Background: an optimization exercise with open tools, aiming at small area, a short achievable clock period and few clock cycles. Do not read the settings as production practice. At most, simulation tests tie the RTL to the original design; equivalence was not proved. The series may have gaps, and a smaller design here may also do less where the tests do not look. Only the layout flow was run in runs 4 to 6; the RTL was not checked for function there.

Run 1, the whole layout, all layers:
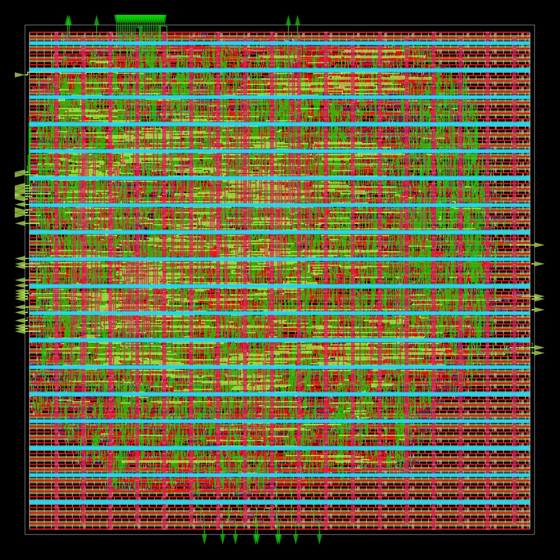
Run 1, sequential cells grouped by signal name:
Scale bar: 100 um.
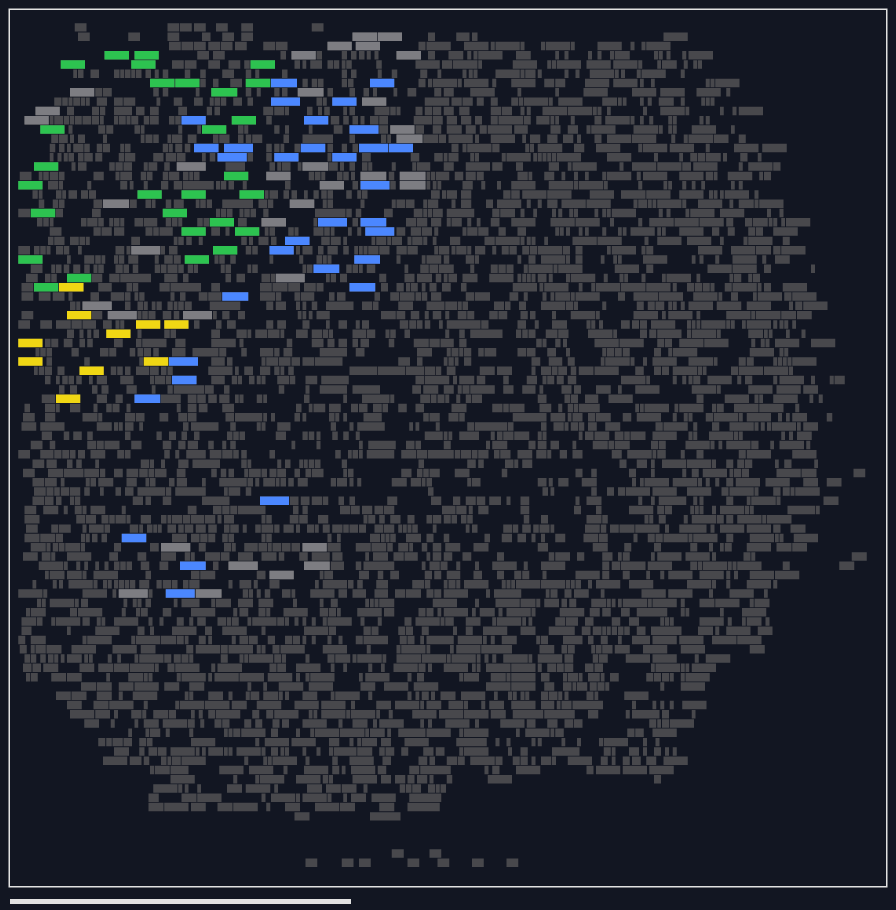
Run 1, logic cells by family:
Scale bar: 100 um.
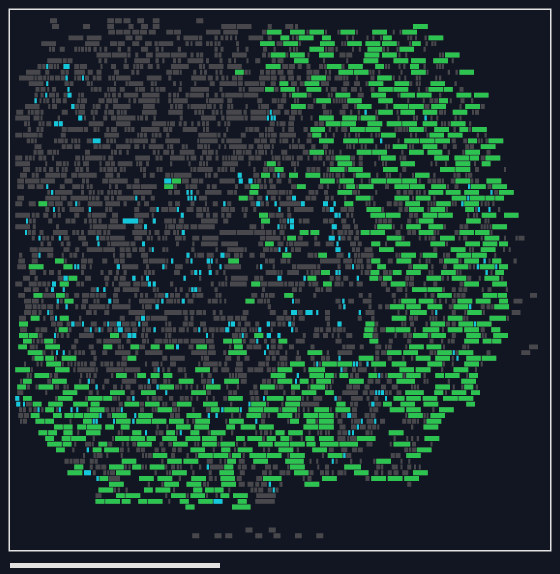
<file path="run.sh">
#!/bin/bash
# synth_recipe.tcl (not shown) runs the flow's synth.tcl, then flattens the netlist and writes it again
# the make line also repeats each setting of config.mk as NAME=value (left out here)
make -C /OpenROAD-flow-scripts/flow DESIGN_CONFIG=/design/flow/config.mk WORK_HOME=/design/flow/orfs CLKGATE_MAP_FILE= SYNTH_SCRIPT=/design/flow/synth_recipe.tcl finish
</file>
<file path="design.v">
module SimpleCPU(clk, rst, data_fromRAM, wrEn, addr_toRAM, data_toRAM);
parameter SIZE = 10;
input clk, rst;
input wire [31:0] data_fromRAM;
output reg wrEn;
output reg [SIZE-1:0] addr_toRAM;
output reg [31:0] data_toRAM;
reg [2:0] state_current, state_next;
reg [SIZE-1:0] pc_current, pc_next;  
reg [31:0] iw_current, iw_next;  
reg [31:0] r1_current, r1_next;  
reg [31:0] r2_current, r2_next;  
always@(posedge clk) begin
	if(rst) begin
		state_current 	<= 0;
		pc_current		<= 10'b0;
		iw_current 		<= 32'b0;
		r1_current 		<= 32'b0;
		r2_current 		<= 32'b0;
	end
	else begin
		state_current 	<= state_next;
		pc_current 		<= pc_next;
		iw_current 		<= iw_next;
		r1_current 		<= r1_next;
		r2_current 		<= r2_next;
	end
end
always@(*) begin
	state_next 	= state_current;  
	pc_next 	= pc_current;  
	iw_next 	= iw_current;  
	r1_next 	= r1_current;  
	r2_next 	= r2_current;  
	wrEn 		= 0;  
	addr_toRAM 	= 0;  
	data_toRAM 	= 0;  
	case(state_current)
		0: begin
			pc_next 	= 0;
			iw_next 	= 0;
			r1_next 	= 0;
			r2_next 	= 0;
			state_next	= 1;
		end
		1: begin
			addr_toRAM 	= pc_current;
			state_next	= 2;
		end
		2: begin
			iw_next 	= data_fromRAM;			
			state_next 	= 3;
		end
		3: begin
			if(iw_current[31:28]=={3'b100, 1'b0}) begin  
				state_next = 4;
				end
			else if(iw_current[31:28]=={3'b100, 1'b1})begin 
        		r2_next=iw_current[13:0];
				state_next = 6;
				end  
			else if(iw_current[31:28]=={3'b101, 1'b0})begin 
                addr_toRAM = iw_current[13:0];
                state_next = 4;
              	end
			else  begin  
				addr_toRAM = iw_current[27:14];
                state_next = 4;
                end	
		end
		4: begin
			case(iw_current[31:28])          
              {3'b000, 1'b0}: begin 
                r1_next= data_fromRAM;
                addr_toRAM= iw_current[13:0];
                state_next= 5;
              end
              {3'b000, 1'b1}: begin 
                r1_next= data_fromRAM;
                r2_next= iw_current[13:0];
                state_next = 6;
              end    
              {3'b001, 1'b0}: begin 
                r1_next= data_fromRAM;
                addr_toRAM= iw_current[13:0];
                state_next = 5;
              end
              {3'b001, 1'b1}: begin 
                r1_next= data_fromRAM;
                r2_next= iw_current[13:0];
                state_next = 6;
              end  
              {3'b010, 1'b0}: begin 
                r1_next= data_fromRAM;
                addr_toRAM= iw_current[13:0];
                state_next = 5;
              end
              {3'b010, 1'b1}: begin 
                r1_next= data_fromRAM;
                r2_next= iw_current[13:0];
                state_next = 6;
              end  
              {3'b011, 1'b0}: begin 
                r1_next= data_fromRAM;
                addr_toRAM= iw_current[13:0];
                state_next = 5;
              end
              {3'b011, 1'b1}: begin 
                r1_next= data_fromRAM;
                r2_next= iw_current[13:0];
                state_next = 6;
              end
              {3'b100, 1'b0}: begin 
				addr_toRAM= iw_current[13:0];
				state_next 	= 5;
			  end 
              {3'b101, 1'b0}: begin 
                r1_next= data_fromRAM;
                addr_toRAM=data_fromRAM;
                state_next = 5;
              end
              {3'b101, 1'b1}: begin 
                r1_next= data_fromRAM;
                addr_toRAM= iw_current[13:0];
                state_next = 5;
              end
              {3'b110, 1'b0}: begin 
                r1_next= data_fromRAM;
                addr_toRAM= iw_current[13:0];
                state_next = 5;
              end
              {3'b110, 1'b1}: begin 
                r1_next= data_fromRAM;
                r2_next= iw_current[13:0];
                state_next = 6;
              end
              {3'b111, 1'b0}: begin 
                r1_next= data_fromRAM; 
                addr_toRAM= iw_current[13:0];
                state_next = 5;
              end
              {3'b111, 1'b1}: begin 
                r1_next= data_fromRAM;
                r2_next= iw_current[13:0];
                state_next = 6;
              end
			endcase
		end
		5: begin
          if(iw_current[31:28]=={3'b101, 1'b0}) begin 
                r1_next= data_fromRAM;
                state_next = 6;
              end
          else begin 
           		r2_next= data_fromRAM;
                state_next = 6;
          	  end  
		end
		6: begin
			casex(iw_current[31:28])
              {3'b000, 1'bx}: begin 
                wrEn= 1'b1;
                pc_next= pc_current+1;
                addr_toRAM= iw_current[27:14];
                data_toRAM= (r1_current+r2_current);
                state_next = 1;
              end
              {3'b001, 1'bx}: begin 
                wrEn = 1'b1;
                pc_next= pc_current+1;
                addr_toRAM= iw_current[27:14];
                data_toRAM= ~(r1_current & r2_current);
                state_next = 1;
              end
              {3'b010, 1'bx}: begin 
                wrEn= 1'b1;
                pc_next= pc_current+1;
                addr_toRAM= iw_current[27:14];
                data_toRAM= (r2_current < 32)? (r1_current >> r2_current) : (r1_current << (r2_current));
                state_next = 1;
              end  
              {3'b011, 1'bx}: begin 
                wrEn= 1'b1;
                pc_next= pc_current+1;
                addr_toRAM= iw_current[27:14];
                if (r1_current<r2_current)
                	data_toRAM=1;
                else
                	data_toRAM=0;
                state_next = 1;
              end
              {3'b100,1'bx}: begin 
				wrEn= 1'b1;
				pc_next= pc_current+1;
				addr_toRAM= iw_current[27:14];
				data_toRAM= r2_current;
				state_next 	= 1;
			  end
              {3'b101,1'b0}: begin 
				wrEn= 1'b1;
				pc_next= pc_current+1;
				addr_toRAM= iw_current[27:14];
				data_toRAM= r1_current;
				state_next 	= 1;
			  end
              {3'b101,1'b1}: begin 
				wrEn= 1'b1;
				pc_next= pc_current+1;
				addr_toRAM= r1_current;
				data_toRAM= r2_current;
				state_next 	= 1;
			  end  
              {3'b110, 1'b0}: begin 
                pc_next= (r2_current == 0)? r1_current : (pc_current+1);
                state_next = 1;
              end  
              {3'b110, 1'b1}: begin 
                pc_next= (r1_current + r2_current);
                state_next = 1;
              end
              {3'b111, 1'bx}: begin 
                wrEn= 1'b1;
                pc_next= pc_current+1;
                addr_toRAM= iw_current[27:14];
                data_toRAM= (r1_current*r2_current);
                state_next = 1;
              end
			endcase
		end
	endcase
end
endmodule
</file>
<file path="config.mk">
export PLATFORM = sky130hd
export DESIGN_NAME = SimpleCPU
export DESIGN_NICKNAME = SimpleCPU
export VERILOG_FILES = /design/flow/design.v
export SDC_FILE = /design/flow/constraint.sdc
export NUM_CORES = 4
export LEC_CHECK = 0
export CAP_MARGIN = 20
export CORE_MARGIN = 2
export CORE_UTILIZATION = 40
export SETUP_SLACK_MARGIN = 1.0
export SLEW_MARGIN = 20
</file>
<file path="constraint.sdc">
create_clock -name core_clock -period 11.0 [get_ports {clk}]
set_input_delay 2.2000 -clock core_clock [delete_from_list [all_inputs] [get_ports {clk}]]
set_output_delay 2.2000 -clock core_clock [all_outputs]
set_load 0.01 [all_outputs]
</file>
==> run_results.csv, run 1 <==
group,metric,value,unit
sta,hold_slack,459,ps
layout,design_area,28900,um2
synth,synth_edf_count,0,
sta,min_period_over_period,0.920,
sta,max_slew.worst_pin.slew,1170,ps
outcome,status,"no timing/DRC/antenna violations",
worst_setup_path,required,8800,ps
synth,synth_xor_area_frac,0.0372,
layout,syn2layout_area_growth,13.0,%
worst_setup_path,crit_start,"r2_current[23]",
layout,nets,3811,
sta,fin_setup_tns,0,ps
grt,grt.total_usage,0.309,
worst_setup_path,reg2reg_depth,12,
sta,setup_ws,884,ps
worst_setup_path,r2r-start,"r2_current[2]",
worst_setup_path,crit_top_cell,"fa_1",
synth,muxShareOfSynthArea,0.0284,
grt,grtUsageMet1,0.418,
placement,io_buffer_count,76,
grt,grt_use_met3,0.0508,
synth,yosysTopAreaCell,"fa_1",
synth,seq_area_frac_synth,0.0823,
drt,wl_met1,41100,um
worst_setup_path,max_stage_delay,950,ps
worst_hold_path,hp-class,"reg -> reg",
cts,cts_tree,"built",
worst_setup_path,crit_end,"data_toRAM[31]",
worst_setup_path,cp_max_fo,12,
drt,dr.first_iter.drc_count,2724,
drt,final_antenna_net_count,0,
placement,placed_cell_area,27600,um2
synth,synth.top_cell.area_share,0.321,
layout,antenna_cells,0,
synth,ys.flop_type,"dfxtp_1",
synth,synth_most_common_cell,"inv_1",
synth,postSynthAreaPerCell,8.13,um2
sta,hold_viol,0,
drt,drt-pass1-iter-count,6,
cts,cts.htree.levels,3,
grt,grt_pass1_wl,153000,um
grt,antenna_found_initial,4,
placement,pre_cts_slack,470,ps
synth,synth_top_family_by_area,"adder cells",
worst_hold_path,hold_depth,2,
flow_run,cap_violations,0,
cts,path_clk_slew,90,ps
synth,synth_adder_area_share,0.413,
worst_setup_path,crit_type,"reg -> out",
drt,top_layer,"met4",
cts,postCtsSetupBuffers,19,
grt,grt_start_max_net_pins,81,
floorplanning,die_h,257,um
synth,ys_seq_elements,105,
layout,nonClkBufAreaFrac,0.0780,
synth,ys_async_sr_fraction,0,
worst_hold_path,whs_endpoint,"iw_current[10]",
worst_setup_path,slowest_stage,"dfxtp_1",
floorplanning,die_w,257,um
layout,multi_input_area,21400,um2
synth,synth_compound_area_frac,0.144,
cts,cts_buffers,9,
placement,detailed_place_hpwl,79400,um
cts,cts_resized,102,
layout,nClkBuffers,9,
layout,layout-drive-gt1-share,0.110,
drt,vias,23900,
floorplanning,n_tap_cell,846,
synth,syn_nets,3773,
sta,setup_viol,0,
synth,synthTopCellsByCount,"433 x inv_1, 409 x fa_1, 391 x nand2_1",
layout,fillCellCount,6394,
synth,netlist_area,25500,um2
synth,synthSimpleGateAreaFrac,0.198,
synth,yosys-top-cells-area,"fa_1 32%, ha_1 9.2%, dfxtp_1 8.2%",
drt,wl_met2,46000,um
floorplanning,core,63100,um2
layout,seq_cells,105,
cts,worstSkewPairLatency,360,ps
synth,synth_cell_types,81,
placement,numPlacedInstances,3972,
sta,relSlewSlack,0.217,
synth,syn_inst,3142,
grt,grt.busiest_layer,"met2",
layout,multi_input_gates,2376,
sta,fmax,98.8,MHz
sta,rsz0062_at_grt,"yes",
layout,clk_share,0.0109,
cts,cts_root_buffer,"clkbuf_16",
drt,drc,0,
floorplanning,rows,92,
layout,inverters_excl_clock,440,
worst_setup_path,worst_r2r_endpoint,"pc_current[8]",
synth,yosys_warnings,1,
grt,grt.overflow.total,0,
drt,wl_per_cell,25.7,um
grt,grt_pass1_vias,23500,
worst_setup_path,critPathCaptureType,"output pin",
cts,postCtsHoldBufs,0,
worst_setup_path,critPathLaunchType,"flop",
sta,clock_skew,15.5,ps
sta,finalCriticalPeriod,10120,ps
floorplanning,initial_core_util,0.405,
drt,dr_wl_met3,10700,um
drt,viasPerCell,5.93,
cts,cts.sinks,105,
layout,multi_input_area_share,0.741,
cts,clock_path_buffers,2,
worst_setup_path,ff2ff_setup_slack,7290,ps
layout,dominant_cells,"multi-input gates",
worst_setup_path,path_cells,"nand2_1 > fa_1 > fa_1 > inv_1 > fa_1 > fa_1 > inv_1 > fa_1 > fa_1 > fa_1 > fa_1 > xnor2_1 > xnor2_1 > xnor2_1 > xnor2_1 > xnor2_1 > xnor3_1 > a211oi_1 > or4_1 > a221oi_4 > buf_2",
worst_setup_path,crit_arrival,7920,ps
grt,use_met2,0.482,
sta,slew_viol_final,0,
floorplanning,io-pin-count,77,
worst_hold_path,hp-start,"iw_current[10]",
layout,num-nonclk-buffers,248,
placement,gp_congestion,1.04,
Testbench counts for the RTL of run 1, summed over its fixed seeds: cycles 267,216.
-- 'the whole layout, all layers' (at the start) --
fin cells: 4031
total wire length: 104000 um
Die Area: 65900 um2

-- 'sequential cells grouped by signal name' (at the start) --
Key: iw_current = green [flops 28, where upper left]; pc_current = yellow [flops 10]; r1_current = blue [flops 32]
Another 35 sequential cells are not colored.
FF/Latch Area: 2200 um2
Util after Layout: 0.457
fraction of area in registers: 0.0762

-- 'logic cells by family' (at the start) --
Key: nor cells = cyan [cells 235]; fa/ha/maj cells = green [cells 597, where all over the die]

-- run 1: cell usage in the layout (no fill, tap or decap), drive strengths merged, types with 32 or more instances in the layout --
cell type and count:
fa 409, a221oi 46, o21ai 69, a21oi 266, buf 176, dfxtp 105
xnor2 79, and2 239, nor2 169, clkdlybuf4s50 64, nor3 32, a211oi 41
nand3 98, nand2 391, ha 188, inv 442
-- run 1: kinds of logic after synthesis --
group / count (synthesis)
adders and majority gates: 597
AOI/OAI and AO/OA: 577
buffers and inverters: 661
and+or+nand+nor: 1047
xor gates and xnor gates: 107
muxes: 48
DFF: 105
-- run 1: state kept, by name, indices dropped and copies added (netlist names) --
name           count
iw_current        28
r1_current        32
r2_current        32
pc_current        10
state_current      3
-- run 1: worst max-delay path: cells and delay by family (launching register included) --
family          cells  cell delay (ps)
buf+inv             3              310
simple gates        2              680
fa+ha+maj           8             3900
compound gates      2              450
flops               1              950
xor+xnor            6             1280
Run 1, sizing map:
Scale bar: 100 um.
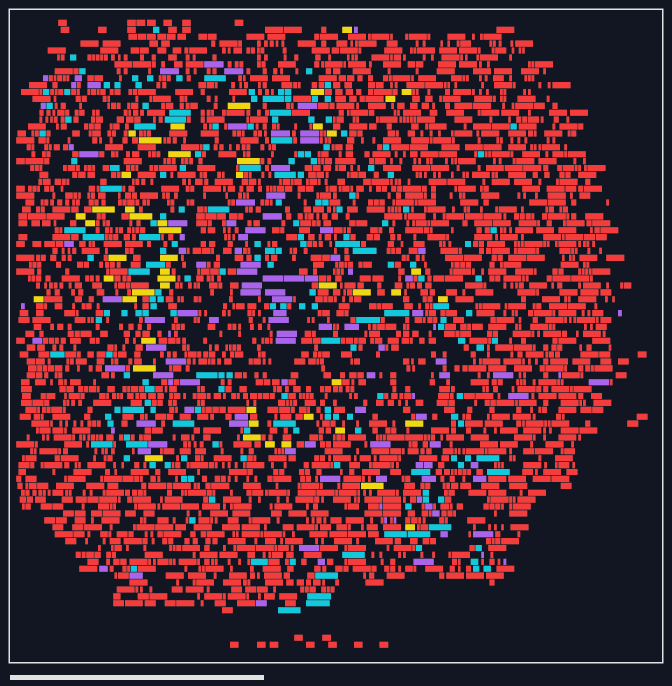

==> run 2: a larger rewrite; changed files in full <==
==> design.v <==
module SimpleCPU(clk, rst, data_fromRAM, wrEn, addr_toRAM, data_toRAM);
input clk, rst;
input wire [31:0] data_fromRAM;
output reg wrEn;
output reg [9:0] addr_toRAM;
output reg [31:0] data_toRAM;    
localparam S_F0  = 4'd0,   
           S_F1  = 4'd1,   
           S_2   = 4'd2,   
           S_3   = 4'd3,   
           S_4   = 4'd4,   
           S_5   = 4'd5,   
           S_IT  = 4'd6,   
           S_J   = 4'd7,   
           S_BR  = 4'd8,   
           S_NFX = 4'd9,   
           S_NFL = 4'd10,  
           S_NFH = 4'd11;  
localparam OP_ADD = 4'd0, OP_ADDi = 4'd1, OP_NAND = 4'd2, OP_NANDi = 4'd3,
           OP_SRL = 4'd4, OP_SRLi = 4'd5, OP_LT = 4'd6, OP_LTi = 4'd7,
           OP_CP = 4'd8, OP_CPi = 4'd9, OP_CPI = 4'd10, OP_CPIi = 4'd11,
           OP_BZJ = 4'd12, OP_BZJi = 4'd13, OP_MUL = 4'd14, OP_MULi = 4'd15;
reg [3:0]  state;
reg        hz;           
reg [9:0]  pc;
reg [3:0]  op;
reg [9:0]  fa;
reg [13:0] fb;
reg [31:0] r2;           
reg [31:0] r3;           
wire [31:0] d  = data_fromRAM;
wire [31:0] r1 = data_toRAM;
wire [9:0]  pc1 = pc + 10'd1;
wire        mulstep = (state == S_IT);
wire [31:0] addb = mulstep ? (r3[0] ? r2 : 32'd0) : r2;
wire [31:0] sum  = r1 + addb;
wire        ge32  = |r2[31:5];
wire        sh8   = |r2[4:3];
wire        sh1   = |r2[2:0];
wire [31:0] srl_r = ge32 ? 32'd0 : sh8 ? (r1 >> 8) : sh1 ? (r1 >> 1) : r1;
wire        srl_last = ge32 | (r2[4:0] == 5'd0) | (r2[4:0] == 5'd8) |
                       (r2[4:3] == 2'd0 && r2[2:0] == 3'd1);
reg  [31:0] alu;
always @(*) begin
	case (op)
		OP_ADD, OP_ADDi:   alu = sum;
		OP_NAND, OP_NANDi: alu = ~(r1 & r2);
		OP_LT, OP_LTi:     alu = {31'd0, r1 < r2};
		default:           alu = srl_r;
	endcase
end
wire r2z = (r2 == 32'd0);
wire r3z = (r3 == 32'd0);
wire mul_last = (r3[31:1] == 31'd0) | (r2[30:0] == 31'd0);
task automatic take_iw;
	begin
		op   <= d[31:28];
		fa   <= d[23:14];
		fb   <= d[13:0];
		addr_toRAM <= d[23:14];
		data_toRAM <= {18'd0, d[13:0]};
		r2   <= {18'd0, d[13:0]};
		state <= S_2;
	end
endtask
task automatic next_fetch;
	begin
		addr_toRAM <= pc1;
		pc <= pc1;
	end
endtask
always @(posedge clk) begin
	if (rst) begin
		state <= S_F0;
		pc <= 10'd0;
		addr_toRAM <= 10'd0;
		wrEn <= 1'b0;
		hz <= 1'b0;
	end else begin
		wrEn <= 1'b0;
		case (state)
		S_F0: begin
			hz <= 1'b0;
			state <= S_F1;
		end
		S_F1: begin
			if (hz) begin
				addr_toRAM <= pc;
				state <= S_F0;
			end else
				take_iw;
		end
		S_2: begin
			addr_toRAM <= fb[9:0];
			state <= S_3;
			case (op)
				OP_CPi: begin next_fetch; state <= S_NFH; end
				OP_MULi: begin r3 <= {18'd0, fb}; data_toRAM <= 32'd0; end
				OP_MUL: data_toRAM <= 32'd0;
				default: ;
			endcase
		end
		S_3: begin
			case (op)
				OP_ADDi, OP_NANDi, OP_LTi: begin
					data_toRAM <= d; next_fetch; state <= S_NFX;
				end
				OP_SRLi: begin
					data_toRAM <= d;
					if (srl_last) begin next_fetch; state <= S_NFX; end
					else state <= S_IT;
				end
				OP_MULi: begin r2 <= d; state <= S_IT; end
				OP_MUL: begin r2 <= d; state <= S_4; end
				OP_BZJi: begin data_toRAM <= d; state <= S_J; end
				OP_BZJ: begin data_toRAM <= d; next_fetch; state <= S_4; end
				OP_CPIi: begin fa <= d[9:0]; next_fetch; state <= S_NFL; end
				OP_CP: begin next_fetch; state <= S_NFL; end
				OP_CPI: state <= S_4;
				default: begin data_toRAM <= d; state <= S_4; end  
			endcase
		end
		S_4: begin
			case (op)
				OP_SRL: begin r2 <= d; state <= S_IT; end
				OP_MUL: begin
					r3 <= d;
					if (r2z) begin next_fetch; state <= S_NFH; end
					else state <= S_IT;
				end
				OP_CPI: begin addr_toRAM <= d[9:0]; state <= S_5; end
				OP_BZJ: begin r3 <= d; addr_toRAM <= r1[9:0]; state <= S_BR; end
				default: begin r2 <= d; next_fetch; state <= S_NFX; end  
			endcase
		end
		S_5: begin
			next_fetch; state <= S_NFL;
		end
		S_IT: begin
			if (op[3]) begin  
				if (r2z | r3z) begin
					next_fetch; state <= S_NFH;
				end else begin
					data_toRAM <= sum;
					r2 <= {r2[30:0], 1'b0};
					r3 <= {1'b0, r3[31:1]};
					if (mul_last) begin next_fetch; state <= S_NFH; end
				end
			end else begin    
				data_toRAM <= srl_r;
				if (sh8 & ~ge32) r2[4:3] <= r2[4:3] - 2'd1;
				else if (sh1 & ~ge32) r2[2:0] <= r2[2:0] - 3'd1;
				if (srl_last) begin next_fetch; state <= S_NFH; end
			end
		end
		S_J: begin
			addr_toRAM <= sum[9:0];
			pc <= sum[9:0];
			state <= S_F0;
		end
		S_BR: begin
			if (r3z) begin
				pc <= r1[9:0];
				state <= S_F1;
			end else begin
				take_iw;
			end
		end
		S_NFX, S_NFL, S_NFH: begin
			if (state == S_NFX) data_toRAM <= alu;
			if (state == S_NFL) data_toRAM <= d;
			addr_toRAM <= fa;
			wrEn <= 1'b1;
			hz <= (fa == pc);
			state <= S_F1;
		end
		default: state <= S_F0;
		endcase
	end
end
endmodule
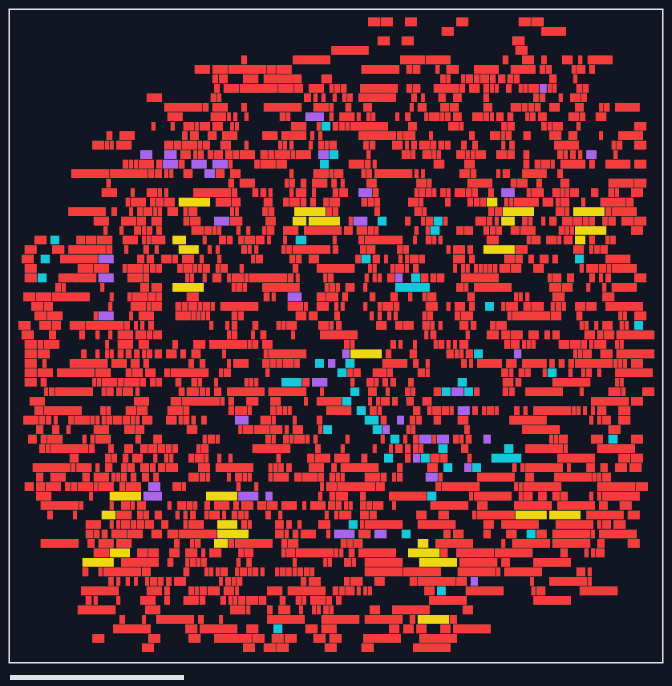
Run 2: sizing map
Scale bar: 50 um.
Key: x6 and larger = yellow [cells 29, most used clkbuf_16]; x2 = purple [cells 41]; x1 and smaller = red [cells 1618, most used nand2_1]; x3 and x4 = cyan [cells 46, most used buf_4]

==> run 2 against run 1 <==
  * Cell count shrank 46%
  * Worst setup slack gained 5100 ps
  * Core utilization barely moved
  * Final area down 47%
  * Critical path depth shrank 6
  * Synthesized area shrank 48%
  * Largest cell class unchanged
==> run_results.csv, run 2 <==
group,metric,value,unit
drt,dr.first_iter.drc_count,1937,
worst_setup_path,required,11210,ps
worst_setup_path,cpLargestDelayFamily,"compound AO/OA/AOI/OAI gates",
layout,nClkBuffers,17,
layout,multi_input_area,8580,um2
drt,drt-pass1-iter-count,6,
layout,seq_cells,150,
synth,yosys_warnings,1,
synth,yosys-top-cells-area,"edfxtp_1 28%, ha_1 9.5%, nand2_1 7.9%",
synth,ys_seq_elements,150,
drt,wl_per_cell,25.7,um
placement,pre_cts_slack,6110,ps
cts,cts_root_buffer,"clkbuf_16",
synth,synth_top_family_by_area,"compound AO/OA/AOI/OAI gates",
drt,wl_met2,24800,um
synth,synth_xor_area_frac,0.0332,
worst_setup_path,crit_type,"reg -> reg",
layout,nonClkBufAreaFrac,0.0691,
grt,grt.total_usage,0.316,
layout,multi_input_area_share,0.563,
grt,grt_pass1_vias,13400,
cts,path_clk_slew,80,ps
grt,use_met2,0.488,
drt,viasPerCell,6.44,
grt,grt_pass1_wl,84400,um
worst_setup_path,critPathCaptureType,"flop",
synth,muxShareOfSynthArea,0.0157,
grt,grt_start_max_net_pins,64,
cts,cts_resized,0,
cts,cts.sinks,150,
sta,min_period_over_period,0.457,
synth,synth.top_cell.area_share,0.278,
outcome,status,"no timing/DRC/antenna violations",
synth,synth_adder_area_share,0.0968,
sta,fmax,199,MHz
layout,layout-drive-gt1-share,0.0669,
sta,setup_ws,5970,ps
grt,grtUsageMet1,0.426,
sta,rsz0062_at_grt,"no",
synth,ys_async_sr_fraction,0,
placement,detailed_place_hpwl,39600,um
drt,drc,0,
worst_setup_path,cp_max_fo,31,
floorplanning,initial_core_util,0.403,
synth,synth_cell_types,74,
floorplanning,design.die.area,35000,um2
layout,final_common_cell,"nand2_1",
flow_run,cap_violations,0,
grt,antenna_found_initial,0,
floorplanning,io-pin-count,77,
layout,antenna_cells,0,
synth,syn_inst,1701,
synth,yosysTopAreaCell,"edfxtp_1",
worst_setup_path,slowest_stage,"dfxtp_1",
sta,hold_viol,0,
cts,postCtsSetupBuffers,0,
drt,dr_wl_met3,5850,um
sta,setup_viol,0,
layout,final_cell_mix,"280 x nand2_1, 170 x nor2_1, 163 x o21ai_0",
grt,grt.overflow.total,0,
layout,nets,1858,
placement,placed_cell_area,14600,um2
sta,fin_setup_tns,0,ps
grt,grt.busiest_layer,"met2",
synth,synthTopCellsByCount,"281 x nand2_1, 176 x nor2_1, 163 x o21ai_0",
worst_setup_path,path_cells,"nor2b_1 > nand2_2 > nor2_2 > buf_4 > nor2_1 > ha_1 > nand3_1 > o21bai_1 > a21oi_1 > o221ai_1 > and3_1 > o21ai_1 > a31oi_1 > xnor2_1 > a221o_1",
layout,fillCellCount,3344,
worst_setup_path,crit_arrival,5240,ps
worst_setup_path,max_stage_delay,970,ps
cts,postCtsHoldBufs,0,
synth,synth_edf_count,124,
placement,gp_congestion,0.947,
drt,final_antenna_net_count,0,
layout,layout.cells.non_filler,2182,
synth,postSynthAreaPerCell,7.88,um2
synth,synthSimpleGateAreaFrac,0.209,
layout,syn2layout_area_growth,13.7,%
drt,wl_met1,23000,um
sta,clock_skew,16.4,ps
layout,dominant_cells,"multi-input gates",
cts,cts_tree,"built",
drt,top_layer,"met4",
placement,io_buffer_count,76,
cts,worstSkewPairLatency,470,ps
floorplanning,n_tap_cell,448,
worst_setup_path,cp.buffers_inverters,1,
synth,synth_compound_area_frac,0.281,
layout,num-nonclk-buffers,115,
sta,hold_slack,480,ps
worst_setup_path,critPathLaunchType,"flop",
synth,syn_nets,1838,
layout,design_area,15200,um2
layout,clk_share,0.0401,
synth,seq_area_frac_synth,0.317,
sta,slew_viol_final,0,
cts,clock_path_buffers,2,
layout,sh_seq_area,0.279,
drt,vias,14100,
grt,grt_use_met3,0.0647,
synth,netlist_area,13400,um2
synth,synth_most_common_cell,"nand2_1",
sta,relSlewSlack,0.252,
floorplanning,core,33300,um2
synth,ys.flop_type,"edfxtp_1",
placement,numPlacedInstances,2150,
layout,postLayoutCoreUtil,0.458,
sta,finalCriticalPeriod,5030,ps
cts,cts_buffers,17,
layout,seq_area,4240,um2
layout,inverters_excl_clock,51,
worst_hold_path,hp-class,"reg -> reg",
cts,cts.htree.levels,4,
layout,multi_input_gates,1386,
sta,max_slew.worst_pin.slew,1110,ps
layout,reg_top3,"data_toRAM: 32 flops, r2: 32 flops, r3: 32 flops",
Testbench counts for the RTL of run 2, summed over its fixed seeds: cycles 251,499.
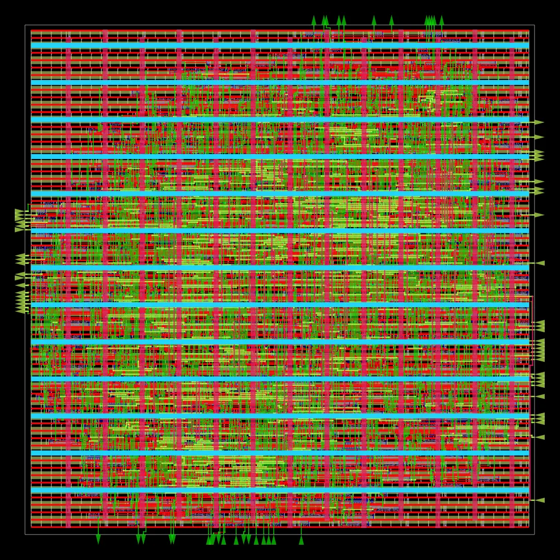
Run 2: the whole layout, all layers
Rows: 67
die height: 187 um
Die W: 187 um
total wire length: 56100 um

[run 2: cell types whose count changed in the layout (fill, tap and decap cells not counted), sizes merged, moves of 118 or more]
cell	previous run	this run
fa	409	1
inv	442	59
and2	239	8
buf	176	39
edfxtp	0	124
a21oi	266	148
[run 2: tightest hold or removal path: cells and delay by family, from the launching register on]
kind	cells	cell delay, ps
and+or+nand+nor	1	60
AOI/OAI and AO/OA	1	50
DFF	1	330
[run 2: path summary, 6_finish.rpt]
path,start,end,slack [ps],cells after the start
max,state[2],data_toRAM[24],5970,15
max reg2reg,state[2],data_toRAM[24],5970,15
min,addr_toRAM[0],addr_toRAM[0],480,2
min reg2reg,addr_toRAM[0],addr_toRAM[0],480,2
[run 2: cell families after synthesis]
| group | after synthesis |
|---|---|
| AOI/OAI and AO/OA | 581 |
| xor gates and xnor gates | 50 |
| adders and majority gates | 103 |
| buffers and inverters | 165 |
| DFF | 150 |
| muxes | 21 |
| and+or+nand+nor | 631 |
Run 2, logic cells by family:
Scale bar: 50 um.
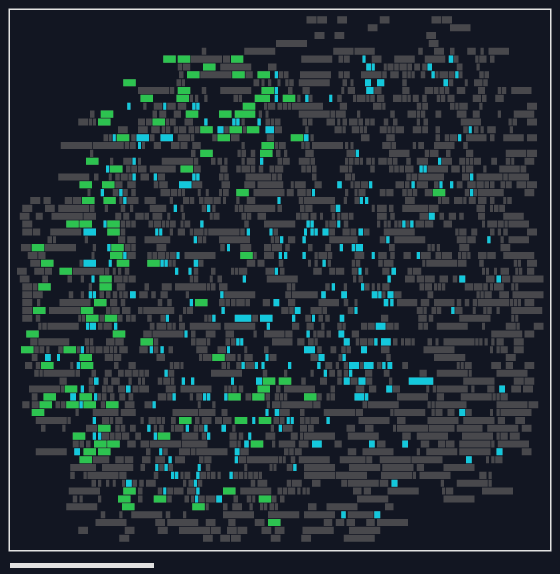

==> run 3: a larger rewrite; changed files in full <==
==> design.v <==
module SimpleCPU(clk, rst, data_fromRAM, wrEn, addr_toRAM, data_toRAM);
input clk, rst;
input wire [31:0] data_fromRAM;
output reg wrEn;
output reg [9:0] addr_toRAM;
output reg [31:0] data_toRAM;    
localparam S_F0  = 4'd0,   
           S_F1  = 4'd1,   
           S_2   = 4'd2,   
           S_3   = 4'd3,   
           S_4   = 4'd4,   
           S_5   = 4'd5,   
           S_IT  = 4'd6,   
           S_J   = 4'd7,   
           S_BR  = 4'd8,   
           S_NFX = 4'd9,   
           S_NFL = 4'd10,  
           S_NFH = 4'd11;  
localparam OP_ADD = 4'd0, OP_ADDi = 4'd1, OP_NAND = 4'd2, OP_NANDi = 4'd3,
           OP_SRL = 4'd4, OP_SRLi = 4'd5, OP_LT = 4'd6, OP_LTi = 4'd7,
           OP_CP = 4'd8, OP_CPi = 4'd9, OP_CPI = 4'd10, OP_CPIi = 4'd11,
           OP_BZJ = 4'd12, OP_BZJi = 4'd13, OP_MUL = 4'd14, OP_MULi = 4'd15;
reg [3:0]  state;
reg        hz;           
reg [9:0]  pc;
reg [3:0]  op;
reg [9:0]  fa;           
reg [31:0] r2;           
reg [31:0] r3;           
wire [31:0] d  = data_fromRAM;
wire [31:0] r1 = data_toRAM;
wire [9:0]  pc1 = pc + 10'd1;
wire        mulstep = (state == S_IT);
wire        sub  = ~mulstep & op[2] & op[1];           
wire [31:0] addb = ((mulstep & ~r3[0]) ? 32'd0 : r2) ^ {32{sub}};
wire [32:0] sum  = {1'b0, r1} + {1'b0, addb} + {32'd0, sub};
wire        lt   = ~sum[32];
wire        ge32  = |r2[31:5];
wire        sh8   = |r2[4:3];
wire        sh1   = |r2[2:0];
wire [31:0] srl_r = ge32 ? 32'd0 : sh8 ? (r1 >> 8) : sh1 ? (r1 >> 1) : r1;
wire        srl_last = ge32 | (r2[4:0] == 5'd0) | (r2[4:0] == 5'd8) |
                       (r2[4:3] == 2'd0 && r2[2:0] == 3'd1);
reg  [31:0] alu;
always @(*) begin
	case (op[2:1])
		2'b00:   alu = sum[31:0];         
		2'b01:   alu = ~(r1 & r2);        
		2'b11:   alu = {31'd0, lt};       
		default: alu = srl_r;             
	endcase
end
wire r3hz = (r3[31:1] == 31'd0);
wire r2lz = (r2[30:0] == 31'd0);
wire r2z  = r2lz & ~r2[31];
wire r3z  = r3hz & ~r3[0];
wire mul_last = r3hz | r2lz;
always @(posedge clk) begin
	if (rst) begin
		state <= S_F0;
		pc <= 10'd0;
		addr_toRAM <= 10'd0;
		wrEn <= 1'b0;
		hz <= 1'b0;
	end else begin
		wrEn <= 1'b0;
		case (state)
		S_F0: begin
			hz <= 1'b0;
			state <= S_F1;
		end
		S_F1: begin
			if (hz) begin
				addr_toRAM <= pc;
				state <= S_F0;
			end else begin
				addr_toRAM <= d[23:14];
				state <= S_2;
			end
		end
		S_2: begin
			addr_toRAM <= r2[9:0];
			state <= S_3;
			if (op == OP_CPi) begin addr_toRAM <= pc1; pc <= pc1; state <= S_NFH; end
		end
		S_3: begin
			case (op)
				OP_ADDi, OP_NANDi, OP_LTi: begin addr_toRAM <= pc1; pc <= pc1; state <= S_NFX; end
				OP_SRLi: begin
					if (srl_last) begin addr_toRAM <= pc1; pc <= pc1; state <= S_NFX; end
					else state <= S_IT;
				end
				OP_MULi: state <= S_IT;
				OP_BZJi: state <= S_J;
				OP_BZJ, OP_CPIi, OP_CP: begin
					addr_toRAM <= pc1; pc <= pc1;
					state <= (op == OP_BZJ) ? S_4 : S_NFL;
				end
				default: state <= S_4;  
			endcase
		end
		S_4: begin
			case (op)
				OP_SRL: state <= S_IT;
				OP_MUL: begin
					if (r2z) begin addr_toRAM <= pc1; pc <= pc1; state <= S_NFH; end
					else state <= S_IT;
				end
				OP_CPI: begin addr_toRAM <= d[9:0]; state <= S_5; end
				OP_BZJ: begin addr_toRAM <= r1[9:0]; state <= S_BR; end
				default: begin addr_toRAM <= pc1; pc <= pc1; state <= S_NFX; end  
			endcase
		end
		S_5: begin
			addr_toRAM <= pc1; pc <= pc1; state <= S_NFL;
		end
		S_IT: begin
			if (op[3] ? (r2z | r3z | mul_last) : srl_last) begin
				addr_toRAM <= pc1; pc <= pc1; state <= S_NFH;
			end
		end
		S_J: begin
			addr_toRAM <= sum[9:0];
			pc <= sum[9:0];
			state <= S_F0;
		end
		S_BR: begin
			if (r3z) begin
				pc <= r1[9:0];
				state <= S_F1;
			end else begin
				addr_toRAM <= d[23:14];
				state <= S_2;
			end
		end
		S_NFX, S_NFL, S_NFH: begin
			addr_toRAM <= fa;
			wrEn <= 1'b1;
			hz <= (fa == pc);
			state <= S_F1;
		end
		default: state <= S_F0;
		endcase
	end
end
wire take = (state == S_F1 && !hz) || (state == S_BR && !r3z);
always @(posedge clk) begin
	if (take) begin
		op <= d[31:28];
		fa <= d[23:14];
	end else if (state == S_3 && op == OP_CPIi)
		fa <= d[9:0];
	if (take)
		data_toRAM <= {18'd0, d[13:0]};
	else case (state)
		S_2: if (op[3:1] == 3'b111) data_toRAM <= 32'd0;             
		S_3: if (!op[3] || op[3:1] == 3'b110) data_toRAM <= d;       
		S_NFX: data_toRAM <= alu;
		S_NFL: data_toRAM <= d;
		S_IT: if (op[3]) begin
				if (!(r2z | r3z)) data_toRAM <= sum[31:0];
			end else data_toRAM <= srl_r;
		default: ;
	endcase
	if (take)
		r2 <= {18'd0, d[13:0]};
	else case (state)
		S_3: if (op[3:1] == 3'b111) r2 <= d;                         
		S_4: if (!op[3]) r2 <= d;                                    
		S_IT: if (op[3]) r2 <= {r2[30:0], 1'b0};
			else if (sh8 & ~ge32) r2[4:3] <= r2[4:3] - 2'd1;
			else if (sh1 & ~ge32) r2[2:0] <= r2[2:0] - 3'd1;
		default: ;
	endcase
	if (state == S_4) r3 <= d;
	else if (state == S_3) r3 <= {18'd0, r2[13:0]};
	else r3 <= {1'b0, r3[31:1]};
end
endmodule
==> config.mk <==
export PLATFORM = sky130hd
export DESIGN_NAME = SimpleCPU
export DESIGN_NICKNAME = SimpleCPU
export VERILOG_FILES = /design/flow/design.v
export SDC_FILE = /design/flow/constraint.sdc
export NUM_CORES = 4
export LEC_CHECK = 0
export ABC_AREA = 1
export CAP_MARGIN = 20
export CORE_MARGIN = 2
export CORE_UTILIZATION = 40
export SETUP_SLACK_MARGIN = 1.0
export SLEW_MARGIN = 20
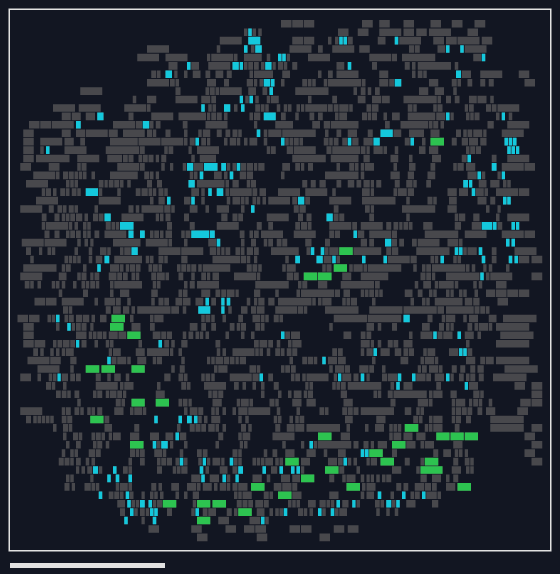
Run 3: logic cells by family
Scale bar: 50 um.
Key: nor cells = cyan [cells 182, where all over the die]; fa/ha/maj cells = green [cells 37]

==> run 3 against run 2 <==
  * Critical path type unchanged
  * Synthesized area is 13% lower
  * Largest cell class unchanged
  * Fmax rose by 16%
  * Worst hold slack worse by 18 ps
  * Final area down 13%
  * Sequential share of layout area decreased by 4.0 points
==> run_results.csv, run 3 <==
group,metric,value,unit
outcome,status,"no timing/DRC/antenna violations",
cts,cts_root_buffer,"clkbuf_16",
cts,clock_path_buffers,2,
cts,postCtsSetupBuffers,0,
synth,yosys-top-cells-area,"dfxtp_1 16%, nand2_1 14%, edfxtp_1 11%",
grt,grt_start_max_net_pins,68,
grt,grt.total_usage,0.331,
grt,use_met2,0.527,
drt,drc,0,
synth,yosys_warnings,1,
cts,worstSkewPairLatency,430,ps
drt,vias,13500,
cts,postCtsHoldBufs,0,
worst_setup_path,crit_start,"state[2]",
placement,numPlacedInstances,2177,
worst_setup_path,slowest_stage,"o21ai_0",
grt,grt_pass1_wl,77200,um
worst_hold_path,hp-start,"r3[17]",
placement,detailed_place_hpwl,38200,um
drt,drt-pass1-iter-count,6,
synth,synth_edf_count,42,
placement,io_buffer_count,76,
worst_setup_path,crit_arrival,4610,ps
synth,postSynthAreaPerCell,6.50,um2
worst_hold_path,hp-class,"reg -> reg",
synth,muxShareOfSynthArea,0.00172,
worst_setup_path,required,11270,ps
sta,hold_viol,0,
worst_setup_path,max_stage_delay,520,ps
cts,cts_tree,"built",
layout,final_common_cell,"nand2_1",
drt,wl_per_cell,23.2,um
worst_setup_path,crit_end,"data_toRAM[30]",
sta,setup_ws,6670,ps
sta,fmax,231,MHz
cts,cts_buffers,17,
layout,antenna_cells,0,
sta,rsz0062_at_grt,"no",
synth,ys_async_sr_fraction,0,
sta,setup_viol,0,
worst_setup_path,critPathLaunchType,"flop",
worst_setup_path,worst_r2r_endpoint,"data_toRAM[30]",
sta,clock_skew,14.4,ps
synth,synth_xor_area_frac,0.0482,
layout,layout-drive-gt1-share,0.0570,
sta,fin_setup_tns,0,ps
synth,syn_inst,1789,
drt,wl_met1,20800,um
synth,seq_area_frac_synth,0.270,
synth,synth_cell_types,65,
grt,grtUsageMet1,0.436,
sta,min_period_over_period,0.394,
synth,synth_top_family_by_area,"simple AND/OR/NAND/NOR gates",
cts,path_clk_slew,60,ps
worst_hold_path,hold_depth,2,
synth,yosysTopAreaCell,"dfxtp_1",
worst_setup_path,crit_top_cell,"nand2_1",
placement,placed_cell_area,12600,um2
grt,grt_pass1_vias,12600,
Testbench counts for the RTL of run 3, summed over its fixed seeds: cycles 251,499.
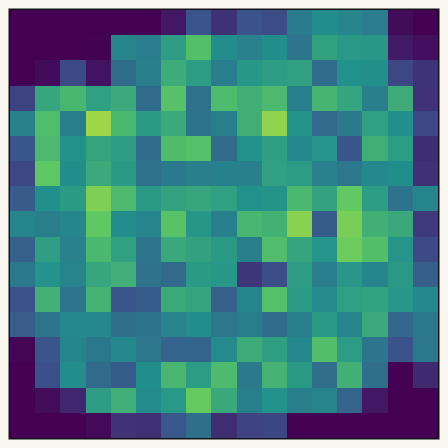
Run 3: cell density map
The die is cut into 17 by 17 equal tiles; dark purple is low, yellow is high, 0 to 100% covered.
9.3% of the tiles are nearly empty. The fullest tile reaches 85%. 2.8% of the tiles are over 75% full. The mean over all tiles is 42%.
Core ar.: 28600 um2
Starting Density: 0.406
Util after Layout: 0.461

[run 3: kinds of logic after synthesis]
kind of cell             count (synthesis)
buffers and inverters                  294
adder cells (fa/ha/maj)                 37
AND/OR/NAND/NOR                        772
flip-flops                             136
AO/OA/AOI/OAI                          484
multiplexers                             2
XOR/XNOR                                64
[run 3: critical path, delay by kind of cell, from the launching register on]
family	cells	cell delay (ps)
AO/OA/AOI/OAI	5	1060
buffers and inverters	5	910
adder cells (fa/ha/maj)	1	400
flip-flops	1	400
AND/OR/NAND/NOR	13	1340
[run 3: final cells by class]
| type | instances | area [um2] |
|---|---|---|
| clock buffers | 24 | 524 |
| fillers | 2993 | 15400 |
| flip-flops and latches | 136 | 3140 |
| repair buffers | 93 | 888 |
| inverters | 205 | 769 |
| well taps | 384 | 480 |
| multi-input cells | 1359 | 7330 |
| clock inverters | 8 | 56.3 |
Run 3, sizing map:
Scale bar: 50 um.
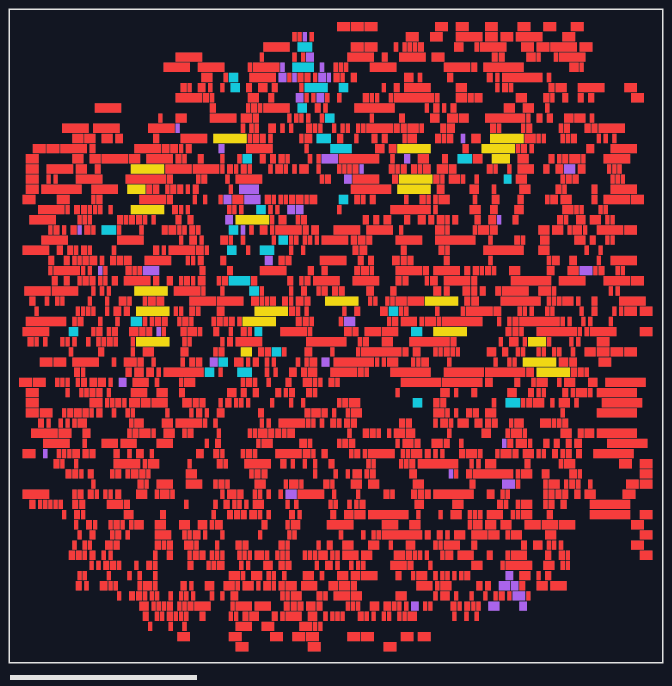

## Run 4: files that changed since run 3, shown whole
==> design.v <==
module SimpleCPU(clk, rst, data_fromRAM, wrEn, addr_toRAM, data_toRAM);
input clk, rst;
input wire [31:0] data_fromRAM;
output reg wrEn;
output reg [9:0] addr_toRAM;
output reg [31:0] data_toRAM;    
localparam S_F0  = 4'd0,   
           S_F1  = 4'd1,   
           S_2   = 4'd2,   
           S_3   = 4'd3,   
           S_4   = 4'd4,   
           S_5   = 4'd5,   
           S_IT  = 4'd6,   
           S_J   = 4'd7,   
           S_BR  = 4'd8,   
           S_NFX = 4'd9,   
           S_NFL = 4'd10,  
           S_NFH = 4'd11;  
localparam OP_ADD = 4'd0, OP_ADDi = 4'd1, OP_NAND = 4'd2, OP_NANDi = 4'd3,
           OP_SRL = 4'd4, OP_SRLi = 4'd5, OP_LT = 4'd6, OP_LTi = 4'd7,
           OP_CP = 4'd8, OP_CPi = 4'd9, OP_CPI = 4'd10, OP_CPIi = 4'd11,
           OP_BZJ = 4'd12, OP_BZJi = 4'd13, OP_MUL = 4'd14, OP_MULi = 4'd15;
reg [3:0]  state;
reg        hz;           
reg [9:0]  pc;
reg [3:0]  op;
reg [9:0]  fa;           
reg [31:0] r2;           
reg [31:0] r3;           
wire [31:0] d  = data_fromRAM;
wire [31:0] r1 = data_toRAM;
wire [9:0]  pc1 = pc + 10'd1;
wire st_f1  = state == S_F1;
wire st_2   = state == S_2;
wire st_3   = state == S_3;
wire st_4   = state == S_4;
wire st_5   = state == S_5;
wire st_it  = state == S_IT;
wire st_j   = state == S_J;
wire st_br  = state == S_BR;
wire st_nfx = state == S_NFX;
wire st_nfl = state == S_NFL;
wire st_nf  = state == S_NFX || state == S_NFL || state == S_NFH;
wire op_mul  = op[3:1] == 3'b111;
wire op_alu  = ~op[3];                  
wire op_imm  = op[0];
wire op_srl  = op[3:1] == 3'b010;
wire [32:0] sum  = {1'b0, r1} + {1'b0, r2};
wire        lt   = sum[32];
wire        ge32     = |r2[31:5];
wire        srl_last = ge32 | (r2[4:1] == 4'd0);
wire r3hz = (r3[31:1] == 31'd0);
wire r2lz = (r2[30:0] == 31'd0);
wire r3z  = r3hz & ~r3[0];
wire r2z  = r2lz & ~r2[31];
wire mul_last = r3hz | r2lz;
wire take = (st_f1 & ~hz) | (st_br & ~r3z);
reg [3:0] state_n;
reg       nf;            
always @(*) begin
	nf = 1'b0;
	state_n = state;
	case (state)
	S_F0: state_n = S_F1;
	S_F1: state_n = hz ? S_F0 : S_2;
	S_2:  if (op == OP_CPi) begin nf = 1'b1; state_n = S_NFH; end
	      else state_n = S_3;
	S_3:  case (op)
		OP_ADDi, OP_NANDi, OP_LTi: begin nf = 1'b1; state_n = S_NFX; end
		OP_SRLi: if (srl_last) begin nf = 1'b1; state_n = S_NFX; end
		         else state_n = S_IT;
		OP_MULi: state_n = S_IT;
		OP_BZJi: state_n = S_J;
		OP_CPIi, OP_CP: begin nf = 1'b1; state_n = S_NFL; end
		default: state_n = S_4;  
	      endcase
	S_4:  case (op)
		OP_SRL: state_n = S_IT;
		OP_MUL: if (r2z) begin nf = 1'b1; state_n = S_NFH; end
		        else state_n = S_IT;
		OP_CPI: state_n = S_5;
		OP_BZJ: state_n = S_BR;
		default: begin nf = 1'b1; state_n = S_NFX; end  
	      endcase
	S_5:  begin nf = 1'b1; state_n = S_NFL; end
	S_IT: if (op[3] ? mul_last : srl_last) begin nf = 1'b1; state_n = S_NFH; end
	S_J:  state_n = S_F0;
	S_BR: state_n = r3z ? S_F1 : S_2;
	S_NFX, S_NFL, S_NFH: state_n = S_F1;
	default: state_n = S_F0;
	endcase
end
wire nf_bzj = st_3 & (op == OP_BZJ);
wire pc_inc = nf | nf_bzj;
always @(posedge clk) begin
	if (rst) begin
		state <= S_F0;
		pc <= 10'd0;
		addr_toRAM <= 10'd0;
		wrEn <= 1'b0;
		hz <= 1'b0;
	end else begin
		state <= state_n;
		wrEn <= st_nf;
		hz <= st_nf & (fa == pc);
		if (pc_inc) pc <= pc1;
		else if (st_j | (st_br & r3z)) pc <= sum[9:0];
		if (take) addr_toRAM <= d[23:14];
		else if (pc_inc) addr_toRAM <= pc1;
		else if (st_2) addr_toRAM <= r2[9:0];
		else if (st_4 & (op == OP_CPI)) addr_toRAM <= d[9:0];
		else if (st_4 | st_j) addr_toRAM <= sum[9:0];    
		else addr_toRAM <= fa;                            
	end
end
always @(posedge clk) begin
	if (take) begin
		op <= d[31:28];
		fa <= d[23:14];
	end else if (st_3 & (op == OP_CPIi))
		fa <= d[9:0];
	if (take)
		data_toRAM <= {18'd0, d[13:0]};
	else if (st_2 & (op_mul | op == OP_BZJ))
		data_toRAM <= 32'd0;
	else if (st_3 & op_alu & op[2] & op[1])       
		data_toRAM <= ~d;
	else if ((st_3 & op_alu) | (st_3 & op == OP_BZJi) | st_nfl)
		data_toRAM <= d;
	else if ((st_nfx & op[2:1] == 2'b00) | (st_it & op[3] & r3[0]))
		data_toRAM <= sum[31:0];
	else if (st_nfx & op[2:1] == 2'b01)
		data_toRAM <= ~(r1 & r2);
	else if (st_nfx & op[2:1] == 2'b11)
		data_toRAM <= {31'd0, lt};
	else if ((st_nfx | st_it) & op_srl) begin
		if (ge32) data_toRAM <= 32'd0;
		else if (r2[4:0] != 5'd0) data_toRAM <= {1'b0, r1[31:1]};
	end
	if (take)
		r2 <= {18'd0, d[13:0]};
	else if ((st_3 & (op_mul | op == OP_BZJ)) | (st_4 & op_alu))
		r2 <= d;
	else if (st_it & op[3])
		r2 <= {r2[30:0], 1'b0};
	else if (st_it & ~ge32 & (r2[4:0] != 5'd0))
		r2[4:0] <= r2[4:0] - 5'd1;
	if (st_4) r3 <= d;
	else if (st_3) r3 <= {18'd0, r2[13:0]};
	else r3 <= {1'b0, r3[31:1]};
end
endmodule
==> config.mk <==
export PLATFORM = sky130hd
export DESIGN_NAME = SimpleCPU
export DESIGN_NICKNAME = SimpleCPU
export VERILOG_FILES = /design/flow/design.v
export SDC_FILE = /design/flow/constraint.sdc
export NUM_CORES = 4
export LEC_CHECK = 0
export ABC_AREA = 1
export CAP_MARGIN = 60
export CORE_MARGIN = 2
export CORE_UTILIZATION = 40
export SETUP_SLACK_MARGIN = 1.0
export SLEW_MARGIN = 60
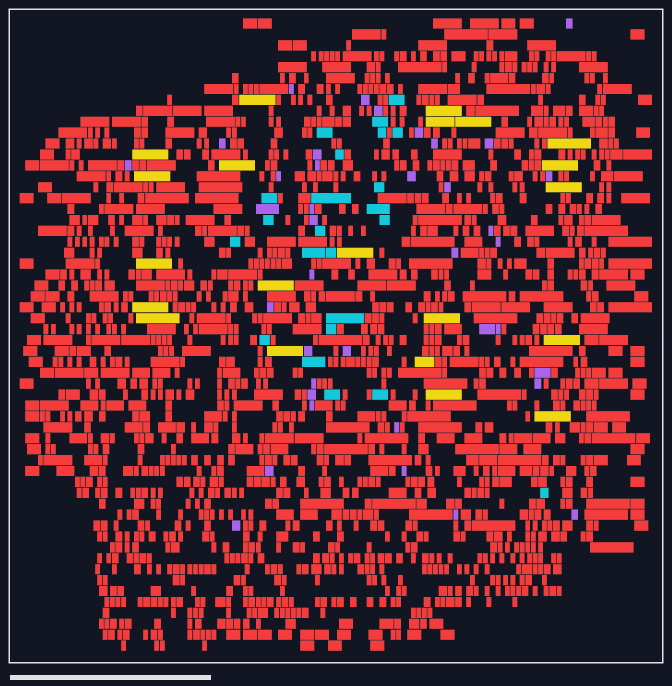
Run 4: sizing map
Scale bar: 50 um.
Key: x2 = purple [cells 38, most used inv_2]; x6 and larger = yellow [cells 21, most used clkbuf_16]; x3 and x4 = cyan [cells 23, most used buf_4]; x1 and smaller = red [cells 1571, most used nand2_1]
Area Growth Syn to Fin: 16.1%
final setup margin: 7260 ps
Non-CTS buffers: 86
design area: 11700 um2

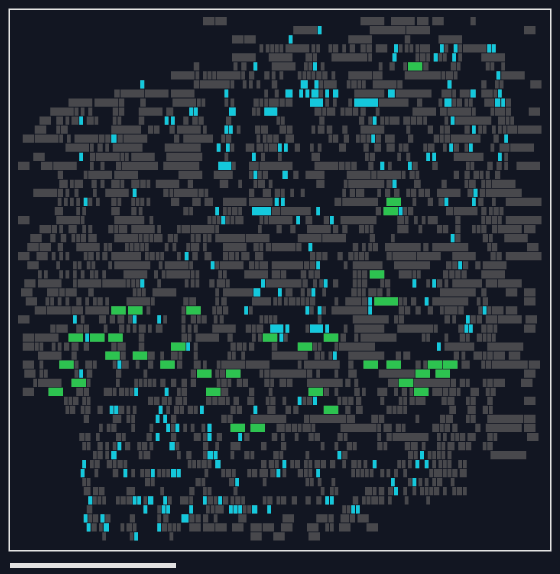
Run 4: logic cells by family
Scale bar: 50 um.
Key: nor cells = cyan [cells 184, where all over the die]; fa/ha/maj cells = green [cells 36]

==> run 4 against run 3 <==
  * Non-clock buffer count decreased by 7
  * Sequential share of layout area increased by 3.1 points
  * Die area decreased by 13%
  * Synthesized cell count decreased by 11%
  * Via count decreased by 17%
  * Critical path type is now reg -> out
  * Final area decreased by 12%
  * Synthesized area decreased by 14%
==> run_results.csv, run 4 <==
group,metric,value,unit
sta,fin_setup_tns,0,ps
layout,layout-drive-gt1-share,0.0496,
sta,relSlewSlack,0.631,
placement,numPlacedInstances,1951,
drt,top_layer,"met4",
worst_setup_path,cpLargestDelayFamily,"buffers and inverters",
grt,grtUsageMet1,0.374,
floorplanning,die_h,162,um
grt,grt_pass1_vias,10400,
layout,final_common_cell,"nand2_1",
drt,wl_met1,16000,um
worst_setup_path,cp.buffers_inverters,1,
synth,synth_adder_area_share,0.0456,
floorplanning,die_w,162,um
layout,multi_input_area,6030,um2
layout,layout.cells.non_filler,1983,
sta,fmax,267,MHz
cts,clock_path_buffers,2,
grt,grt.overflow.total,0,
placement,placed_cell_area,11100,um2
worst_setup_path,required,8800,ps
drt,vias,11200,
drt,wl_per_cell,19.7,um
floorplanning,core,24900,um2
sta,hold_viol,0,
layout,final_cell_mix,"460 x nand2_1, 162 x inv_1, 156 x nor2_1",
worst_setup_path,ff2ff_setup_slack,7340,ps
synth,ys_async_sr_fraction,0,
synth,yosys_warnings,1,
sta,hold_slack,470,ps
worst_setup_path,critPathCaptureType,"output pin",
synth,postSynthAreaPerCell,6.29,um2
grt,antenna_found_initial,0,
layout,reg_top3,"data_toRAM: 32 flops, r2: 32 flops, r3: 32 flops",
worst_setup_path,slowest_stage,"clkdlybuf4s50_1",
sta,clock_skew,8.14,ps
worst_setup_path,crit_cells,1,
layout,antenna_cells,0,
drt,drt_wl_total,39000,um
placement,detailed_place_hpwl,29700,um
synth,synth_most_common_cell,"nand2_1",
layout,postLayoutCoreUtil,0.468,
synth,yosysTopAreaCell,"dfxtp_1",
synth,synthTopCellsByCount,"465 x nand2_1, 165 x inv_1, 156 x nor2_1",
drt,drt-pass1-iter-count,8,
synth,synth_xor_area_frac,0.0131,
sta,rsz0062_at_grt,"no",
synth,synth_top_family_by_area,"simple AND/OR/NAND/NOR gates",
grt,grt_pass1_wl,59500,um
sta,max_slew.worst_pin.slew,554,ps
worst_setup_path,critPathLaunchType,"flop",
synth,synthSimpleGateAreaFrac,0.322,
worst_setup_path,crit_end,"data_toRAM[17]",
worst_setup_path,r2r-start,"r2[25]",
layout,fillCellCount,2585,
cts,cts_root_buffer,"clkbuf_16",
drt,final_antenna_net_count,0,
synth,synth_edf_count,42,
drt,dr.first_iter.drc_count,1236,
cts,postCtsSetupBuffers,0,
placement,io_buffer_count,76,
sta,slew_viol_final,0,
worst_setup_path,worst_r2r_endpoint,"data_toRAM[31]",
flow_run,cap_violations,0,
floorplanning,io-pin-count,77,
synth,seq_area_frac_synth,0.313,
floorplanning,design.die.area,26400,um2
drt,wl_met2,18300,um
worst_setup_path,max_stage_delay,610,ps
drt,dr_wl_met3,2700,um
synth,ys_seq_elements,136,
grt,grt_start_max_net_pins,47,
cts,cts_tree,"built",
synth,ys.flop_type,"dfxtp_1",
synth,synth_compound_area_frac,0.208,
worst_setup_path,cp_max_fo,4,
grt,grt.busiest_layer,"met2",
grt,grt.total_usage,0.296,
synth,yosys-top-cells-area,"dfxtp_1 19%, nand2_1 17%, edfxtp_1 13%",
floorplanning,rows,58,
synth,syn_nets,1667,
sta,min_period_over_period,0.340,
placement,gp_congestion,0.982,
cts,cts.htree.levels,4,
cts,path_clk_slew,60,ps
floorplanning,initial_core_util,0.404,
sta,finalCriticalPeriod,3740,ps
cts,cts.sinks,136,
worst_setup_path,crit_start,"data_toRAM[17]",
worst_setup_path,reg2reg_depth,13,
worst_setup_path,path_cells,"clkdlybuf4s50_1",
cts,cts_buffers,17,
synth,synth.top_cell.area_share,0.187,
synth,syn_inst,1597,
drt,viasPerCell,5.66,
synth,netlist_area,10000,um2
grt,grt_use_met3,0.0458,
cts,cts_resized,0,
sta,setup_viol,0,
layout,seq_area,3140,um2
worst_setup_path,crit_type,"reg -> out",
placement,pre_cts_slack,7280,ps
worst_setup_path,crit_arrival,1540,ps
layout,nets,1710,
synth,synth_cell_types,49,
grt,use_met2,0.495,
synth,muxShareOfSynthArea,0.00324,
cts,postCtsHoldBufs,0,
drt,drc,0,
cts,worstSkewPairLatency,430,ps
outcome,status,"no timing/DRC/antenna violations",
worst_hold_path,hp-class,"reg -> reg",
-- run 4: cell count changes after synthesis, sizes merged, moves of 17 or more --
cell / delta
xor2: -47
o221ai: -29
inv: -22
nand2: +20
o21ai: -19
o22ai: -18
nor2: +17
-- run 4: area by class of cell --
cell class / count / area share
multi-input cells: 1217 / 0.517
flip-flops and latches: 136 / 0.270
repair buffers: 86 / 0.0708
inverters: 182 / 0.0593
clock buffers: 21 / 0.0386
well taps: 330 / 0.0354
clock inverters: 11 / 0.00901
-- run 4: how the worst min path moves through the flow --
stage | end | cells past startpoint | from | slack, ps
final | r3[15] | 2 | r3[16] | 470
after global routing | r3[24] | 2 | r3[25] | 500
after CTS | r3[15] | 2 | r3[16] | 470
after detailed placement | r3[15] | 2 | r3[16] | 460
after global placement | r3[17] | 2 | r3[18] | 460
after floorplan | r3[15] | 2 | r3[16] | 450
Run 4, cell density map:
The die is cut into 16 by 16 equal tiles; dark purple is low, yellow is high, 0 to 100% covered.
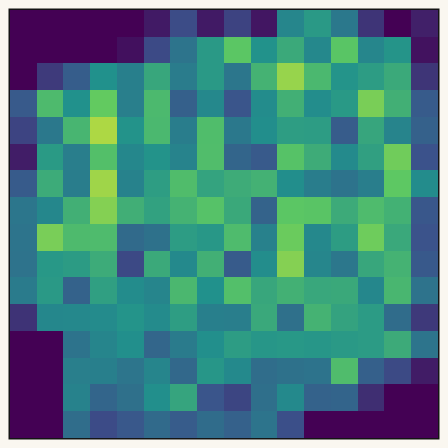

==> run 5, diff against run 4 <==
--- a/config.mk
+++ b/config.mk
@@ -8,3 +8,3 @@
 export ABC_AREA = 1
-export CAP_MARGIN = 60
+export CAP_MARGIN = 85
 export CORE_MARGIN = 2
@@ -12,2 +12,2 @@
 export SETUP_SLACK_MARGIN = 1.0
-export SLEW_MARGIN = 60
+export SLEW_MARGIN = 85
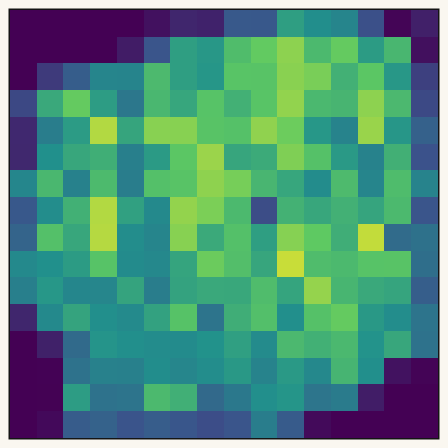
Run 5: cell density map
The die is cut into 16 by 16 equal tiles; dark purple is low, yellow is high, 0 to 100% covered.
11% of the tiles are over 75% full. The fullest tile reaches 92%. The mean over all tiles is 48%.
Util after Layout: 0.528
Starting Density: 0.404
Core ar.: 24900 um2

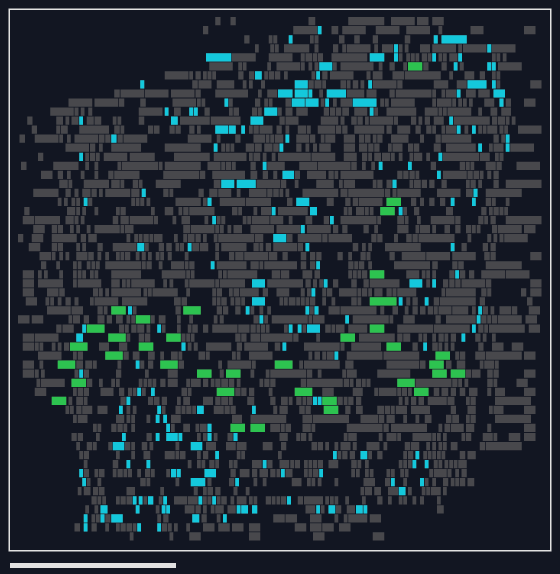
Run 5: logic cells by family
Scale bar: 50 um.
Key: nor cells = cyan [cells 184, where all over the die]; fa/ha/maj cells = green [cells 36]
most common cell after layout, fill and taps aside: nand2_1
fin cells: 2062
multi-input combinational area share: 0.509

==> run 5 against run 4 <==
  * Fmax fell by 28%
  * First-iteration DRC count fell by 9.4%
  * Largest cell class unchanged
  * Clock-buffer cell count rose by 1
  * Flip-flop and latch count did not move
  * Still clean
  * Worst hold slack barely moved
  * Wire length rose by 3.5%
  * Synthesized cell count did not move
==> run_results.csv, run 5 <==
group,metric,value,unit
outcome,status,"no timing/DRC/antenna violations",
worst_setup_path,crit_end,"fa[4]",
grt,grtUsageMet1,0.378,
cts,worstSkewPairLatency,440,ps
worst_setup_path,cp_max_fo,17,
worst_setup_path,reg2reg_depth,18,
synth,synth.top_cell.area_share,0.187,
synth,seq_area_frac_synth,0.313,
drt,wl_met1,16500,um
drt,top_layer,"met4",
layout,final_cell_mix,"445 x nand2_1, 149 x inv_1, 135 x nor2_1",
synth,synthTopCellsByCount,"465 x nand2_1, 165 x inv_1, 156 x nor2_1",
layout,reg_top3,"data_toRAM: 32 flops, r2: 32 flops, r3: 32 flops",
sta,fmax,192,MHz
worst_hold_path,hp-class,"reg -> reg",
worst_setup_path,max_stage_delay,540,ps
grt,antenna_found_initial,0,
layout,layout-drive-gt1-share,0.178,
drt,final_antenna_net_count,0,
drt,drt-pass1-iter-count,5,
worst_setup_path,slowest_stage,"clkdlybuf4s50_1",
placement,pre_cts_slack,7340,ps
grt,grt_start_max_net_pins,40,
synth,ys_async_sr_fraction,0,
drt,vias,11600,
sta,slew_viol_final,0,
grt,grt_pass1_wl,61500,um
grt,grt_pass1_vias,11000,
sta,hold_slack,470,ps
placement,io_buffer_count,76,
cts,cts_resized,0,
worst_setup_path,critPathCaptureType,"flop",
placement,detailed_place_hpwl,31400,um
cts,cts_buffers,17,
placement,gp_congestion,0.982,
worst_setup_path,cp.buffers_inverters,15,
layout,nets,1789,
worst_setup_path,crit_arrival,5330,ps
sta,relSlewSlack,0.839,
synth,synth_compound_area_frac,0.208,
synth,syn_nets,1667,
sta,rsz0062_at_grt,"no",
synth,postSynthAreaPerCell,6.29,um2
cts,cts_tree,"built",
floorplanning,design.die.area,26400,um2
synth,synth_most_common_cell,"nand2_1",
grt,grt.overflow.total,0,
grt,grt_use_met3,0.0390,
synth,synth_xor_area_frac,0.0131,
sta,hold_viol,0,
drt,drt_wl_total,40300,um
sta,fin_setup_tns,0,ps
worst_hold_path,hp-start,"r3[18]",
worst_setup_path,required,11140,ps
synth,netlist_area,10000,um2
cts,cts.sinks,136,
sta,finalCriticalPeriod,5200,ps
drt,drc,0,
worst_setup_path,cpLargestDelayFamily,"buffers and inverters",
worst_setup_path,crit_cells,18,
cts,cts_root_buffer,"clkbuf_16",
synth,yosys_warnings,1,
grt,grt.busiest_layer,"met2",
floorplanning,io-pin-count,77,
synth,syn_inst,1597,
cts,postCtsHoldBufs,0,
synth,ys.flop_type,"dfxtp_1",
sta,setup_ws,5800,ps
synth,synth_cell_types,49,
synth,yosysTopAreaCell,"dfxtp_1",
floorplanning,rows,58,
drt,wl_per_cell,19.6,um
cts,postCtsSetupBuffers,0,
placement,numPlacedInstances,2017,
worst_setup_path,r2r-start,"state[3]",
synth,muxShareOfSynthArea,0.00324,
worst_hold_path,hold_depth,2,
worst_setup_path,worst_r2r_endpoint,"fa[4]",
synth,ys_seq_elements,136,
drt,wl_met2,19400,um
floorplanning,die_h,162,um
worst_setup_path,crit_start,"state[3]",
flow_run,cap_violations,0,
worst_setup_path,path_cells,"nor2_1 > inv_1 > nor2_4 > buf_2 > inv_8 > buf_8 > buf_16 > o41ai_4 > clkdlybuf4s50_1 > clkdlybuf4s50_1 > clkdlybuf4s50_1 > clkdlybuf4s50_1 > clkdlybuf4s50_1 > buf_1 > buf_1 > buf_1 > buf_1 > buf_1",
synth,synthSimpleGateAreaFrac,0.322,
sta,max_slew.worst_pin.slew,241,ps
synth,synth_adder_area_share,0.0456,
layout,antenna_cells,0,
cts,path_clk_slew,60,ps
worst_setup_path,critPathLaunchType,"flop",
synth,yosys-top-cells-area,"dfxtp_1 19%, nand2_1 17%, edfxtp_1 13%",
sta,min_period_over_period,0.472,
layout,syn2layout_area_growth,30.8,%
drt,dr.first_iter.drc_count,1120,
sta,clock_skew,10.7,ps
==> run 5: layout make-up <==
cell class | instances | area, um2
multi-input combinational | 1217 | 6690
clock inverter | 10 | 175
sequential | 136 | 3170
timing repair buffer | 165 | 1490
clock buffer | 22 | 454
tap | 330 | 413
inverter | 182 | 753
fill | 2533 | 11800
==> run 5: worst min path at each step <==
stage / to / slack, ps
2_1_floorplan: r3[15] / 450
3_3_place_gp: r3[17] / 460
3_5_place_dp: r3[25] / 460
4_1_cts: r3[25] / 470
5_1_grt: r3[24] / 500
6_report: r3[17] / 470
==> run 5: kinds of logic after synthesis <==
| group | Yosys count |
|---|---|
| and+or+nand+nor | 785 |
| AOI/OAI and AO/OA | 378 |
| buffers and inverters | 244 |
| DFF | 136 |
| adders and majority gates | 36 |
| xor gates and xnor gates | 15 |
| muxes | 3 |
Run 5, the whole layout, all layers:
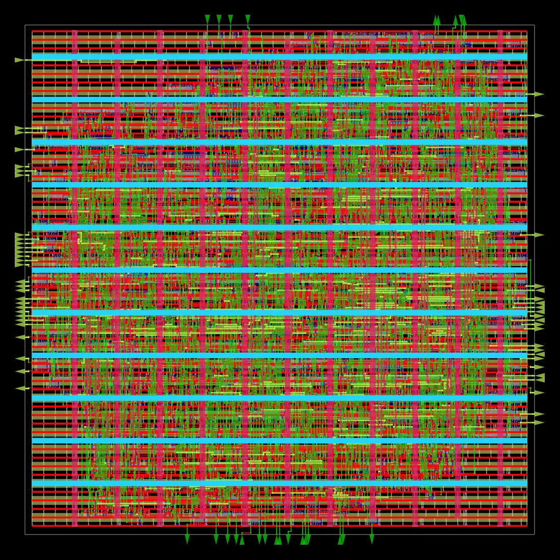

==> run 6, diff against run 5 <==
--- a/config.mk
+++ b/config.mk
@@ -8,3 +8,3 @@
 export ABC_AREA = 1
-export CAP_MARGIN = 85
+export CAP_MARGIN = 20
 export CORE_MARGIN = 2
@@ -12,2 +12,2 @@
 export SETUP_SLACK_MARGIN = 1.0
-export SLEW_MARGIN = 85
+export SLEW_MARGIN = 20
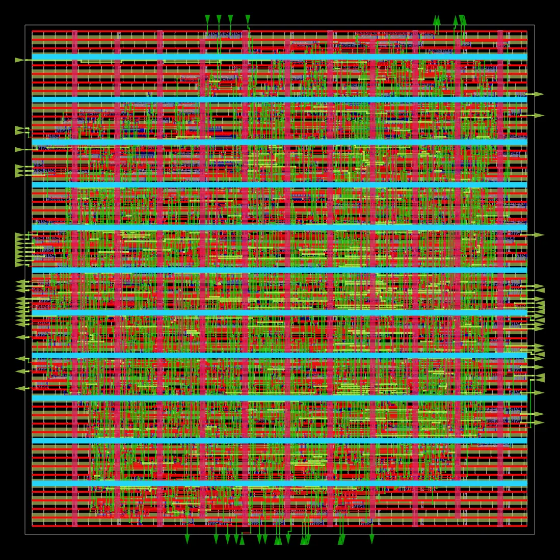
Run 6: the whole layout, all layers
I/O pins: 77
die height: 162 um
fin cells: 1981

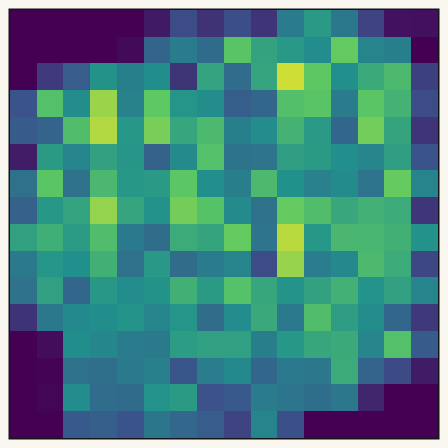
Run 6: cell density map
The die is cut into 16 by 16 equal tiles; dark purple is low, yellow is high, 0 to 100% covered.
The fullest tile reaches 93%. 5.1% of the tiles are over 75% full. 9.8% of the tiles are nearly empty. The mean over all tiles is 43%.

==> run 6 against run 5 <==
  * Wire length shrank 3.3%
  * Sequential share of layout area grew 2.8 points
  * First-iteration DRC count grew 19%
  * Critical path depth shrank 5
  * Synthesized area is the same
  * Worst setup slack gained 1200 ps
  * Global-route usage shrank 0.75 points
  * Final area shrank 11%
  * Cell count shrank 3.9%
  * Flip-flop and latch count is the same
  * Largest cell class unchanged
==> run_results.csv, run 6 <==
group,metric,value,unit
layout,inverters_excl_clock,182,
cts,cts.htree.levels,4,
layout,multi_input_area_share,0.514,
layout,multi_input_gates,1217,
sta,setup_ws,7020,ps
floorplanning,die_w,162,um
layout,reg_top3,"data_toRAM: 32 flops, r2: 32 flops, r3: 32 flops",
grt,grt_pass1_wl,59600,um
floorplanning,rows,58,
synth,synth_most_common_cell,"nand2_1",
cts,cts_tree,"built",
worst_setup_path,path_cells,"nor2_1 > nand2_1 > nor2_1 > nand2_1 > nor2_4 > inv_1 > nor2_2 > nand2_1 > a21oi_4 > nand2_2 > inv_2 > nand2_1 > nand3_1",
worst_setup_path,cp_max_fo,22,
sta,clock_skew,13.6,ps
cts,postCtsSetupBuffers,0,
drt,viasPerCell,5.67,
worst_setup_path,critPathCaptureType,"flop",
drt,drc,0,
layout,nets,1708,
sta,relSlewSlack,0.254,
placement,numPlacedInstances,1948,
grt,grtUsageMet1,0.380,
layout,nClkBuffers,18,
layout,multi_input_area,5990,um2
worst_setup_path,crit_top_cell,"nand2_1",
cts,cts_root_buffer,"clkbuf_16",
drt,top_layer,"met4",
drt,final_antenna_net_count,0,
layout,final_common_cell,"nand2_1",
grt,antenna_found_initial,0,
cts,cts.sinks,136,
cts,cts_buffers,17,
cts,cts_resized,0,
worst_setup_path,required,11370,ps
layout,syn2layout_area_growth,16.2,%
synth,syn_inst,1597,
synth,synth_edf_count,42,
synth,netlist_area,10000,um2
synth,synth_cell_types,49,
synth,synth.top_cell.area_share,0.187,
layout,dominant_cells,"multi-input gates",
grt,grt_use_met3,0.0364,
synth,postSynthAreaPerCell,6.29,um2
synth,synthTopCellsByCount,"465 x nand2_1, 165 x inv_1, 156 x nor2_1",
worst_setup_path,critPathLaunchType,"flop",
synth,ys_seq_elements,136,
worst_setup_path,crit_type,"reg -> reg",
sta,fin_setup_tns,0,ps
grt,grt.total_usage,0.297,
synth,ys.flop_type,"dfxtp_1",
drt,dr.first_iter.drc_count,1338,
synth,yosys_warnings,1,
sta,setup_viol,0,
sta,slew_viol_final,0,
drt,drt_wl_total,39000,um
synth,syn_nets,1667,
worst_setup_path,crit_arrival,4340,ps
cts,postCtsHoldBufs,0,
grt,use_met2,0.500,
layout,layout-drive-gt1-share,0.0448,
layout,postLayoutCoreUtil,0.469,
layout,final_cell_mix,"465 x nand2_1, 165 x inv_1, 156 x nor2_1",
synth,yosysTopAreaCell,"dfxtp_1",
synth,ys_async_sr_fraction,0,
layout,sh_seq_area,0.269,
worst_setup_path,cp.buffers_inverters,2,
grt,grt_start_max_net_pins,47,
layout,num-nonclk-buffers,84,
sta,min_period_over_period,0.361,
sta,finalCriticalPeriod,3980,ps
drt,wl_met1,16500,um
flow_run,cap_violations,0,
sta,hold_viol,0,
cts,clock_path_buffers,2,
layout,seq_cells,136,
outcome,status,"no timing/DRC/antenna violations",
placement,pre_cts_slack,7100,ps
cts,worstSkewPairLatency,440,ps
layout,clk_share,0.0523,
drt,wl_per_cell,19.7,um
worst_hold_path,hp-class,"reg -> reg",
drt,wl_met2,18600,um
placement,detailed_place_hpwl,29700,um
floorplanning,design.die.area,26400,um2
worst_setup_path,slowest_stage,"nor2_2",
sta,fmax,252,MHz
layout,fillCellCount,2623,
worst_setup_path,cpLargestDelayFamily,"simple AND/OR/NAND/NOR gates",
grt,grt.overflow.total,0,
floorplanning,core,24900,um2
drt,vias,11200,
layout,antenna_cells,0,
placement,io_buffer_count,76,
drt,dr_wl_met3,2240,um
layout,nonClkBufAreaFrac,0.0710,
grt,grt.busiest_layer,"met2",
sta,rsz0062_at_grt,"no",
cts,path_clk_slew,60,ps
floorplanning,n_tap_cell,330,
worst_setup_path,ff2ff_setup_slack,7020,ps
worst_setup_path,max_stage_delay,730,ps
floorplanning,initial_core_util,0.404,
placement,gp_congestion,0.982,
drt,drt-pass1-iter-count,6,
run 6: cell counts after synthesis:
No cell type changed its count.
run 6: stage by stage:
| stage | cell area, um2 | hold WS [ps] |
|---|---|---|
| 2_1_floorplan | 10000 | 445 |
| 5_1_grt | 11700 | 503 |
| 3_5_place_dp | 11000 | 459 |
| 3_3_place_gp | 11000 | 456 |
| 4_1_cts | 11700 | 468 |
| 6_report | 11700 | 467 |
run 6: cells by family after synthesis:
family | count (synthesis) | synth area share
AOI/OAI and AO/OA | 378 | 0.208
muxes | 3 | 0.00324
adders and majority gates | 36 | 0.0456
DFF | 136 | 0.313
xor gates and xnor gates | 15 | 0.0131
and+or+nand+nor | 785 | 0.322
buffers and inverters | 244 | 0.0954
run 6: worst paths after layout:
kind,startpoint,to,cells after the start
hold / removal,r3[16],r3[15],2
hold reg to reg,r3[16],r3[15],2
setup / recovery,r2[7],data_toRAM[31],13
setup reg to reg,r2[7],data_toRAM[31],13
Run 6, logic cells by family:
Scale bar: 50 um.
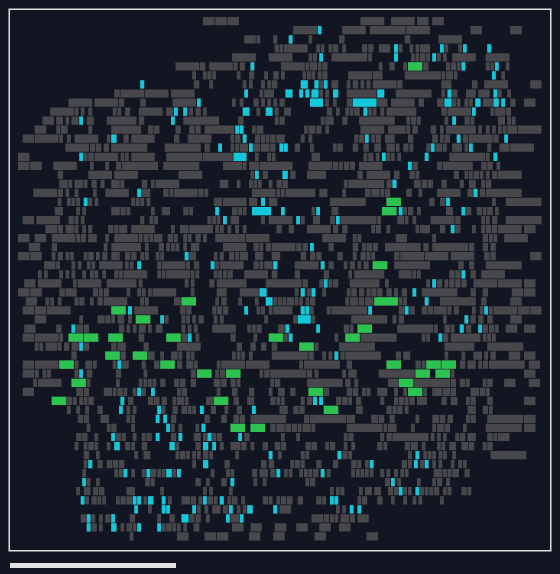

--- run 7 (changed files replaced; the others as in run 6) ---
==> design.v <==
module SimpleCPU(clk, rst, data_fromRAM, wrEn, addr_toRAM, data_toRAM);
input clk, rst;
input wire [31:0] data_fromRAM;
output reg wrEn;
output reg [9:0] addr_toRAM;
output reg [31:0] data_toRAM;    
localparam S_F0  = 4'd0,   
           S_F1  = 4'd1,   
           S_2   = 4'd2,   
           S_3   = 4'd3,   
           S_4   = 4'd4,   
           S_5   = 4'd5,   
           S_IT  = 4'd6,   
           S_J   = 4'd7,   
           S_BR  = 4'd8,   
           S_NFX = 4'd9,   
           S_NFL = 4'd10,  
           S_NFH = 4'd11;  
localparam OP_ADD = 4'd0, OP_ADDi = 4'd1, OP_NAND = 4'd2, OP_NANDi = 4'd3,
           OP_SRL = 4'd4, OP_SRLi = 4'd5, OP_LT = 4'd6, OP_LTi = 4'd7,
           OP_CP = 4'd8, OP_CPi = 4'd9, OP_CPI = 4'd10, OP_CPIi = 4'd11,
           OP_BZJ = 4'd12, OP_BZJi = 4'd13, OP_MUL = 4'd14, OP_MULi = 4'd15;
reg [3:0]  state;
reg        hz;           
reg [9:0]  pc;
reg [3:0]  op;
reg [9:0]  fa;           
reg [31:0] r2;           
reg [31:0] r3;           
reg        g32;          
reg        bz;           
wire [31:0] d  = data_fromRAM;
wire [31:0] r1 = data_toRAM;
wire [9:0]  pc1 = pc + 10'd1;
wire st_f1  = state == S_F1;
wire st_2   = state == S_2;
wire st_3   = state == S_3;
wire st_4   = state == S_4;
wire st_5   = state == S_5;
wire st_it  = state == S_IT;
wire st_j   = state == S_J;
wire st_br  = state == S_BR;
wire st_nfx = state == S_NFX;
wire st_nfl = state == S_NFL;
wire st_nf  = state == S_NFX || state == S_NFL || state == S_NFH;
wire op_mul  = op[3:1] == 3'b111;
wire op_alu  = ~op[3];                  
wire op_imm  = op[0];
wire op_srl  = op[3:1] == 3'b010;
wire [32:0] sum;
add32 adder (.a(r1), .b(r2), .s(sum));
wire        lt   = sum[32];
wire        srl_last = g32 | (r2[4:1] == 4'd0);
wire        srl_nz   = ~g32 & (r2[4:0] != 5'd0);
wire r3hz = (r3[31:1] == 31'd0);
wire r2lz = (r2[30:0] == 31'd0);
wire r2z  = r2lz & ~r2[31];
wire mul_last = r3hz | r2lz;
wire take = (st_f1 & ~hz) | (st_br & ~bz);
reg [3:0] state_n;
reg       nf;            
always @(*) begin
	nf = 1'b0;
	state_n = state;
	case (state)
	S_F0: state_n = S_F1;
	S_F1: state_n = hz ? S_F0 : S_2;
	S_2:  if (op == OP_CPi) begin nf = 1'b1; state_n = S_NFH; end
	      else state_n = S_3;
	S_3:  case (op)
		OP_ADDi, OP_NANDi, OP_LTi: begin nf = 1'b1; state_n = S_NFX; end
		OP_SRLi: if (srl_last) begin nf = 1'b1; state_n = S_NFX; end
		         else state_n = S_IT;
		OP_MULi: state_n = S_IT;
		OP_BZJi: state_n = S_J;
		OP_CPIi, OP_CP: begin nf = 1'b1; state_n = S_NFL; end
		default: state_n = S_4;  
	      endcase
	S_4:  case (op)
		OP_SRL: state_n = S_IT;
		OP_MUL: if (r2z) begin nf = 1'b1; state_n = S_NFH; end
		        else state_n = S_IT;
		OP_CPI: state_n = S_5;
		OP_BZJ: state_n = S_BR;
		default: begin nf = 1'b1; state_n = S_NFX; end  
	      endcase
	S_5:  begin nf = 1'b1; state_n = S_NFL; end
	S_IT: if (op[3] ? mul_last : srl_last) begin nf = 1'b1; state_n = S_NFH; end
	S_J:  state_n = S_F0;
	S_BR: state_n = bz ? S_F1 : S_2;
	S_NFX, S_NFL, S_NFH: state_n = S_F1;
	default: state_n = S_F0;
	endcase
end
wire nf_bzj = st_3 & (op == OP_BZJ);
wire pc_inc = nf | nf_bzj;
always @(posedge clk) begin
	if (rst) begin
		state <= S_F0;
		pc <= 10'd0;
		addr_toRAM <= 10'd0;
		wrEn <= 1'b0;
		hz <= 1'b0;
	end else begin
		state <= state_n;
		wrEn <= st_nf;
		hz <= st_nf & (fa == pc);
		if (pc_inc) pc <= pc1;
		else if (st_j | (st_br & bz)) pc <= sum[9:0];
		if (take) addr_toRAM <= d[23:14];
		else if (pc_inc) addr_toRAM <= pc1;
		else if (st_2) addr_toRAM <= r2[9:0];
		else if (st_4 & (op == OP_CPI)) addr_toRAM <= d[9:0];
		else if (st_4 | st_j) addr_toRAM <= sum[9:0];    
		else addr_toRAM <= fa;                            
	end
end
wire op_lt   = ~op[3] & op[2] & op[1];
wire sel_imm  = take;
wire sel_zero = (st_2 & (op_mul | op == OP_BZJ)) | ((st_nfx | st_it) & op_srl & g32);
wire sel_nd   = st_3 & op_lt;
wire sel_d    = (st_3 & ((op_alu & ~op_lt) | op == OP_BZJi)) | st_nfl;
wire sel_sum  = (st_nfx & op[2:1] == 2'b00) | (st_it & op[3] & r3[0]);
wire sel_nand = st_nfx & op[2:1] == 2'b01;
wire sel_lt   = st_nfx & op[2:1] == 2'b11;
wire sel_shr  = (st_nfx | st_it) & op_srl & srl_nz;
wire r1_en = sel_imm | sel_zero | sel_nd | sel_d | sel_sum | sel_nand | sel_lt | sel_shr;
wire [31:0] r1_n = ({32{sel_d}} & d) | ({32{sel_imm}} & {18'd0, d[13:0]}) |
                   ({32{sel_nd}} & ~d) | ({32{sel_sum}} & sum[31:0]) |
                   ({32{sel_nand}} & ~(r1 & r2)) | {31'd0, sel_lt & lt} |
                   ({32{sel_shr}} & {1'b0, r1[31:1]});
always @(posedge clk) begin
	if (take) begin
		op <= d[31:28];
		fa <= d[23:14];
	end else if (st_3 & (op == OP_CPIi))
		fa <= d[9:0];
	if (r1_en) data_toRAM <= r1_n;
	if (take)
		r2 <= {18'd0, d[13:0]};
	else if ((st_3 & (op_mul | op == OP_BZJ)) | (st_4 & op_alu))
		r2 <= d;
	else if (st_it & op[3])
		r2 <= {r2[30:0], 1'b0};
	else if (st_it & srl_nz)
		r2[4:0] <= r2[4:0] - 5'd1;
	if (take) g32 <= |d[13:5];
	else if (st_4) g32 <= |d[31:5];
	if (st_4) bz <= (d == 32'd0);
	if (st_4) r3 <= d;
	else if (st_3) r3 <= {18'd0, r2[13:0]};
	else r3 <= {1'b0, r3[31:1]};
end
endmodule
module add32(input [31:0] a, input [31:0] b, output [32:0] s);
  wire [31:0] p0 = a ^ b, g0 = a & b;
  wire [31:0] g1, p1, g2, p2, g3, p3, g4, p4, g5, p5, c;
  genvar i;
  generate for (i = 0; i < 32; i = i + 1) begin : l1
    if (i % 2 == 1) begin
      assign g1[i] = g0[i] | p0[i] & g0[i-1]; assign p1[i] = p0[i] & p0[i-1];
    end else begin
      assign g1[i] = g0[i]; assign p1[i] = p0[i];
    end
  end endgenerate
  generate for (i = 0; i < 32; i = i + 1) begin : l2
    if (i % 4 == 3) begin
      assign g2[i] = g1[i] | p1[i] & g1[i-2]; assign p2[i] = p1[i] & p1[i-2];
    end else begin
      assign g2[i] = g1[i]; assign p2[i] = p1[i];
    end
  end endgenerate
  generate for (i = 0; i < 32; i = i + 1) begin : l3
    if (i % 8 == 7) begin
      assign g3[i] = g2[i] | p2[i] & g2[i-4]; assign p3[i] = p2[i] & p2[i-4];
    end else begin
      assign g3[i] = g2[i]; assign p3[i] = p2[i];
    end
  end endgenerate
  generate for (i = 0; i < 32; i = i + 1) begin : l4
    if (i % 16 == 15) begin
      assign g4[i] = g3[i] | p3[i] & g3[i-8]; assign p4[i] = p3[i] & p3[i-8];
    end else begin
      assign g4[i] = g3[i]; assign p4[i] = p3[i];
    end
  end endgenerate
  generate for (i = 0; i < 32; i = i + 1) begin : l5
    if (i == 31) begin
      assign g5[i] = g4[i] | p4[i] & g4[i-16]; assign p5[i] = p4[i] & p4[i-16];
    end else begin
      assign g5[i] = g4[i]; assign p5[i] = p4[i];
    end
  end endgenerate
  generate for (i = 0; i < 32; i = i + 1) begin : dn
    if (i == 0 || i == 1 || i == 3 || i == 7 || i == 15 || i == 31)
      assign c[i] = g5[i];
    else if (i == 23)
      assign c[i] = g5[i] | p5[i] & c[15];
    else if (i % 8 == 7)
      assign c[i] = g5[i] | p5[i] & c[i-8];
    else if (i % 4 == 3)
      assign c[i] = g5[i] | p5[i] & c[i-4];
    else if (i % 2 == 1)
      assign c[i] = g5[i] | p5[i] & c[i-2];
    else
      assign c[i] = g0[i] | p0[i] & c[i-1];
  end endgenerate
  assign s[0] = p0[0];
  generate for (i = 1; i < 32; i = i + 1) begin : so
    assign s[i] = p0[i] ^ c[i-1];
  end endgenerate
  assign s[32] = c[31];
endmodule
==> config.mk <==
export PLATFORM = sky130hd
export DESIGN_NAME = SimpleCPU
export DESIGN_NICKNAME = SimpleCPU
export VERILOG_FILES = /design/flow/design.v
export SDC_FILE = /design/flow/constraint.sdc
export NUM_CORES = 4
export LEC_CHECK = 0
export ABC_AREA = 1
export CAP_MARGIN = 65
export CORE_MARGIN = 2
export CORE_UTILIZATION = 40
export SETUP_SLACK_MARGIN = 1.0
export SLEW_MARGIN = 65
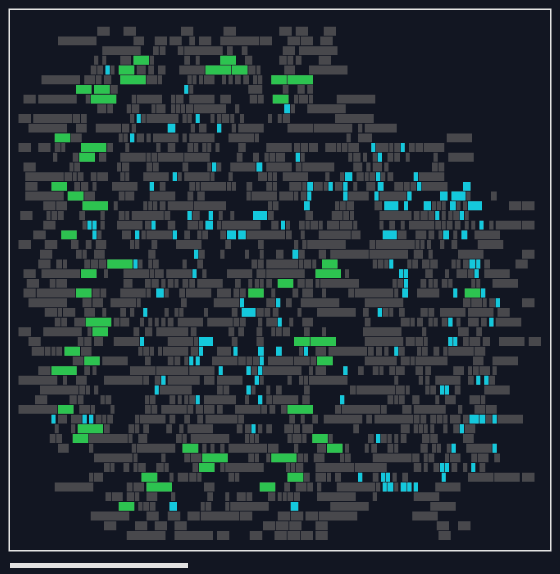
Run 7: logic cells by family
Scale bar: 50 um.
Key: fa/ha/maj cells = green [cells 50]; nor cells = cyan [cells 133]
multi-input combinational area share: 0.457
fin cells: 1462

==> run 7 against run 6 <==
  * Still clean
  * Die area shrank 13%
  * Highest routed layer unchanged
  * Final area shrank 11%
  * Via count decreased by 26%
==> run_results.csv, run 7 <==
group,metric,value,unit
layout,reg_top3,"data_toRAM: 32 flops, r2: 32 flops, r3: 32 flops",
cts,cts_tree,"built",
sta,setup_ws,7250,ps
layout,seq_area,3380,um2
sta,hold_slack,478,ps
worst_setup_path,slowest_stage,"clkdlybuf4s50_1",
floorplanning,initial_core_util,0.411,
synth,synth_adder_area_share,0.0857,
floorplanning,n_tap_cell,275,
worst_hold_path,hp-class,"reg -> reg",
synth,synth_top_family_by_area,"simple AND/OR/NAND/NOR gates",
synth,syn_nets,1194,
grt,grt_pass1_vias,7902,
synth,ys_async_sr_fraction,0,
sta,slew_viol_final,0,
layout,nonClkBufAreaFrac,0.0832,
sta,relSlewSlack,0.658,
worst_setup_path,crit_arrival,1550,ps
worst_setup_path,cp_max_fo,4,
worst_setup_path,critPathCaptureType,"output pin",
grt,antenna_found_initial,0,
cts,postCtsHoldBufs,0,
placement,gp_congestion,0.945,
floorplanning,core,21200,um2
cts,cts_buffers,17,
worst_setup_path,max_stage_delay,600,ps
drt,viasPerCell,5.67,
cts,postCtsSetupBuffers,0,
drt,drt-pass1-iter-count,5,
flow_run,cap_violations,0,
synth,yosys-top-cells-area,"edfxtp_1 21%, dfxtp_1 17%, nand2_1 8.7%",
synth,synth_edf_count,62,
sta,min_period_over_period,0.341,
layout,dominant_cells,"multi-input gates",
drt,dr.first_iter.drc_count,817,
placement,numPlacedInstances,1430,
layout,clk_share,0.0570,
drt,drt_wl_total,27900,um
synth,synthSimpleGateAreaFrac,0.215,
outcome,status,"no timing/DRC/antenna violations",
sta,fmax,266,MHz
sta,rsz0062_at_grt,"no",
layout,antenna_cells,0,
worst_setup_path,required,8800,ps
synth,ys_seq_elements,138,
placement,placed_cell_area,9750,um2
grt,grt.overflow.total,0,
drt,final_antenna_net_count,0,
sta,setup_viol,0,
cts,clock_path_buffers,2,
cts,worstSkewPairLatency,440,ps
layout,design_area,10300,um2
worst_setup_path,cp.buffers_inverters,1,
sta,max_slew.worst_pin.slew,513,ps
layout,sh_seq_area,0.327,
worst_setup_path,path_cells,"clkdlybuf4s50_1",
synth,synth_cell_types,49,
synth,synth_xor_area_frac,0.0342,
floorplanning,design.die.area,22900,um2
layout,layout-drive-gt1-share,0.0775,
synth,postSynthAreaPerCell,7.84,um2
layout,num-nonclk-buffers,90,
drt,vias,8283,
cts,cts.sinks,138,
Testbench counts for the RTL of run 7, summed over its fixed seeds: cycles 257,548.
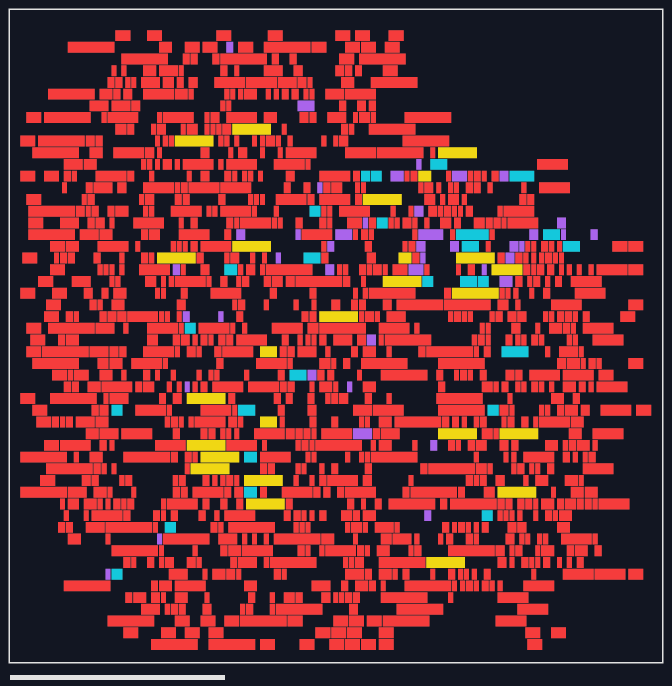
Run 7: sizing map
Scale bar: 50 um.
Key: x2 = purple [cells 41, most used inv_2]; x6 and larger = yellow [cells 25, most used clkbuf_16]; x1 and smaller = red [cells 1095, most used nand2_1]; x3 and x4 = cyan [cells 26, most used buf_4]

## run 7: cell count changes in the layout (fill, tap and decap cells not counted), moves of 20 or more
cell      before  now
nand2_1      465  198
inv_1        165  103
nand3_1      113   51
nor2_1       156   98
a21oi_1      142   97
o21ai_0      122   93
o221ai_1       0   24
edfxtp_1      42   62
## run 7: worst paths after layout
path | start | endpoint | slack [ps] | cells after the start
worst min register to register | r3[29] | r3[28] | 480 | 2
worst min-delay path | r3[29] | r3[28] | 480 | 2
worst max register to register | r2[0] | data_toRAM[30] | 7430 | 17
worst max-delay path | data_toRAM[1] | data_toRAM[1] | 7250 | 1
## run 7: per-layer routing
layer	global-route usage	vias up	wire length (um)
li1	-	3988	-
met1	0.352	3919	12800
met2	0.397	324	12600
met3	0.0404	52	1690
met4	0.0893	0	755
met5	0	-	0
## run 7: cell families after synthesis
group	count (synthesis)
xor gates and xnor gates	34
AOI/OAI and AO/OA	300
and+or+nand+nor	425
buffers and inverters	163
adders and majority gates	50
DFF	138
Run 7, the whole layout, all layers:
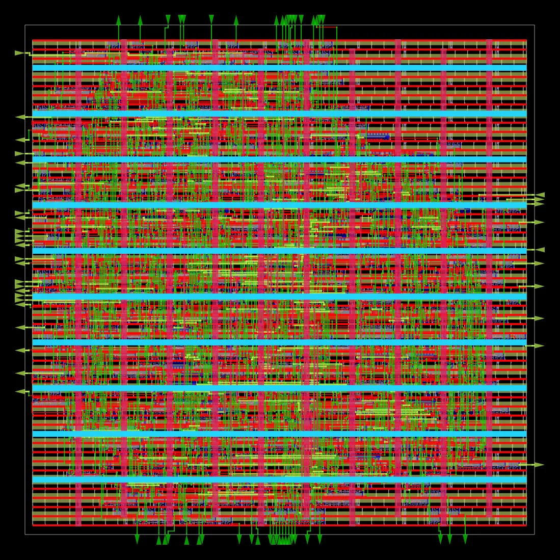

==> run 8, diff against run 7 <==
--- a/config.mk
+++ b/config.mk
@@ -8,3 +8,3 @@
 export ABC_AREA = 1
-export CAP_MARGIN = 65
+export CAP_MARGIN = 45
 export CORE_MARGIN = 2
@@ -12,2 +12,2 @@
 export SETUP_SLACK_MARGIN = 1.0
-export SLEW_MARGIN = 65
+export SLEW_MARGIN = 45
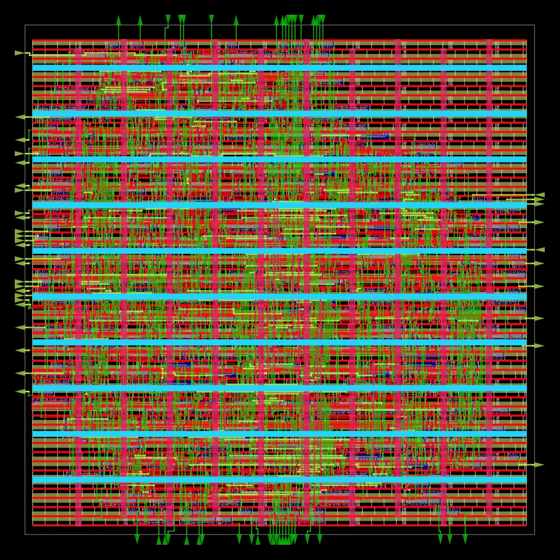
Run 8: the whole layout, all layers
die height: 151 um
Die Area: 22900 um2

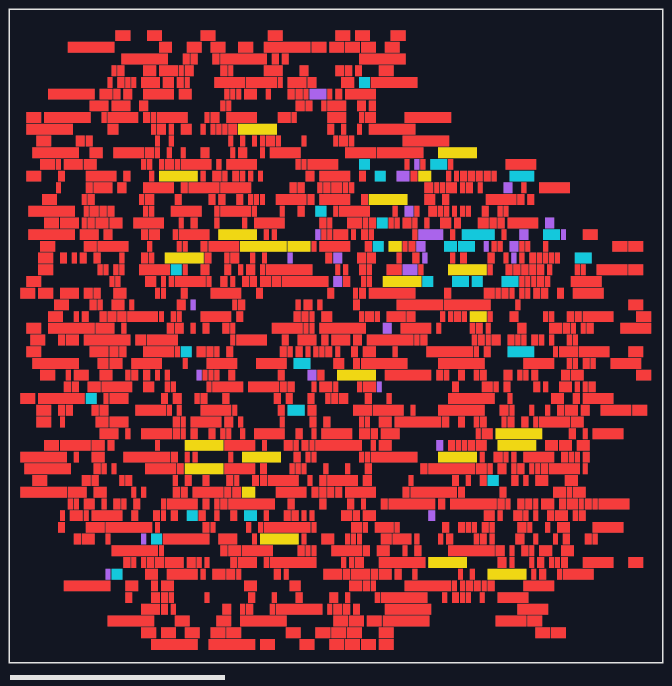
Run 8: sizing map
Scale bar: 50 um.
Key: x1 and smaller = red [cells 1106, most used nand2_1]; x2 = purple [cells 28, most used inv_2]; x3 and x4 = cyan [cells 28, most used buf_4]; x6 and larger = yellow [cells 24, most used clkbuf_16]

==> run 8 against run 7 <==
  * Worst hold slack worse by 2.1 ps
  * Non-clock buffer count down 1
  * Global-route usage down 0.23 points
  * Core utilization down 0.19 points
==> run_results.csv, run 8 <==
group,metric,value,unit
drt,drt_wl_total,27800,um
synth,ys_seq_elements,138,
synth,synth_compound_area_frac,0.202,
cts,cts.htree.levels,4,
cts,postCtsSetupBuffers,0,
drt,drc,0,
worst_setup_path,required,11170,ps
worst_setup_path,crit_arrival,4010,ps
sta,setup_ws,7160,ps
cts,cts_root_buffer,"clkbuf_16",
synth,netlist_area,8700,um2
sta,fin_setup_tns,0,ps
floorplanning,rows,53,
layout,inverters_excl_clock,118,
placement,pre_cts_slack,7120,ps
cts,cts_buffers,17,
synth,synth_top_family_by_area,"simple AND/OR/NAND/NOR gates",
layout,clk_share,0.0560,
layout,reg_top3,"data_toRAM: 32 flops, r2: 32 flops, r3: 32 flops",
grt,grt_start_max_net_pins,50,
floorplanning,initial_core_util,0.411,
synth,synth_most_common_cell,"nand2_1",
drt,final_antenna_net_count,0,
cts,clock_path_buffers,2,
synth,yosys-top-cells-area,"edfxtp_1 21%, dfxtp_1 17%, nand2_1 8.7%",
outcome,status,"no timing/DRC/antenna violations",
layout,design_area,10300,um2
synth,postSynthAreaPerCell,7.84,um2
synth,synth_cell_types,49,
synth,syn_nets,1194,
layout,final_common_cell,"nand2_1",
synth,synth_edf_count,62,
floorplanning,die_w,151,um
flow_run,cap_violations,0,
synth,yosys_warnings,1,
placement,gp_congestion,0.945,
grt,grt.total_usage,0.250,
floorplanning,io-pin-count,77,
drt,vias,8251,
grt,grt.overflow.total,0,
synth,synth_xor_area_frac,0.0342,
synth,ys.flop_type,"dfxtp_1",
synth,synth.top_cell.area_share,0.214,
drt,wl_per_cell,19.0,um
layout,final_cell_mix,"201 x nand2_1, 105 x inv_1, 98 x nor2_1",
layout,seq_cells,138,
worst_setup_path,crit_type,"reg -> reg",
synth,synth_adder_area_share,0.0857,
sta,finalCriticalPeriod,3840,ps
sta,setup_viol,0,
sta,slew_viol_final,0,
cts,cts.sinks,138,
synth,ys_async_sr_fraction,0,
sta,fmax,261,MHz
grt,grt_pass1_wl,43700,um
sta,max_slew.worst_pin.slew,709,ps
placement,placed_cell_area,9720,um2
layout,fillCellCount,2096,
worst_setup_path,critPathLaunchType,"flop",
worst_setup_path,cp_max_fo,5,
grt,grt_pass1_vias,7776,
layout,multi_input_area,4690,um2
drt,viasPerCell,5.65,
sta,min_period_over_period,0.349,
layout,seq_area,3380,um2
layout,nets,1257,
sta,hold_slack,476,ps
cts,postCtsHoldBufs,0,
layout,nClkBuffers,18,
sta,hold_viol,0,
layout,layout.cells.non_filler,1461,
synth,synthTopCellsByCount,"201 x nand2_1, 105 x inv_1, 98 x nor2_1",
placement,io_buffer_count,76,
synth,yosysTopAreaCell,"edfxtp_1",
placement,numPlacedInstances,1428,
layout,sh_seq_area,0.328,
synth,syn_inst,1110,
cts,cts_tree,"built",
drt,drt-pass1-iter-count,5,
cts,cts_resized,0,
layout,syn2layout_area_growth,18.5,%
drt,dr.first_iter.drc_count,677,
floorplanning,n_tap_cell,275,
layout,layout-drive-gt1-share,0.0675,
layout,postLayoutCoreUtil,0.487,
grt,antenna_found_initial,0,
cts,worstSkewPairLatency,440,ps
==> run 8: final timing paths <==
| kind | startpoint | slack, ps | endpoint | depth (start not counted) |
|---|---|---|---|---|
| setup reg to reg | r2[0] | 7160 | data_toRAM[30] | 17 |
| setup / recovery | r2[0] | 7160 | data_toRAM[30] | 17 |
| hold reg to reg | r3[14] | 480 | r3[13] | 2 |
| hold / removal | r3[14] | 480 | r3[13] | 2 |
==> run 8: critical path, stage by stage, from the launching register on <==
cell,delay (ps)
edfxtp_1,470
ha_1,250
fa_1,360
inv_1,110
nor2_1,50
a211oi_1,400
o21ai_0,360
nand3_1,150
nand2_1,130
nand2_1,80
nand2_1,140
nand2_1,90
nand2_1,90
nand3_1,100
nand2_1,80
fa_1,450
a21oi_1,150
o211ai_1,100
==> run 8: routing by layer <==
layer	part of all wire	up-vias	global-route usage
li1	-	3989	-
met1	0.46	3907	0.351
met2	0.45	306	0.397
met3	0.064	49	0.0380
met4	0.024	0	0.0813
met5	0	-	0
Run 8, cell density map:
The die is cut into 15 by 15 equal tiles; dark purple is low, yellow is high, 0 to 100% covered.
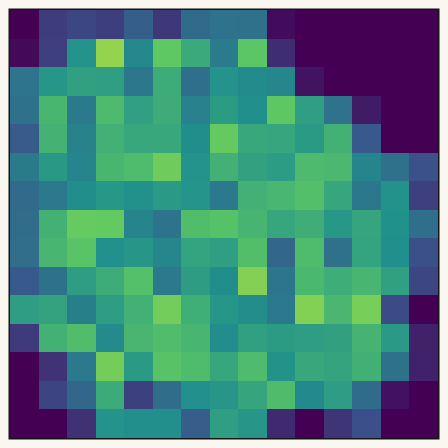

==> run 9, diff against run 8 <==
==> flow/run.sh (new file) <==
#!/bin/bash
# The standard layout, with plain buffers instead of delay cells on the ports.
set -euo pipefail
export BUFFER_PORTS_ARGS="-buffer_cell sky130_fd_sc_hd__buf_4"
bash standard.sh > standard.log 2>&1
==> standard.sh (new file) <==
#!/bin/bash
# synth_recipe.tcl (not shown) runs the flow's synth.tcl, then flattens the netlist and writes it again
# the make line also repeats each setting of config.mk as NAME=value (left out here)
make -C /OpenROAD-flow-scripts/flow DESIGN_CONFIG=/design/flow/config.mk WORK_HOME=/design/flow/orfs CLKGATE_MAP_FILE= SYNTH_SCRIPT=/design/flow/synth_recipe.tcl "${@:-finish}"
--- a/config.mk
+++ b/config.mk
@@ -8,3 +8,3 @@
 export ABC_AREA = 1
-export CAP_MARGIN = 45
+export CAP_MARGIN = 65
 export CORE_MARGIN = 2
@@ -12,2 +12,2 @@
 export SETUP_SLACK_MARGIN = 1.0
-export SLEW_MARGIN = 45
+export SLEW_MARGIN = 65
removed: run.sh
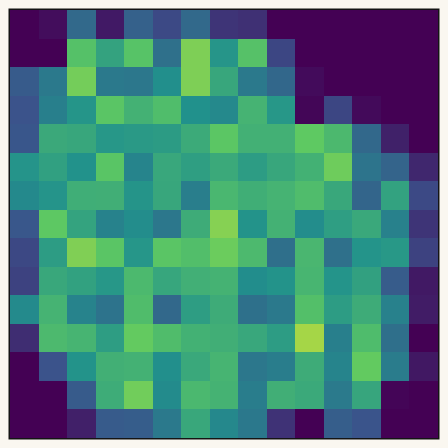
Run 9: cell density map
The die is cut into 15 by 15 equal tiles; dark purple is low, yellow is high, 0 to 100% covered.
The fullest tile reaches 86%. The densest ninth of the die: center. The mean over all tiles is 43%. 15% of the tiles are nearly empty. 4.9% of the tiles are over 75% full. The emptiest ninth of the die: upper right.
Util after Layout: 0.479
Starting Density: 0.411
Core ar.: 21200 um2

==> run 9 against run 8 <==
  * Synthesized area is the same
  * Non-clock buffer count decreased by 4
  * Still clean
  * Core utilization fell by 0.85 points
  * Clock-buffer cell count down 1
  * First-iteration DRC count is 1.0% lower
  * Worst setup slack improved by 370 ps
  * Fmax grew 11%
==> run_results.csv, run 9 <==
group,metric,value,unit
cts,cts_resized,0,
grt,antenna_found_initial,0,
grt,grt_start_max_net_pins,50,
drt,vias,8161,
synth,synth_cell_types,49,
sta,setup_ws,7530,ps
worst_setup_path,critPathCaptureType,"flop",
synth,postSynthAreaPerCell,7.84,um2
cts,cts_buffers,17,
worst_setup_path,max_stage_delay,460,ps
synth,synth.top_cell.area_share,0.214,
grt,grt.overflow.total,0,
cts,cts_root_buffer,"clkbuf_16",
sta,fin_setup_tns,0,ps
worst_setup_path,required,11180,ps
cts,worstSkewPairLatency,450,ps
sta,clock_skew,12.4,ps
grt,grtUsageMet1,0.339,
layout,layout-drive-gt1-share,0.136,
worst_setup_path,crit_type,"reg -> reg",
drt,top_layer,"met4",
floorplanning,design.die.area,22900,um2
placement,pre_cts_slack,7380,ps
outcome,status,"no timing/DRC/antenna violations",
cts,cts_tree,"built",
sta,fmax,289,MHz
floorplanning,die_w,151,um
drt,drt-pass1-iter-count,5,
layout,final_cell_mix,"199 x nand2_1, 103 x inv_1, 98 x nor2_1",
grt,grt_pass1_vias,7872,
cts,postCtsHoldBufs,0,
cts,cts.htree.levels,4,
synth,syn_nets,1194,
layout,fillCellCount,2091,
worst_setup_path,crit_arrival,3640,ps
sta,rsz0062_at_grt,"no",
synth,ys_async_sr_fraction,0,
layout,antenna_cells,0,
worst_setup_path,ff2ff_setup_slack,7530,ps
grt,grt.total_usage,0.251,
synth,yosysTopAreaCell,"edfxtp_1",
sta,finalCriticalPeriod,3470,ps
synth,syn_inst,1110,
grt,grt.busiest_layer,"met2",
synth,synthTopCellsByCount,"201 x nand2_1, 105 x inv_1, 98 x nor2_1",
floorplanning,rows,53,
worst_setup_path,cp.buffers_inverters,1,
grt,grt_use_met3,0.0413,
sta,relSlewSlack,0.656,
worst_setup_path,path_cells,"ha_1 > fa_1 > inv_1 > nor2_1 > a211oi_2 > o21ai_1 > nand3_1 > nand2_1 > nand2_1 > nand2_1 > nand2_1 > nand2_1 > nand3_1 > nand2_1 > fa_1 > a21oi_1 > o211ai_1",
synth,synth_edf_count,62,
drt,drc,0,
layout,syn2layout_area_growth,16.4,%
flow_run,cap_violations,0,
drt,drt_wl_total,27600,um
sta,max_slew.worst_pin.slew,515,ps
floorplanning,die_h,151,um
drt,dr_wl_met3,1980,um
worst_setup_path,cp_max_fo,5,
worst_hold_path,hp-class,"reg -> reg",
grt,grt_pass1_wl,43400,um
drt,viasPerCell,5.60,
synth,yosys_warnings,1,
cts,cts.sinks,138,
layout,design_area,10100,um2
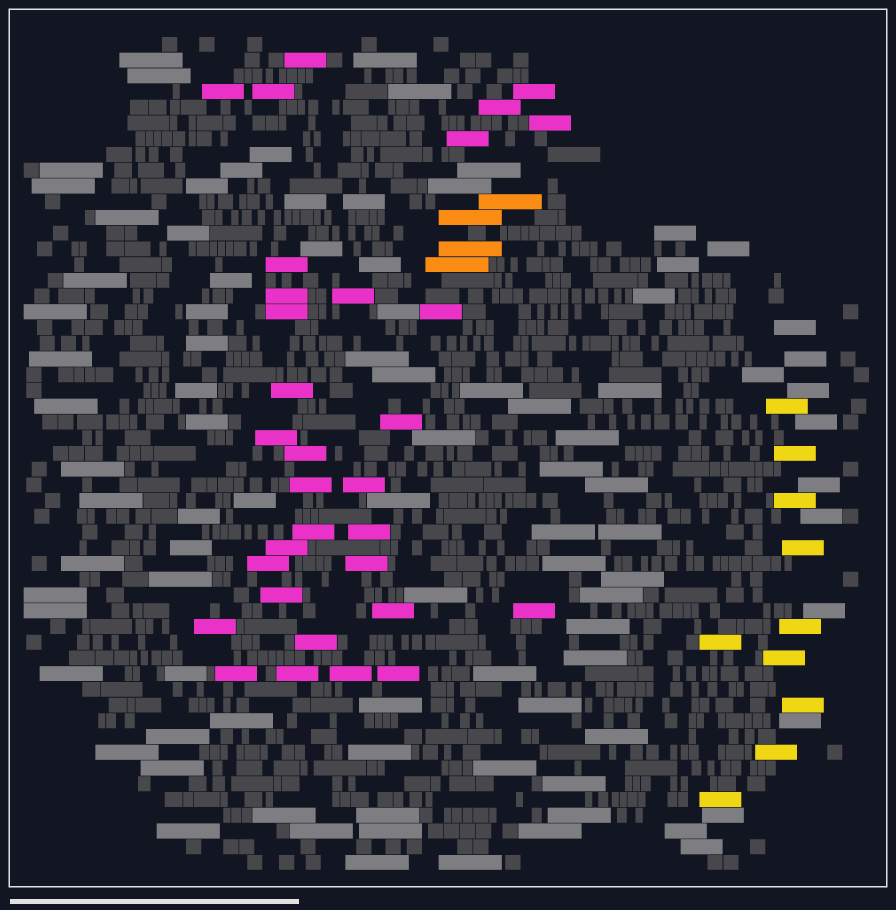
Run 9: sequential cells grouped by signal name
Scale bar: 50 um.
Key: pc = yellow [flops 10]; r3 = magenta [flops 32]; op = orange [flops 4, where top center]
Another 92 sequential cells are not colored.
fraction of area in registers: 0.334
FF/Latch Area: 3380 um2

## run 9: cell counts after synthesis
No cell type changed its count.
## run 9: kinds of logic after synthesis
group | Yosys count | synth area share
buffers and inverters | 163 | 0.0738
AND/OR/NAND/NOR | 425 | 0.215
adder cells (fa/ha/maj) | 50 | 0.0857
XOR/XNOR | 34 | 0.0342
flip-flops | 138 | 0.389
AO/OA/AOI/OAI | 300 | 0.202
## run 9: tightest hold or removal path: cells and delay by family (launching register included)
kind             cells  cell delay, ps
flip-flops           1             310
AND/OR/NAND/NOR      2             110
## run 9: final timing paths
check,cells after the start,start,to
setup reg to reg,17,r2[0],data_toRAM[30]
hold reg to reg,2,r3[23],r3[22]
hold / removal,2,r3[23],r3[22]
setup / recovery,17,r2[0],data_toRAM[30]
## run 9: area by class of cell
type | instances | area (um2) | area share
clock buffer | 17 | 425 | 0.0420
clock inverter | 15 | 143 | 0.0141
inverter | 118 | 450 | 0.0445
multi-input combinational | 809 | 4730 | 0.467
sequential | 138 | 3380 | 0.334
tap | 275 | 344 | 0.0340
timing repair buffer | 85 | 651 | 0.0642
Run 9, the whole layout, all layers:
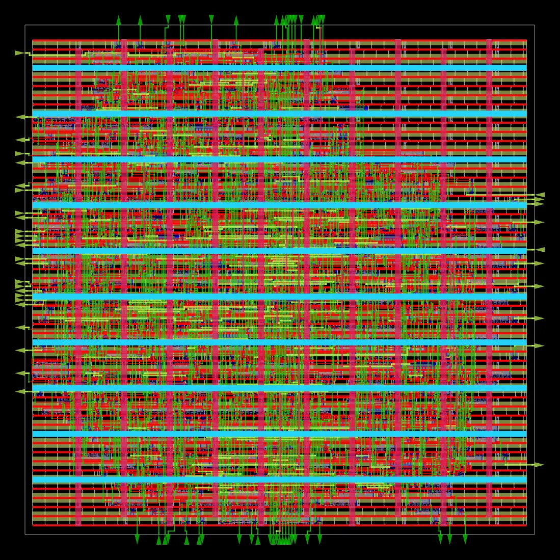

==> run 10, diff against run 9 <==
==> flow/run.sh (replaced) <==
#!/bin/bash
# The standard layout, with plain buffers instead of delay cells on the ports,
# and timing repair aimed at a shorter period than the clock's.
set -euo pipefail
export BUFFER_PORTS_ARGS="-buffer_cell sky130_fd_sc_hd__buf_4"
export SETUP_SLACK_MARGIN=7.4
bash standard.sh > standard.log 2>&1
--- a/config.mk
+++ b/config.mk
@@ -11,3 +11,2 @@
 export CORE_UTILIZATION = 40
-export SETUP_SLACK_MARGIN = 1.0
 export SLEW_MARGIN = 65
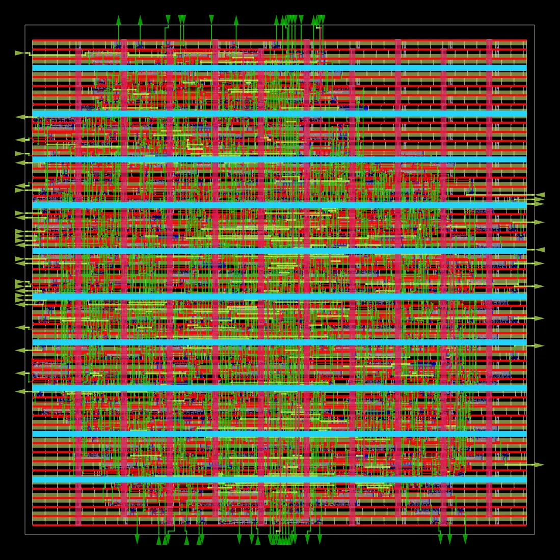
Run 10: the whole layout, all layers
total wire length: 27600 um
Util after Layout: 0.480
design area: 10200 um2
Rows: 53
Die W: 151 um

==> run 10 against run 9 <==
  * Still clean
  * Core utilization rose by 0.14 points
  * Critical path depth did not move
  * Worst hold slack barely moved
  * Global-route usage barely moved
  * Cell count rose by 0.21%
  * Flip-flop and latch count did not move
  * Clock skew fell by 0.59 ps
  * Critical endpoint unchanged
  * Largest cell class unchanged
==> run_results.csv, run 10 <==
group,metric,value,unit
outcome,status,"no timing/DRC/antenna violations",
sta,hold_slack,470,ps
floorplanning,initial_core_util,0.411,
worst_setup_path,cp_max_fo,5,
synth,synthSimpleGateAreaFrac,0.215,
drt,dr.first_iter.drc_count,662,
placement,pre_cts_slack,7380,ps
grt,grt_use_met3,0.0422,
sta,fmax,298,MHz
sta,hold_viol,0,
worst_setup_path,crit_cells,17,
grt,grt.overflow.total,0,
synth,yosys_warnings,1,
synth,yosysTopAreaCell,"edfxtp_1",
worst_setup_path,max_stage_delay,460,ps
worst_setup_path,crit_type,"reg -> reg",
sta,fin_setup_tns,0,ps
cts,cts.htree.levels,4,
synth,synth_adder_area_share,0.0857,
synth,synth_top_family_by_area,"simple AND/OR/NAND/NOR gates",
grt,grt.total_usage,0.251,
cts,worstSkewPairLatency,440,ps
floorplanning,design.die.area,22900,um2
layout,nets,1256,
worst_setup_path,crit_top_cell,"nand2_1",
worst_setup_path,ff2ff_setup_slack,7640,ps
worst_setup_path,critPathLaunchType,"flop",
floorplanning,io-pin-count,77,
drt,drt-pass1-iter-count,5,
synth,ys_async_sr_fraction,0,
grt,antenna_found_initial,0,
sta,rsz0062_at_grt,"no",
synth,yosys-top-cells-area,"edfxtp_1 21%, dfxtp_1 17%, nand2_1 8.7%",
placement,gp_congestion,0.907,
synth,synth_cell_types,49,
grt,grt.busiest_layer,"met2",
layout,syn2layout_area_growth,16.8,%
synth,synth_compound_area_frac,0.202,
sta,relSlewSlack,0.640,
drt,drc,0,
layout,reg_top3,"data_toRAM: 32 flops, r2: 32 flops, r3: 32 flops",
synth,synth.top_cell.area_share,0.214,
worst_setup_path,crit_arrival,3530,ps
worst_setup_path,required,11180,ps
worst_setup_path,cpLargestDelayFamily,"adder cells",
layout,final_cell_mix,"198 x nand2_1, 103 x inv_1, 98 x nor2_1",
synth,ys_seq_elements,138,
synth,synthTopCellsByCount,"201 x nand2_1, 105 x inv_1, 98 x nor2_1",
worst_setup_path,worst_r2r_endpoint,"data_toRAM[30]",
worst_hold_path,hold_depth,2,
sta,clock_skew,11.8,ps
synth,postSynthAreaPerCell,7.84,um2
floorplanning,core,21200,um2
grt,grt_pass1_wl,43400,um
cts,cts_root_buffer,"clkbuf_16",
synth,seq_area_frac_synth,0.389,
drt,vias,8162,
placement,io_buffer_count,76,
worst_setup_path,crit_start,"r2[0]",
worst_hold_path,hp-start,"r3[23]",
drt,viasPerCell,5.59,
cts,cts_tree,"built",
worst_hold_path,whs_endpoint,"r3[22]",
synth,synth_most_common_cell,"nand2_1",
worst_hold_path,hp-class,"reg -> reg",
drt,wl_per_cell,18.9,um
cts,clock_path_buffers,2,
worst_setup_path,crit_end,"data_toRAM[30]",
layout,layout-drive-gt1-share,0.140,
sta,max_slew.worst_pin.slew,538,ps
synth,muxShareOfSynthArea,0,
grt,grt_pass1_vias,7889,
cts,postCtsHoldBufs,0,
sta,setup_ws,7640,ps
worst_setup_path,r2r-start,"r2[0]",
sta,setup_viol,0,
sta,min_period_over_period,0.305,
grt,use_met2,0.406,
synth,ys.flop_type,"dfxtp_1",
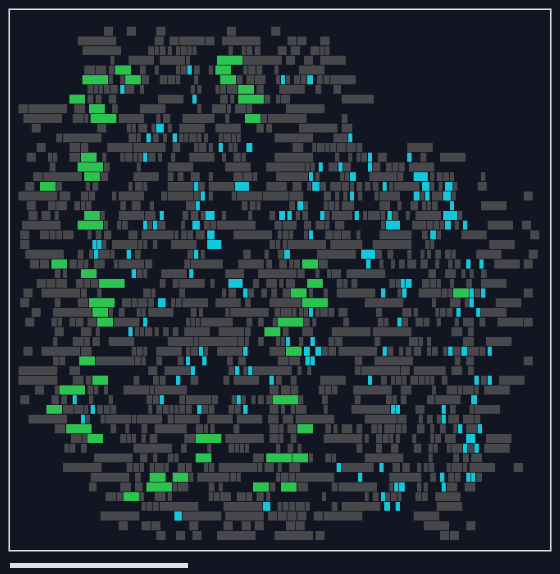
Run 10: logic cells by family
Scale bar: 50 um.
Key: fa/ha/maj cells = green [cells 50]; nor cells = cyan [cells 133]

==> run 10: cell counts after synthesis <==
No cell type changed its count.
==> run 10: layout make-up <==
class	count	area [um2]	area share
Clock buffer	17	425	0.0419
Inverter	118	450	0.0443
Tap cell	275	344	0.0339
Timing Repair Buffer	88	673	0.0663
Clock inverter	15	143	0.0140
Multi-Input combinational cell	809	4740	0.466
Sequential cell	138	3380	0.333
==> run 10: per-layer routing <==
| layer | wire [um] | vias up |
|---|---|---|
| li1 | - | 3998 |
| met1 | 12200 | 3801 |
| met2 | 12800 | 318 |
| met3 | 1900 | 45 |
| met4 | 618 | 0 |
| met5 | 0 | - |
==> run 10: per-stage QoR <==
stage	area, um2	instances	util
6_report	10200	1460	0.480
4_1_cts	10100	1456	0.478
5_1_grt	10200	1460	0.480
3_3_place_gp	9470	1422	0.448
2_1_floorplan	8700	1110	-
3_5_place_dp	9550	1424	0.451
==> run 10: timing repair <==
item,in CTS,in global routing
resized for setup,1,2
setup endpoints to repair,1,3
buffers inserted,0,3
pin swaps,0,1

==> layout pictures side by side <==
Cell density map.
shot_01.png
The die is cut into 19 by 19 equal tiles; dark purple is low, yellow is high, 0 to 100% covered.
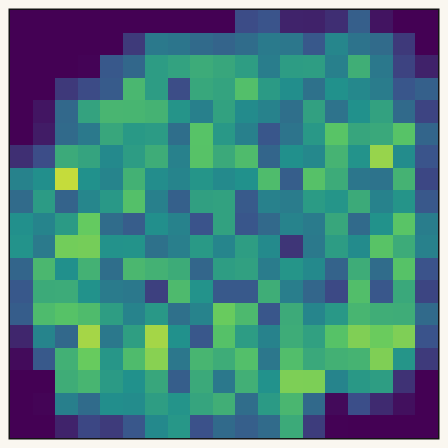
shot_02.png
The die is cut into 26 by 26 equal tiles; dark purple is low, yellow is high, 0 to 100% covered.
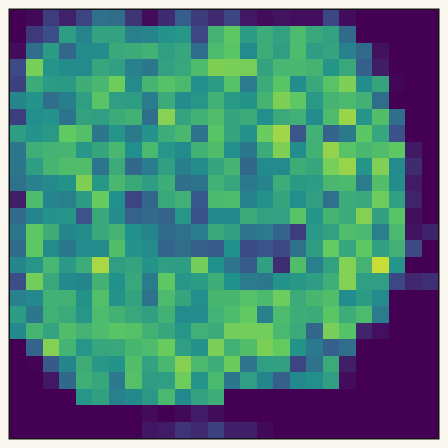
shot_03.png
The die is cut into 15 by 15 equal tiles; dark purple is low, yellow is high, 0 to 100% covered.
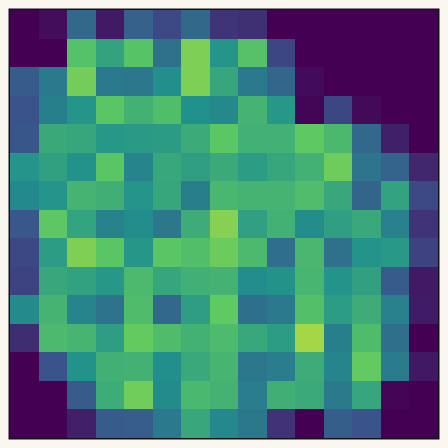
- shot_03.png = run 10
- shot_01.png = run 2
- shot_02.png = run 1

Key to shot_02.png:
18% of the tiles are nearly empty. The fullest tile reaches 92%. The emptiest ninth of the die: lower right. 6.2% of the tiles are over 75% full. The mean over all tiles is 42%.


## Gallery

Sequential cells grouped by signal name.
Scale bar: 50 um.
picture 1
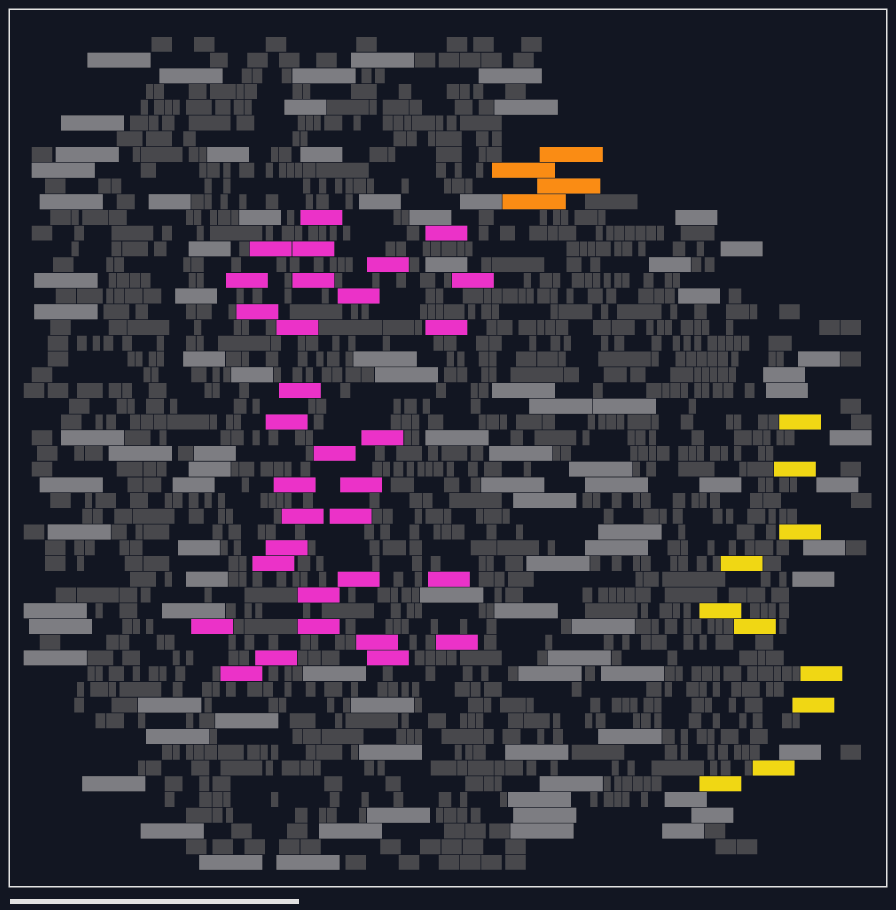
picture 2
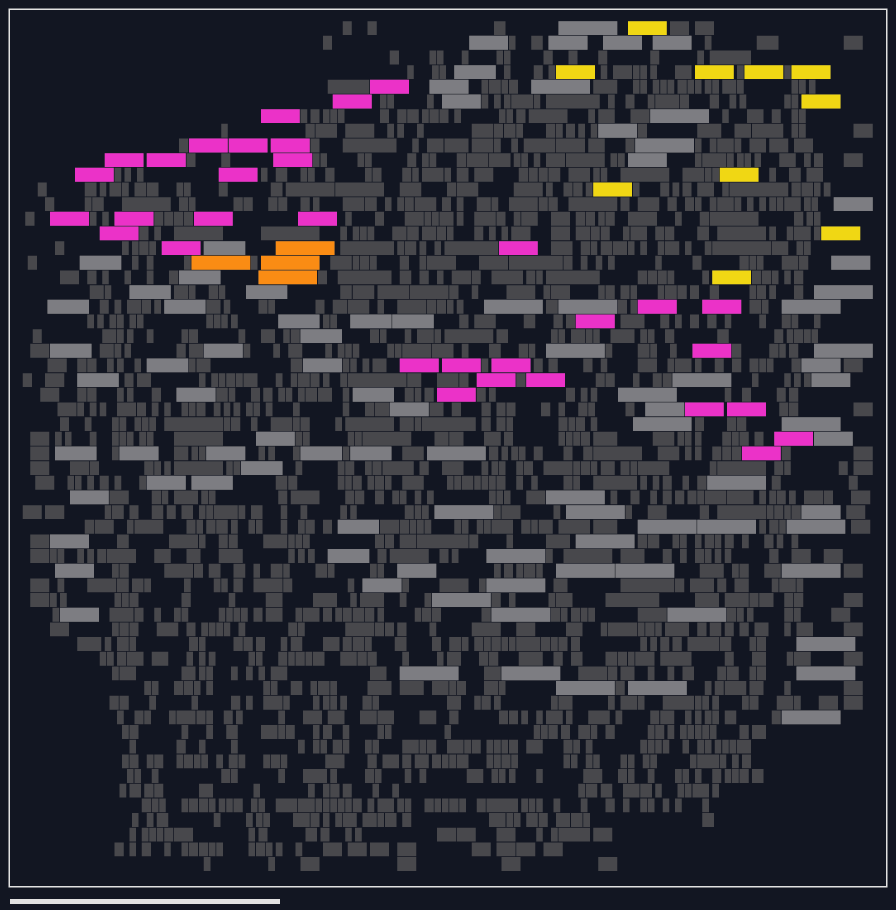
picture 3
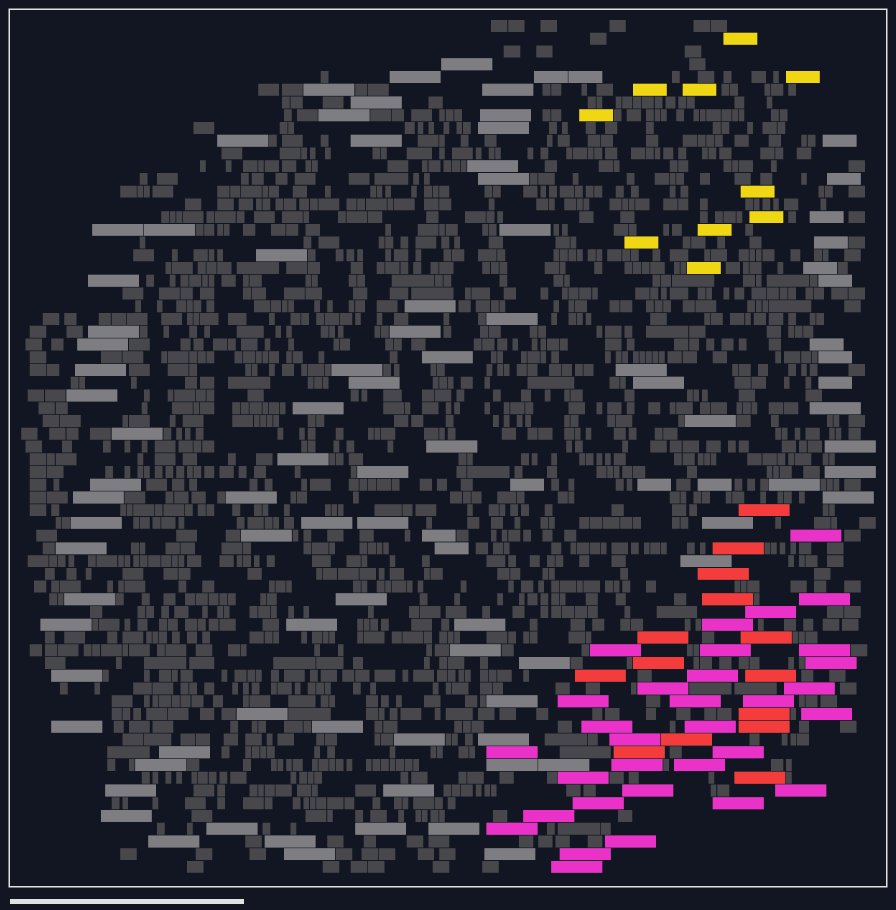
Picture 3 is run 2.
Picture 2 is run 5.
Picture 1 is run 8.
- largest die: picture 3
- smallest die: picture 1

Key to picture 1:
Key: r3 = magenta [flops 32]; op = orange [flops 4]; pc = yellow [flops 10]

==> afterwards: timing with drivers on the ports <==
Ports are ideal in the flow. The routed layouts listed here were re-timed in OpenROAD. Step 1: set_driving_cell puts a clkbuf_16 on clk and a buf_2 on each other input, an assumption about the parent block. Step 2 adds t to the input delays and takes it off the output delays; t is the mean of the earliest and latest rising clock arrival at the registers after step 1. Input paths then give back, and output paths get back, about the clock's delay inside the block. Three values: no drivers, after step 1, after step 2; two values: the first two.
run	t, ns	setup WS [ns]	hold slack, ns	clock arrival spread, ns	slew at the worst register clock pin (ns)
run 1	0.402	0.884 / 0.837 / 1.239	0.459 / 0.459 / 0.459	0.015 / 0.016	0.09 / 0.09
run 2	0.512	5.973 / 5.973 / 5.973	0.480 / 0.480 / 0.480	0.016 / 0.016	0.08 / 0.08
run 3	0.476	6.668 / 6.668 / 6.668	0.462 / 0.462 / 0.462	0.014 / 0.014	0.07 / 0.07
run 4	0.472	7.257 / 7.213 / 7.213	0.470 / 0.470 / 0.470	0.008 / 0.009	0.06 / 0.06
run 5	0.476	5.804 / 5.804 / 5.804	0.470 / 0.470 / 0.470	0.011 / 0.011	0.07 / 0.07
run 6	0.472	7.024 / 7.024 / 7.024	0.467 / 0.467 / 0.467	0.014 / 0.013	0.07 / 0.07
run 7	0.478	7.247 / 7.200 / 7.123	0.478 / 0.478 / 0.478	0.017 / 0.016	0.07 / 0.07
run 8	0.484	7.163 / 7.163 / 7.125	0.476 / 0.476 / 0.476	0.013 / 0.013	0.07 / 0.07
run 9	0.491	7.535 / 7.535 / 7.503	0.469 / 0.469 / 0.469	0.013 / 0.013	0.07 / 0.07
run 10	0.488	7.642 / 7.639 / 7.484	0.470 / 0.470 / 0.470	0.012 / 0.012	0.07 / 0.07
After both steps setup and hold are still met in every run listed. The setup slack of run 10, which loses most, moves by -0.003 ns with the drivers and by -0.158 ns with both steps.
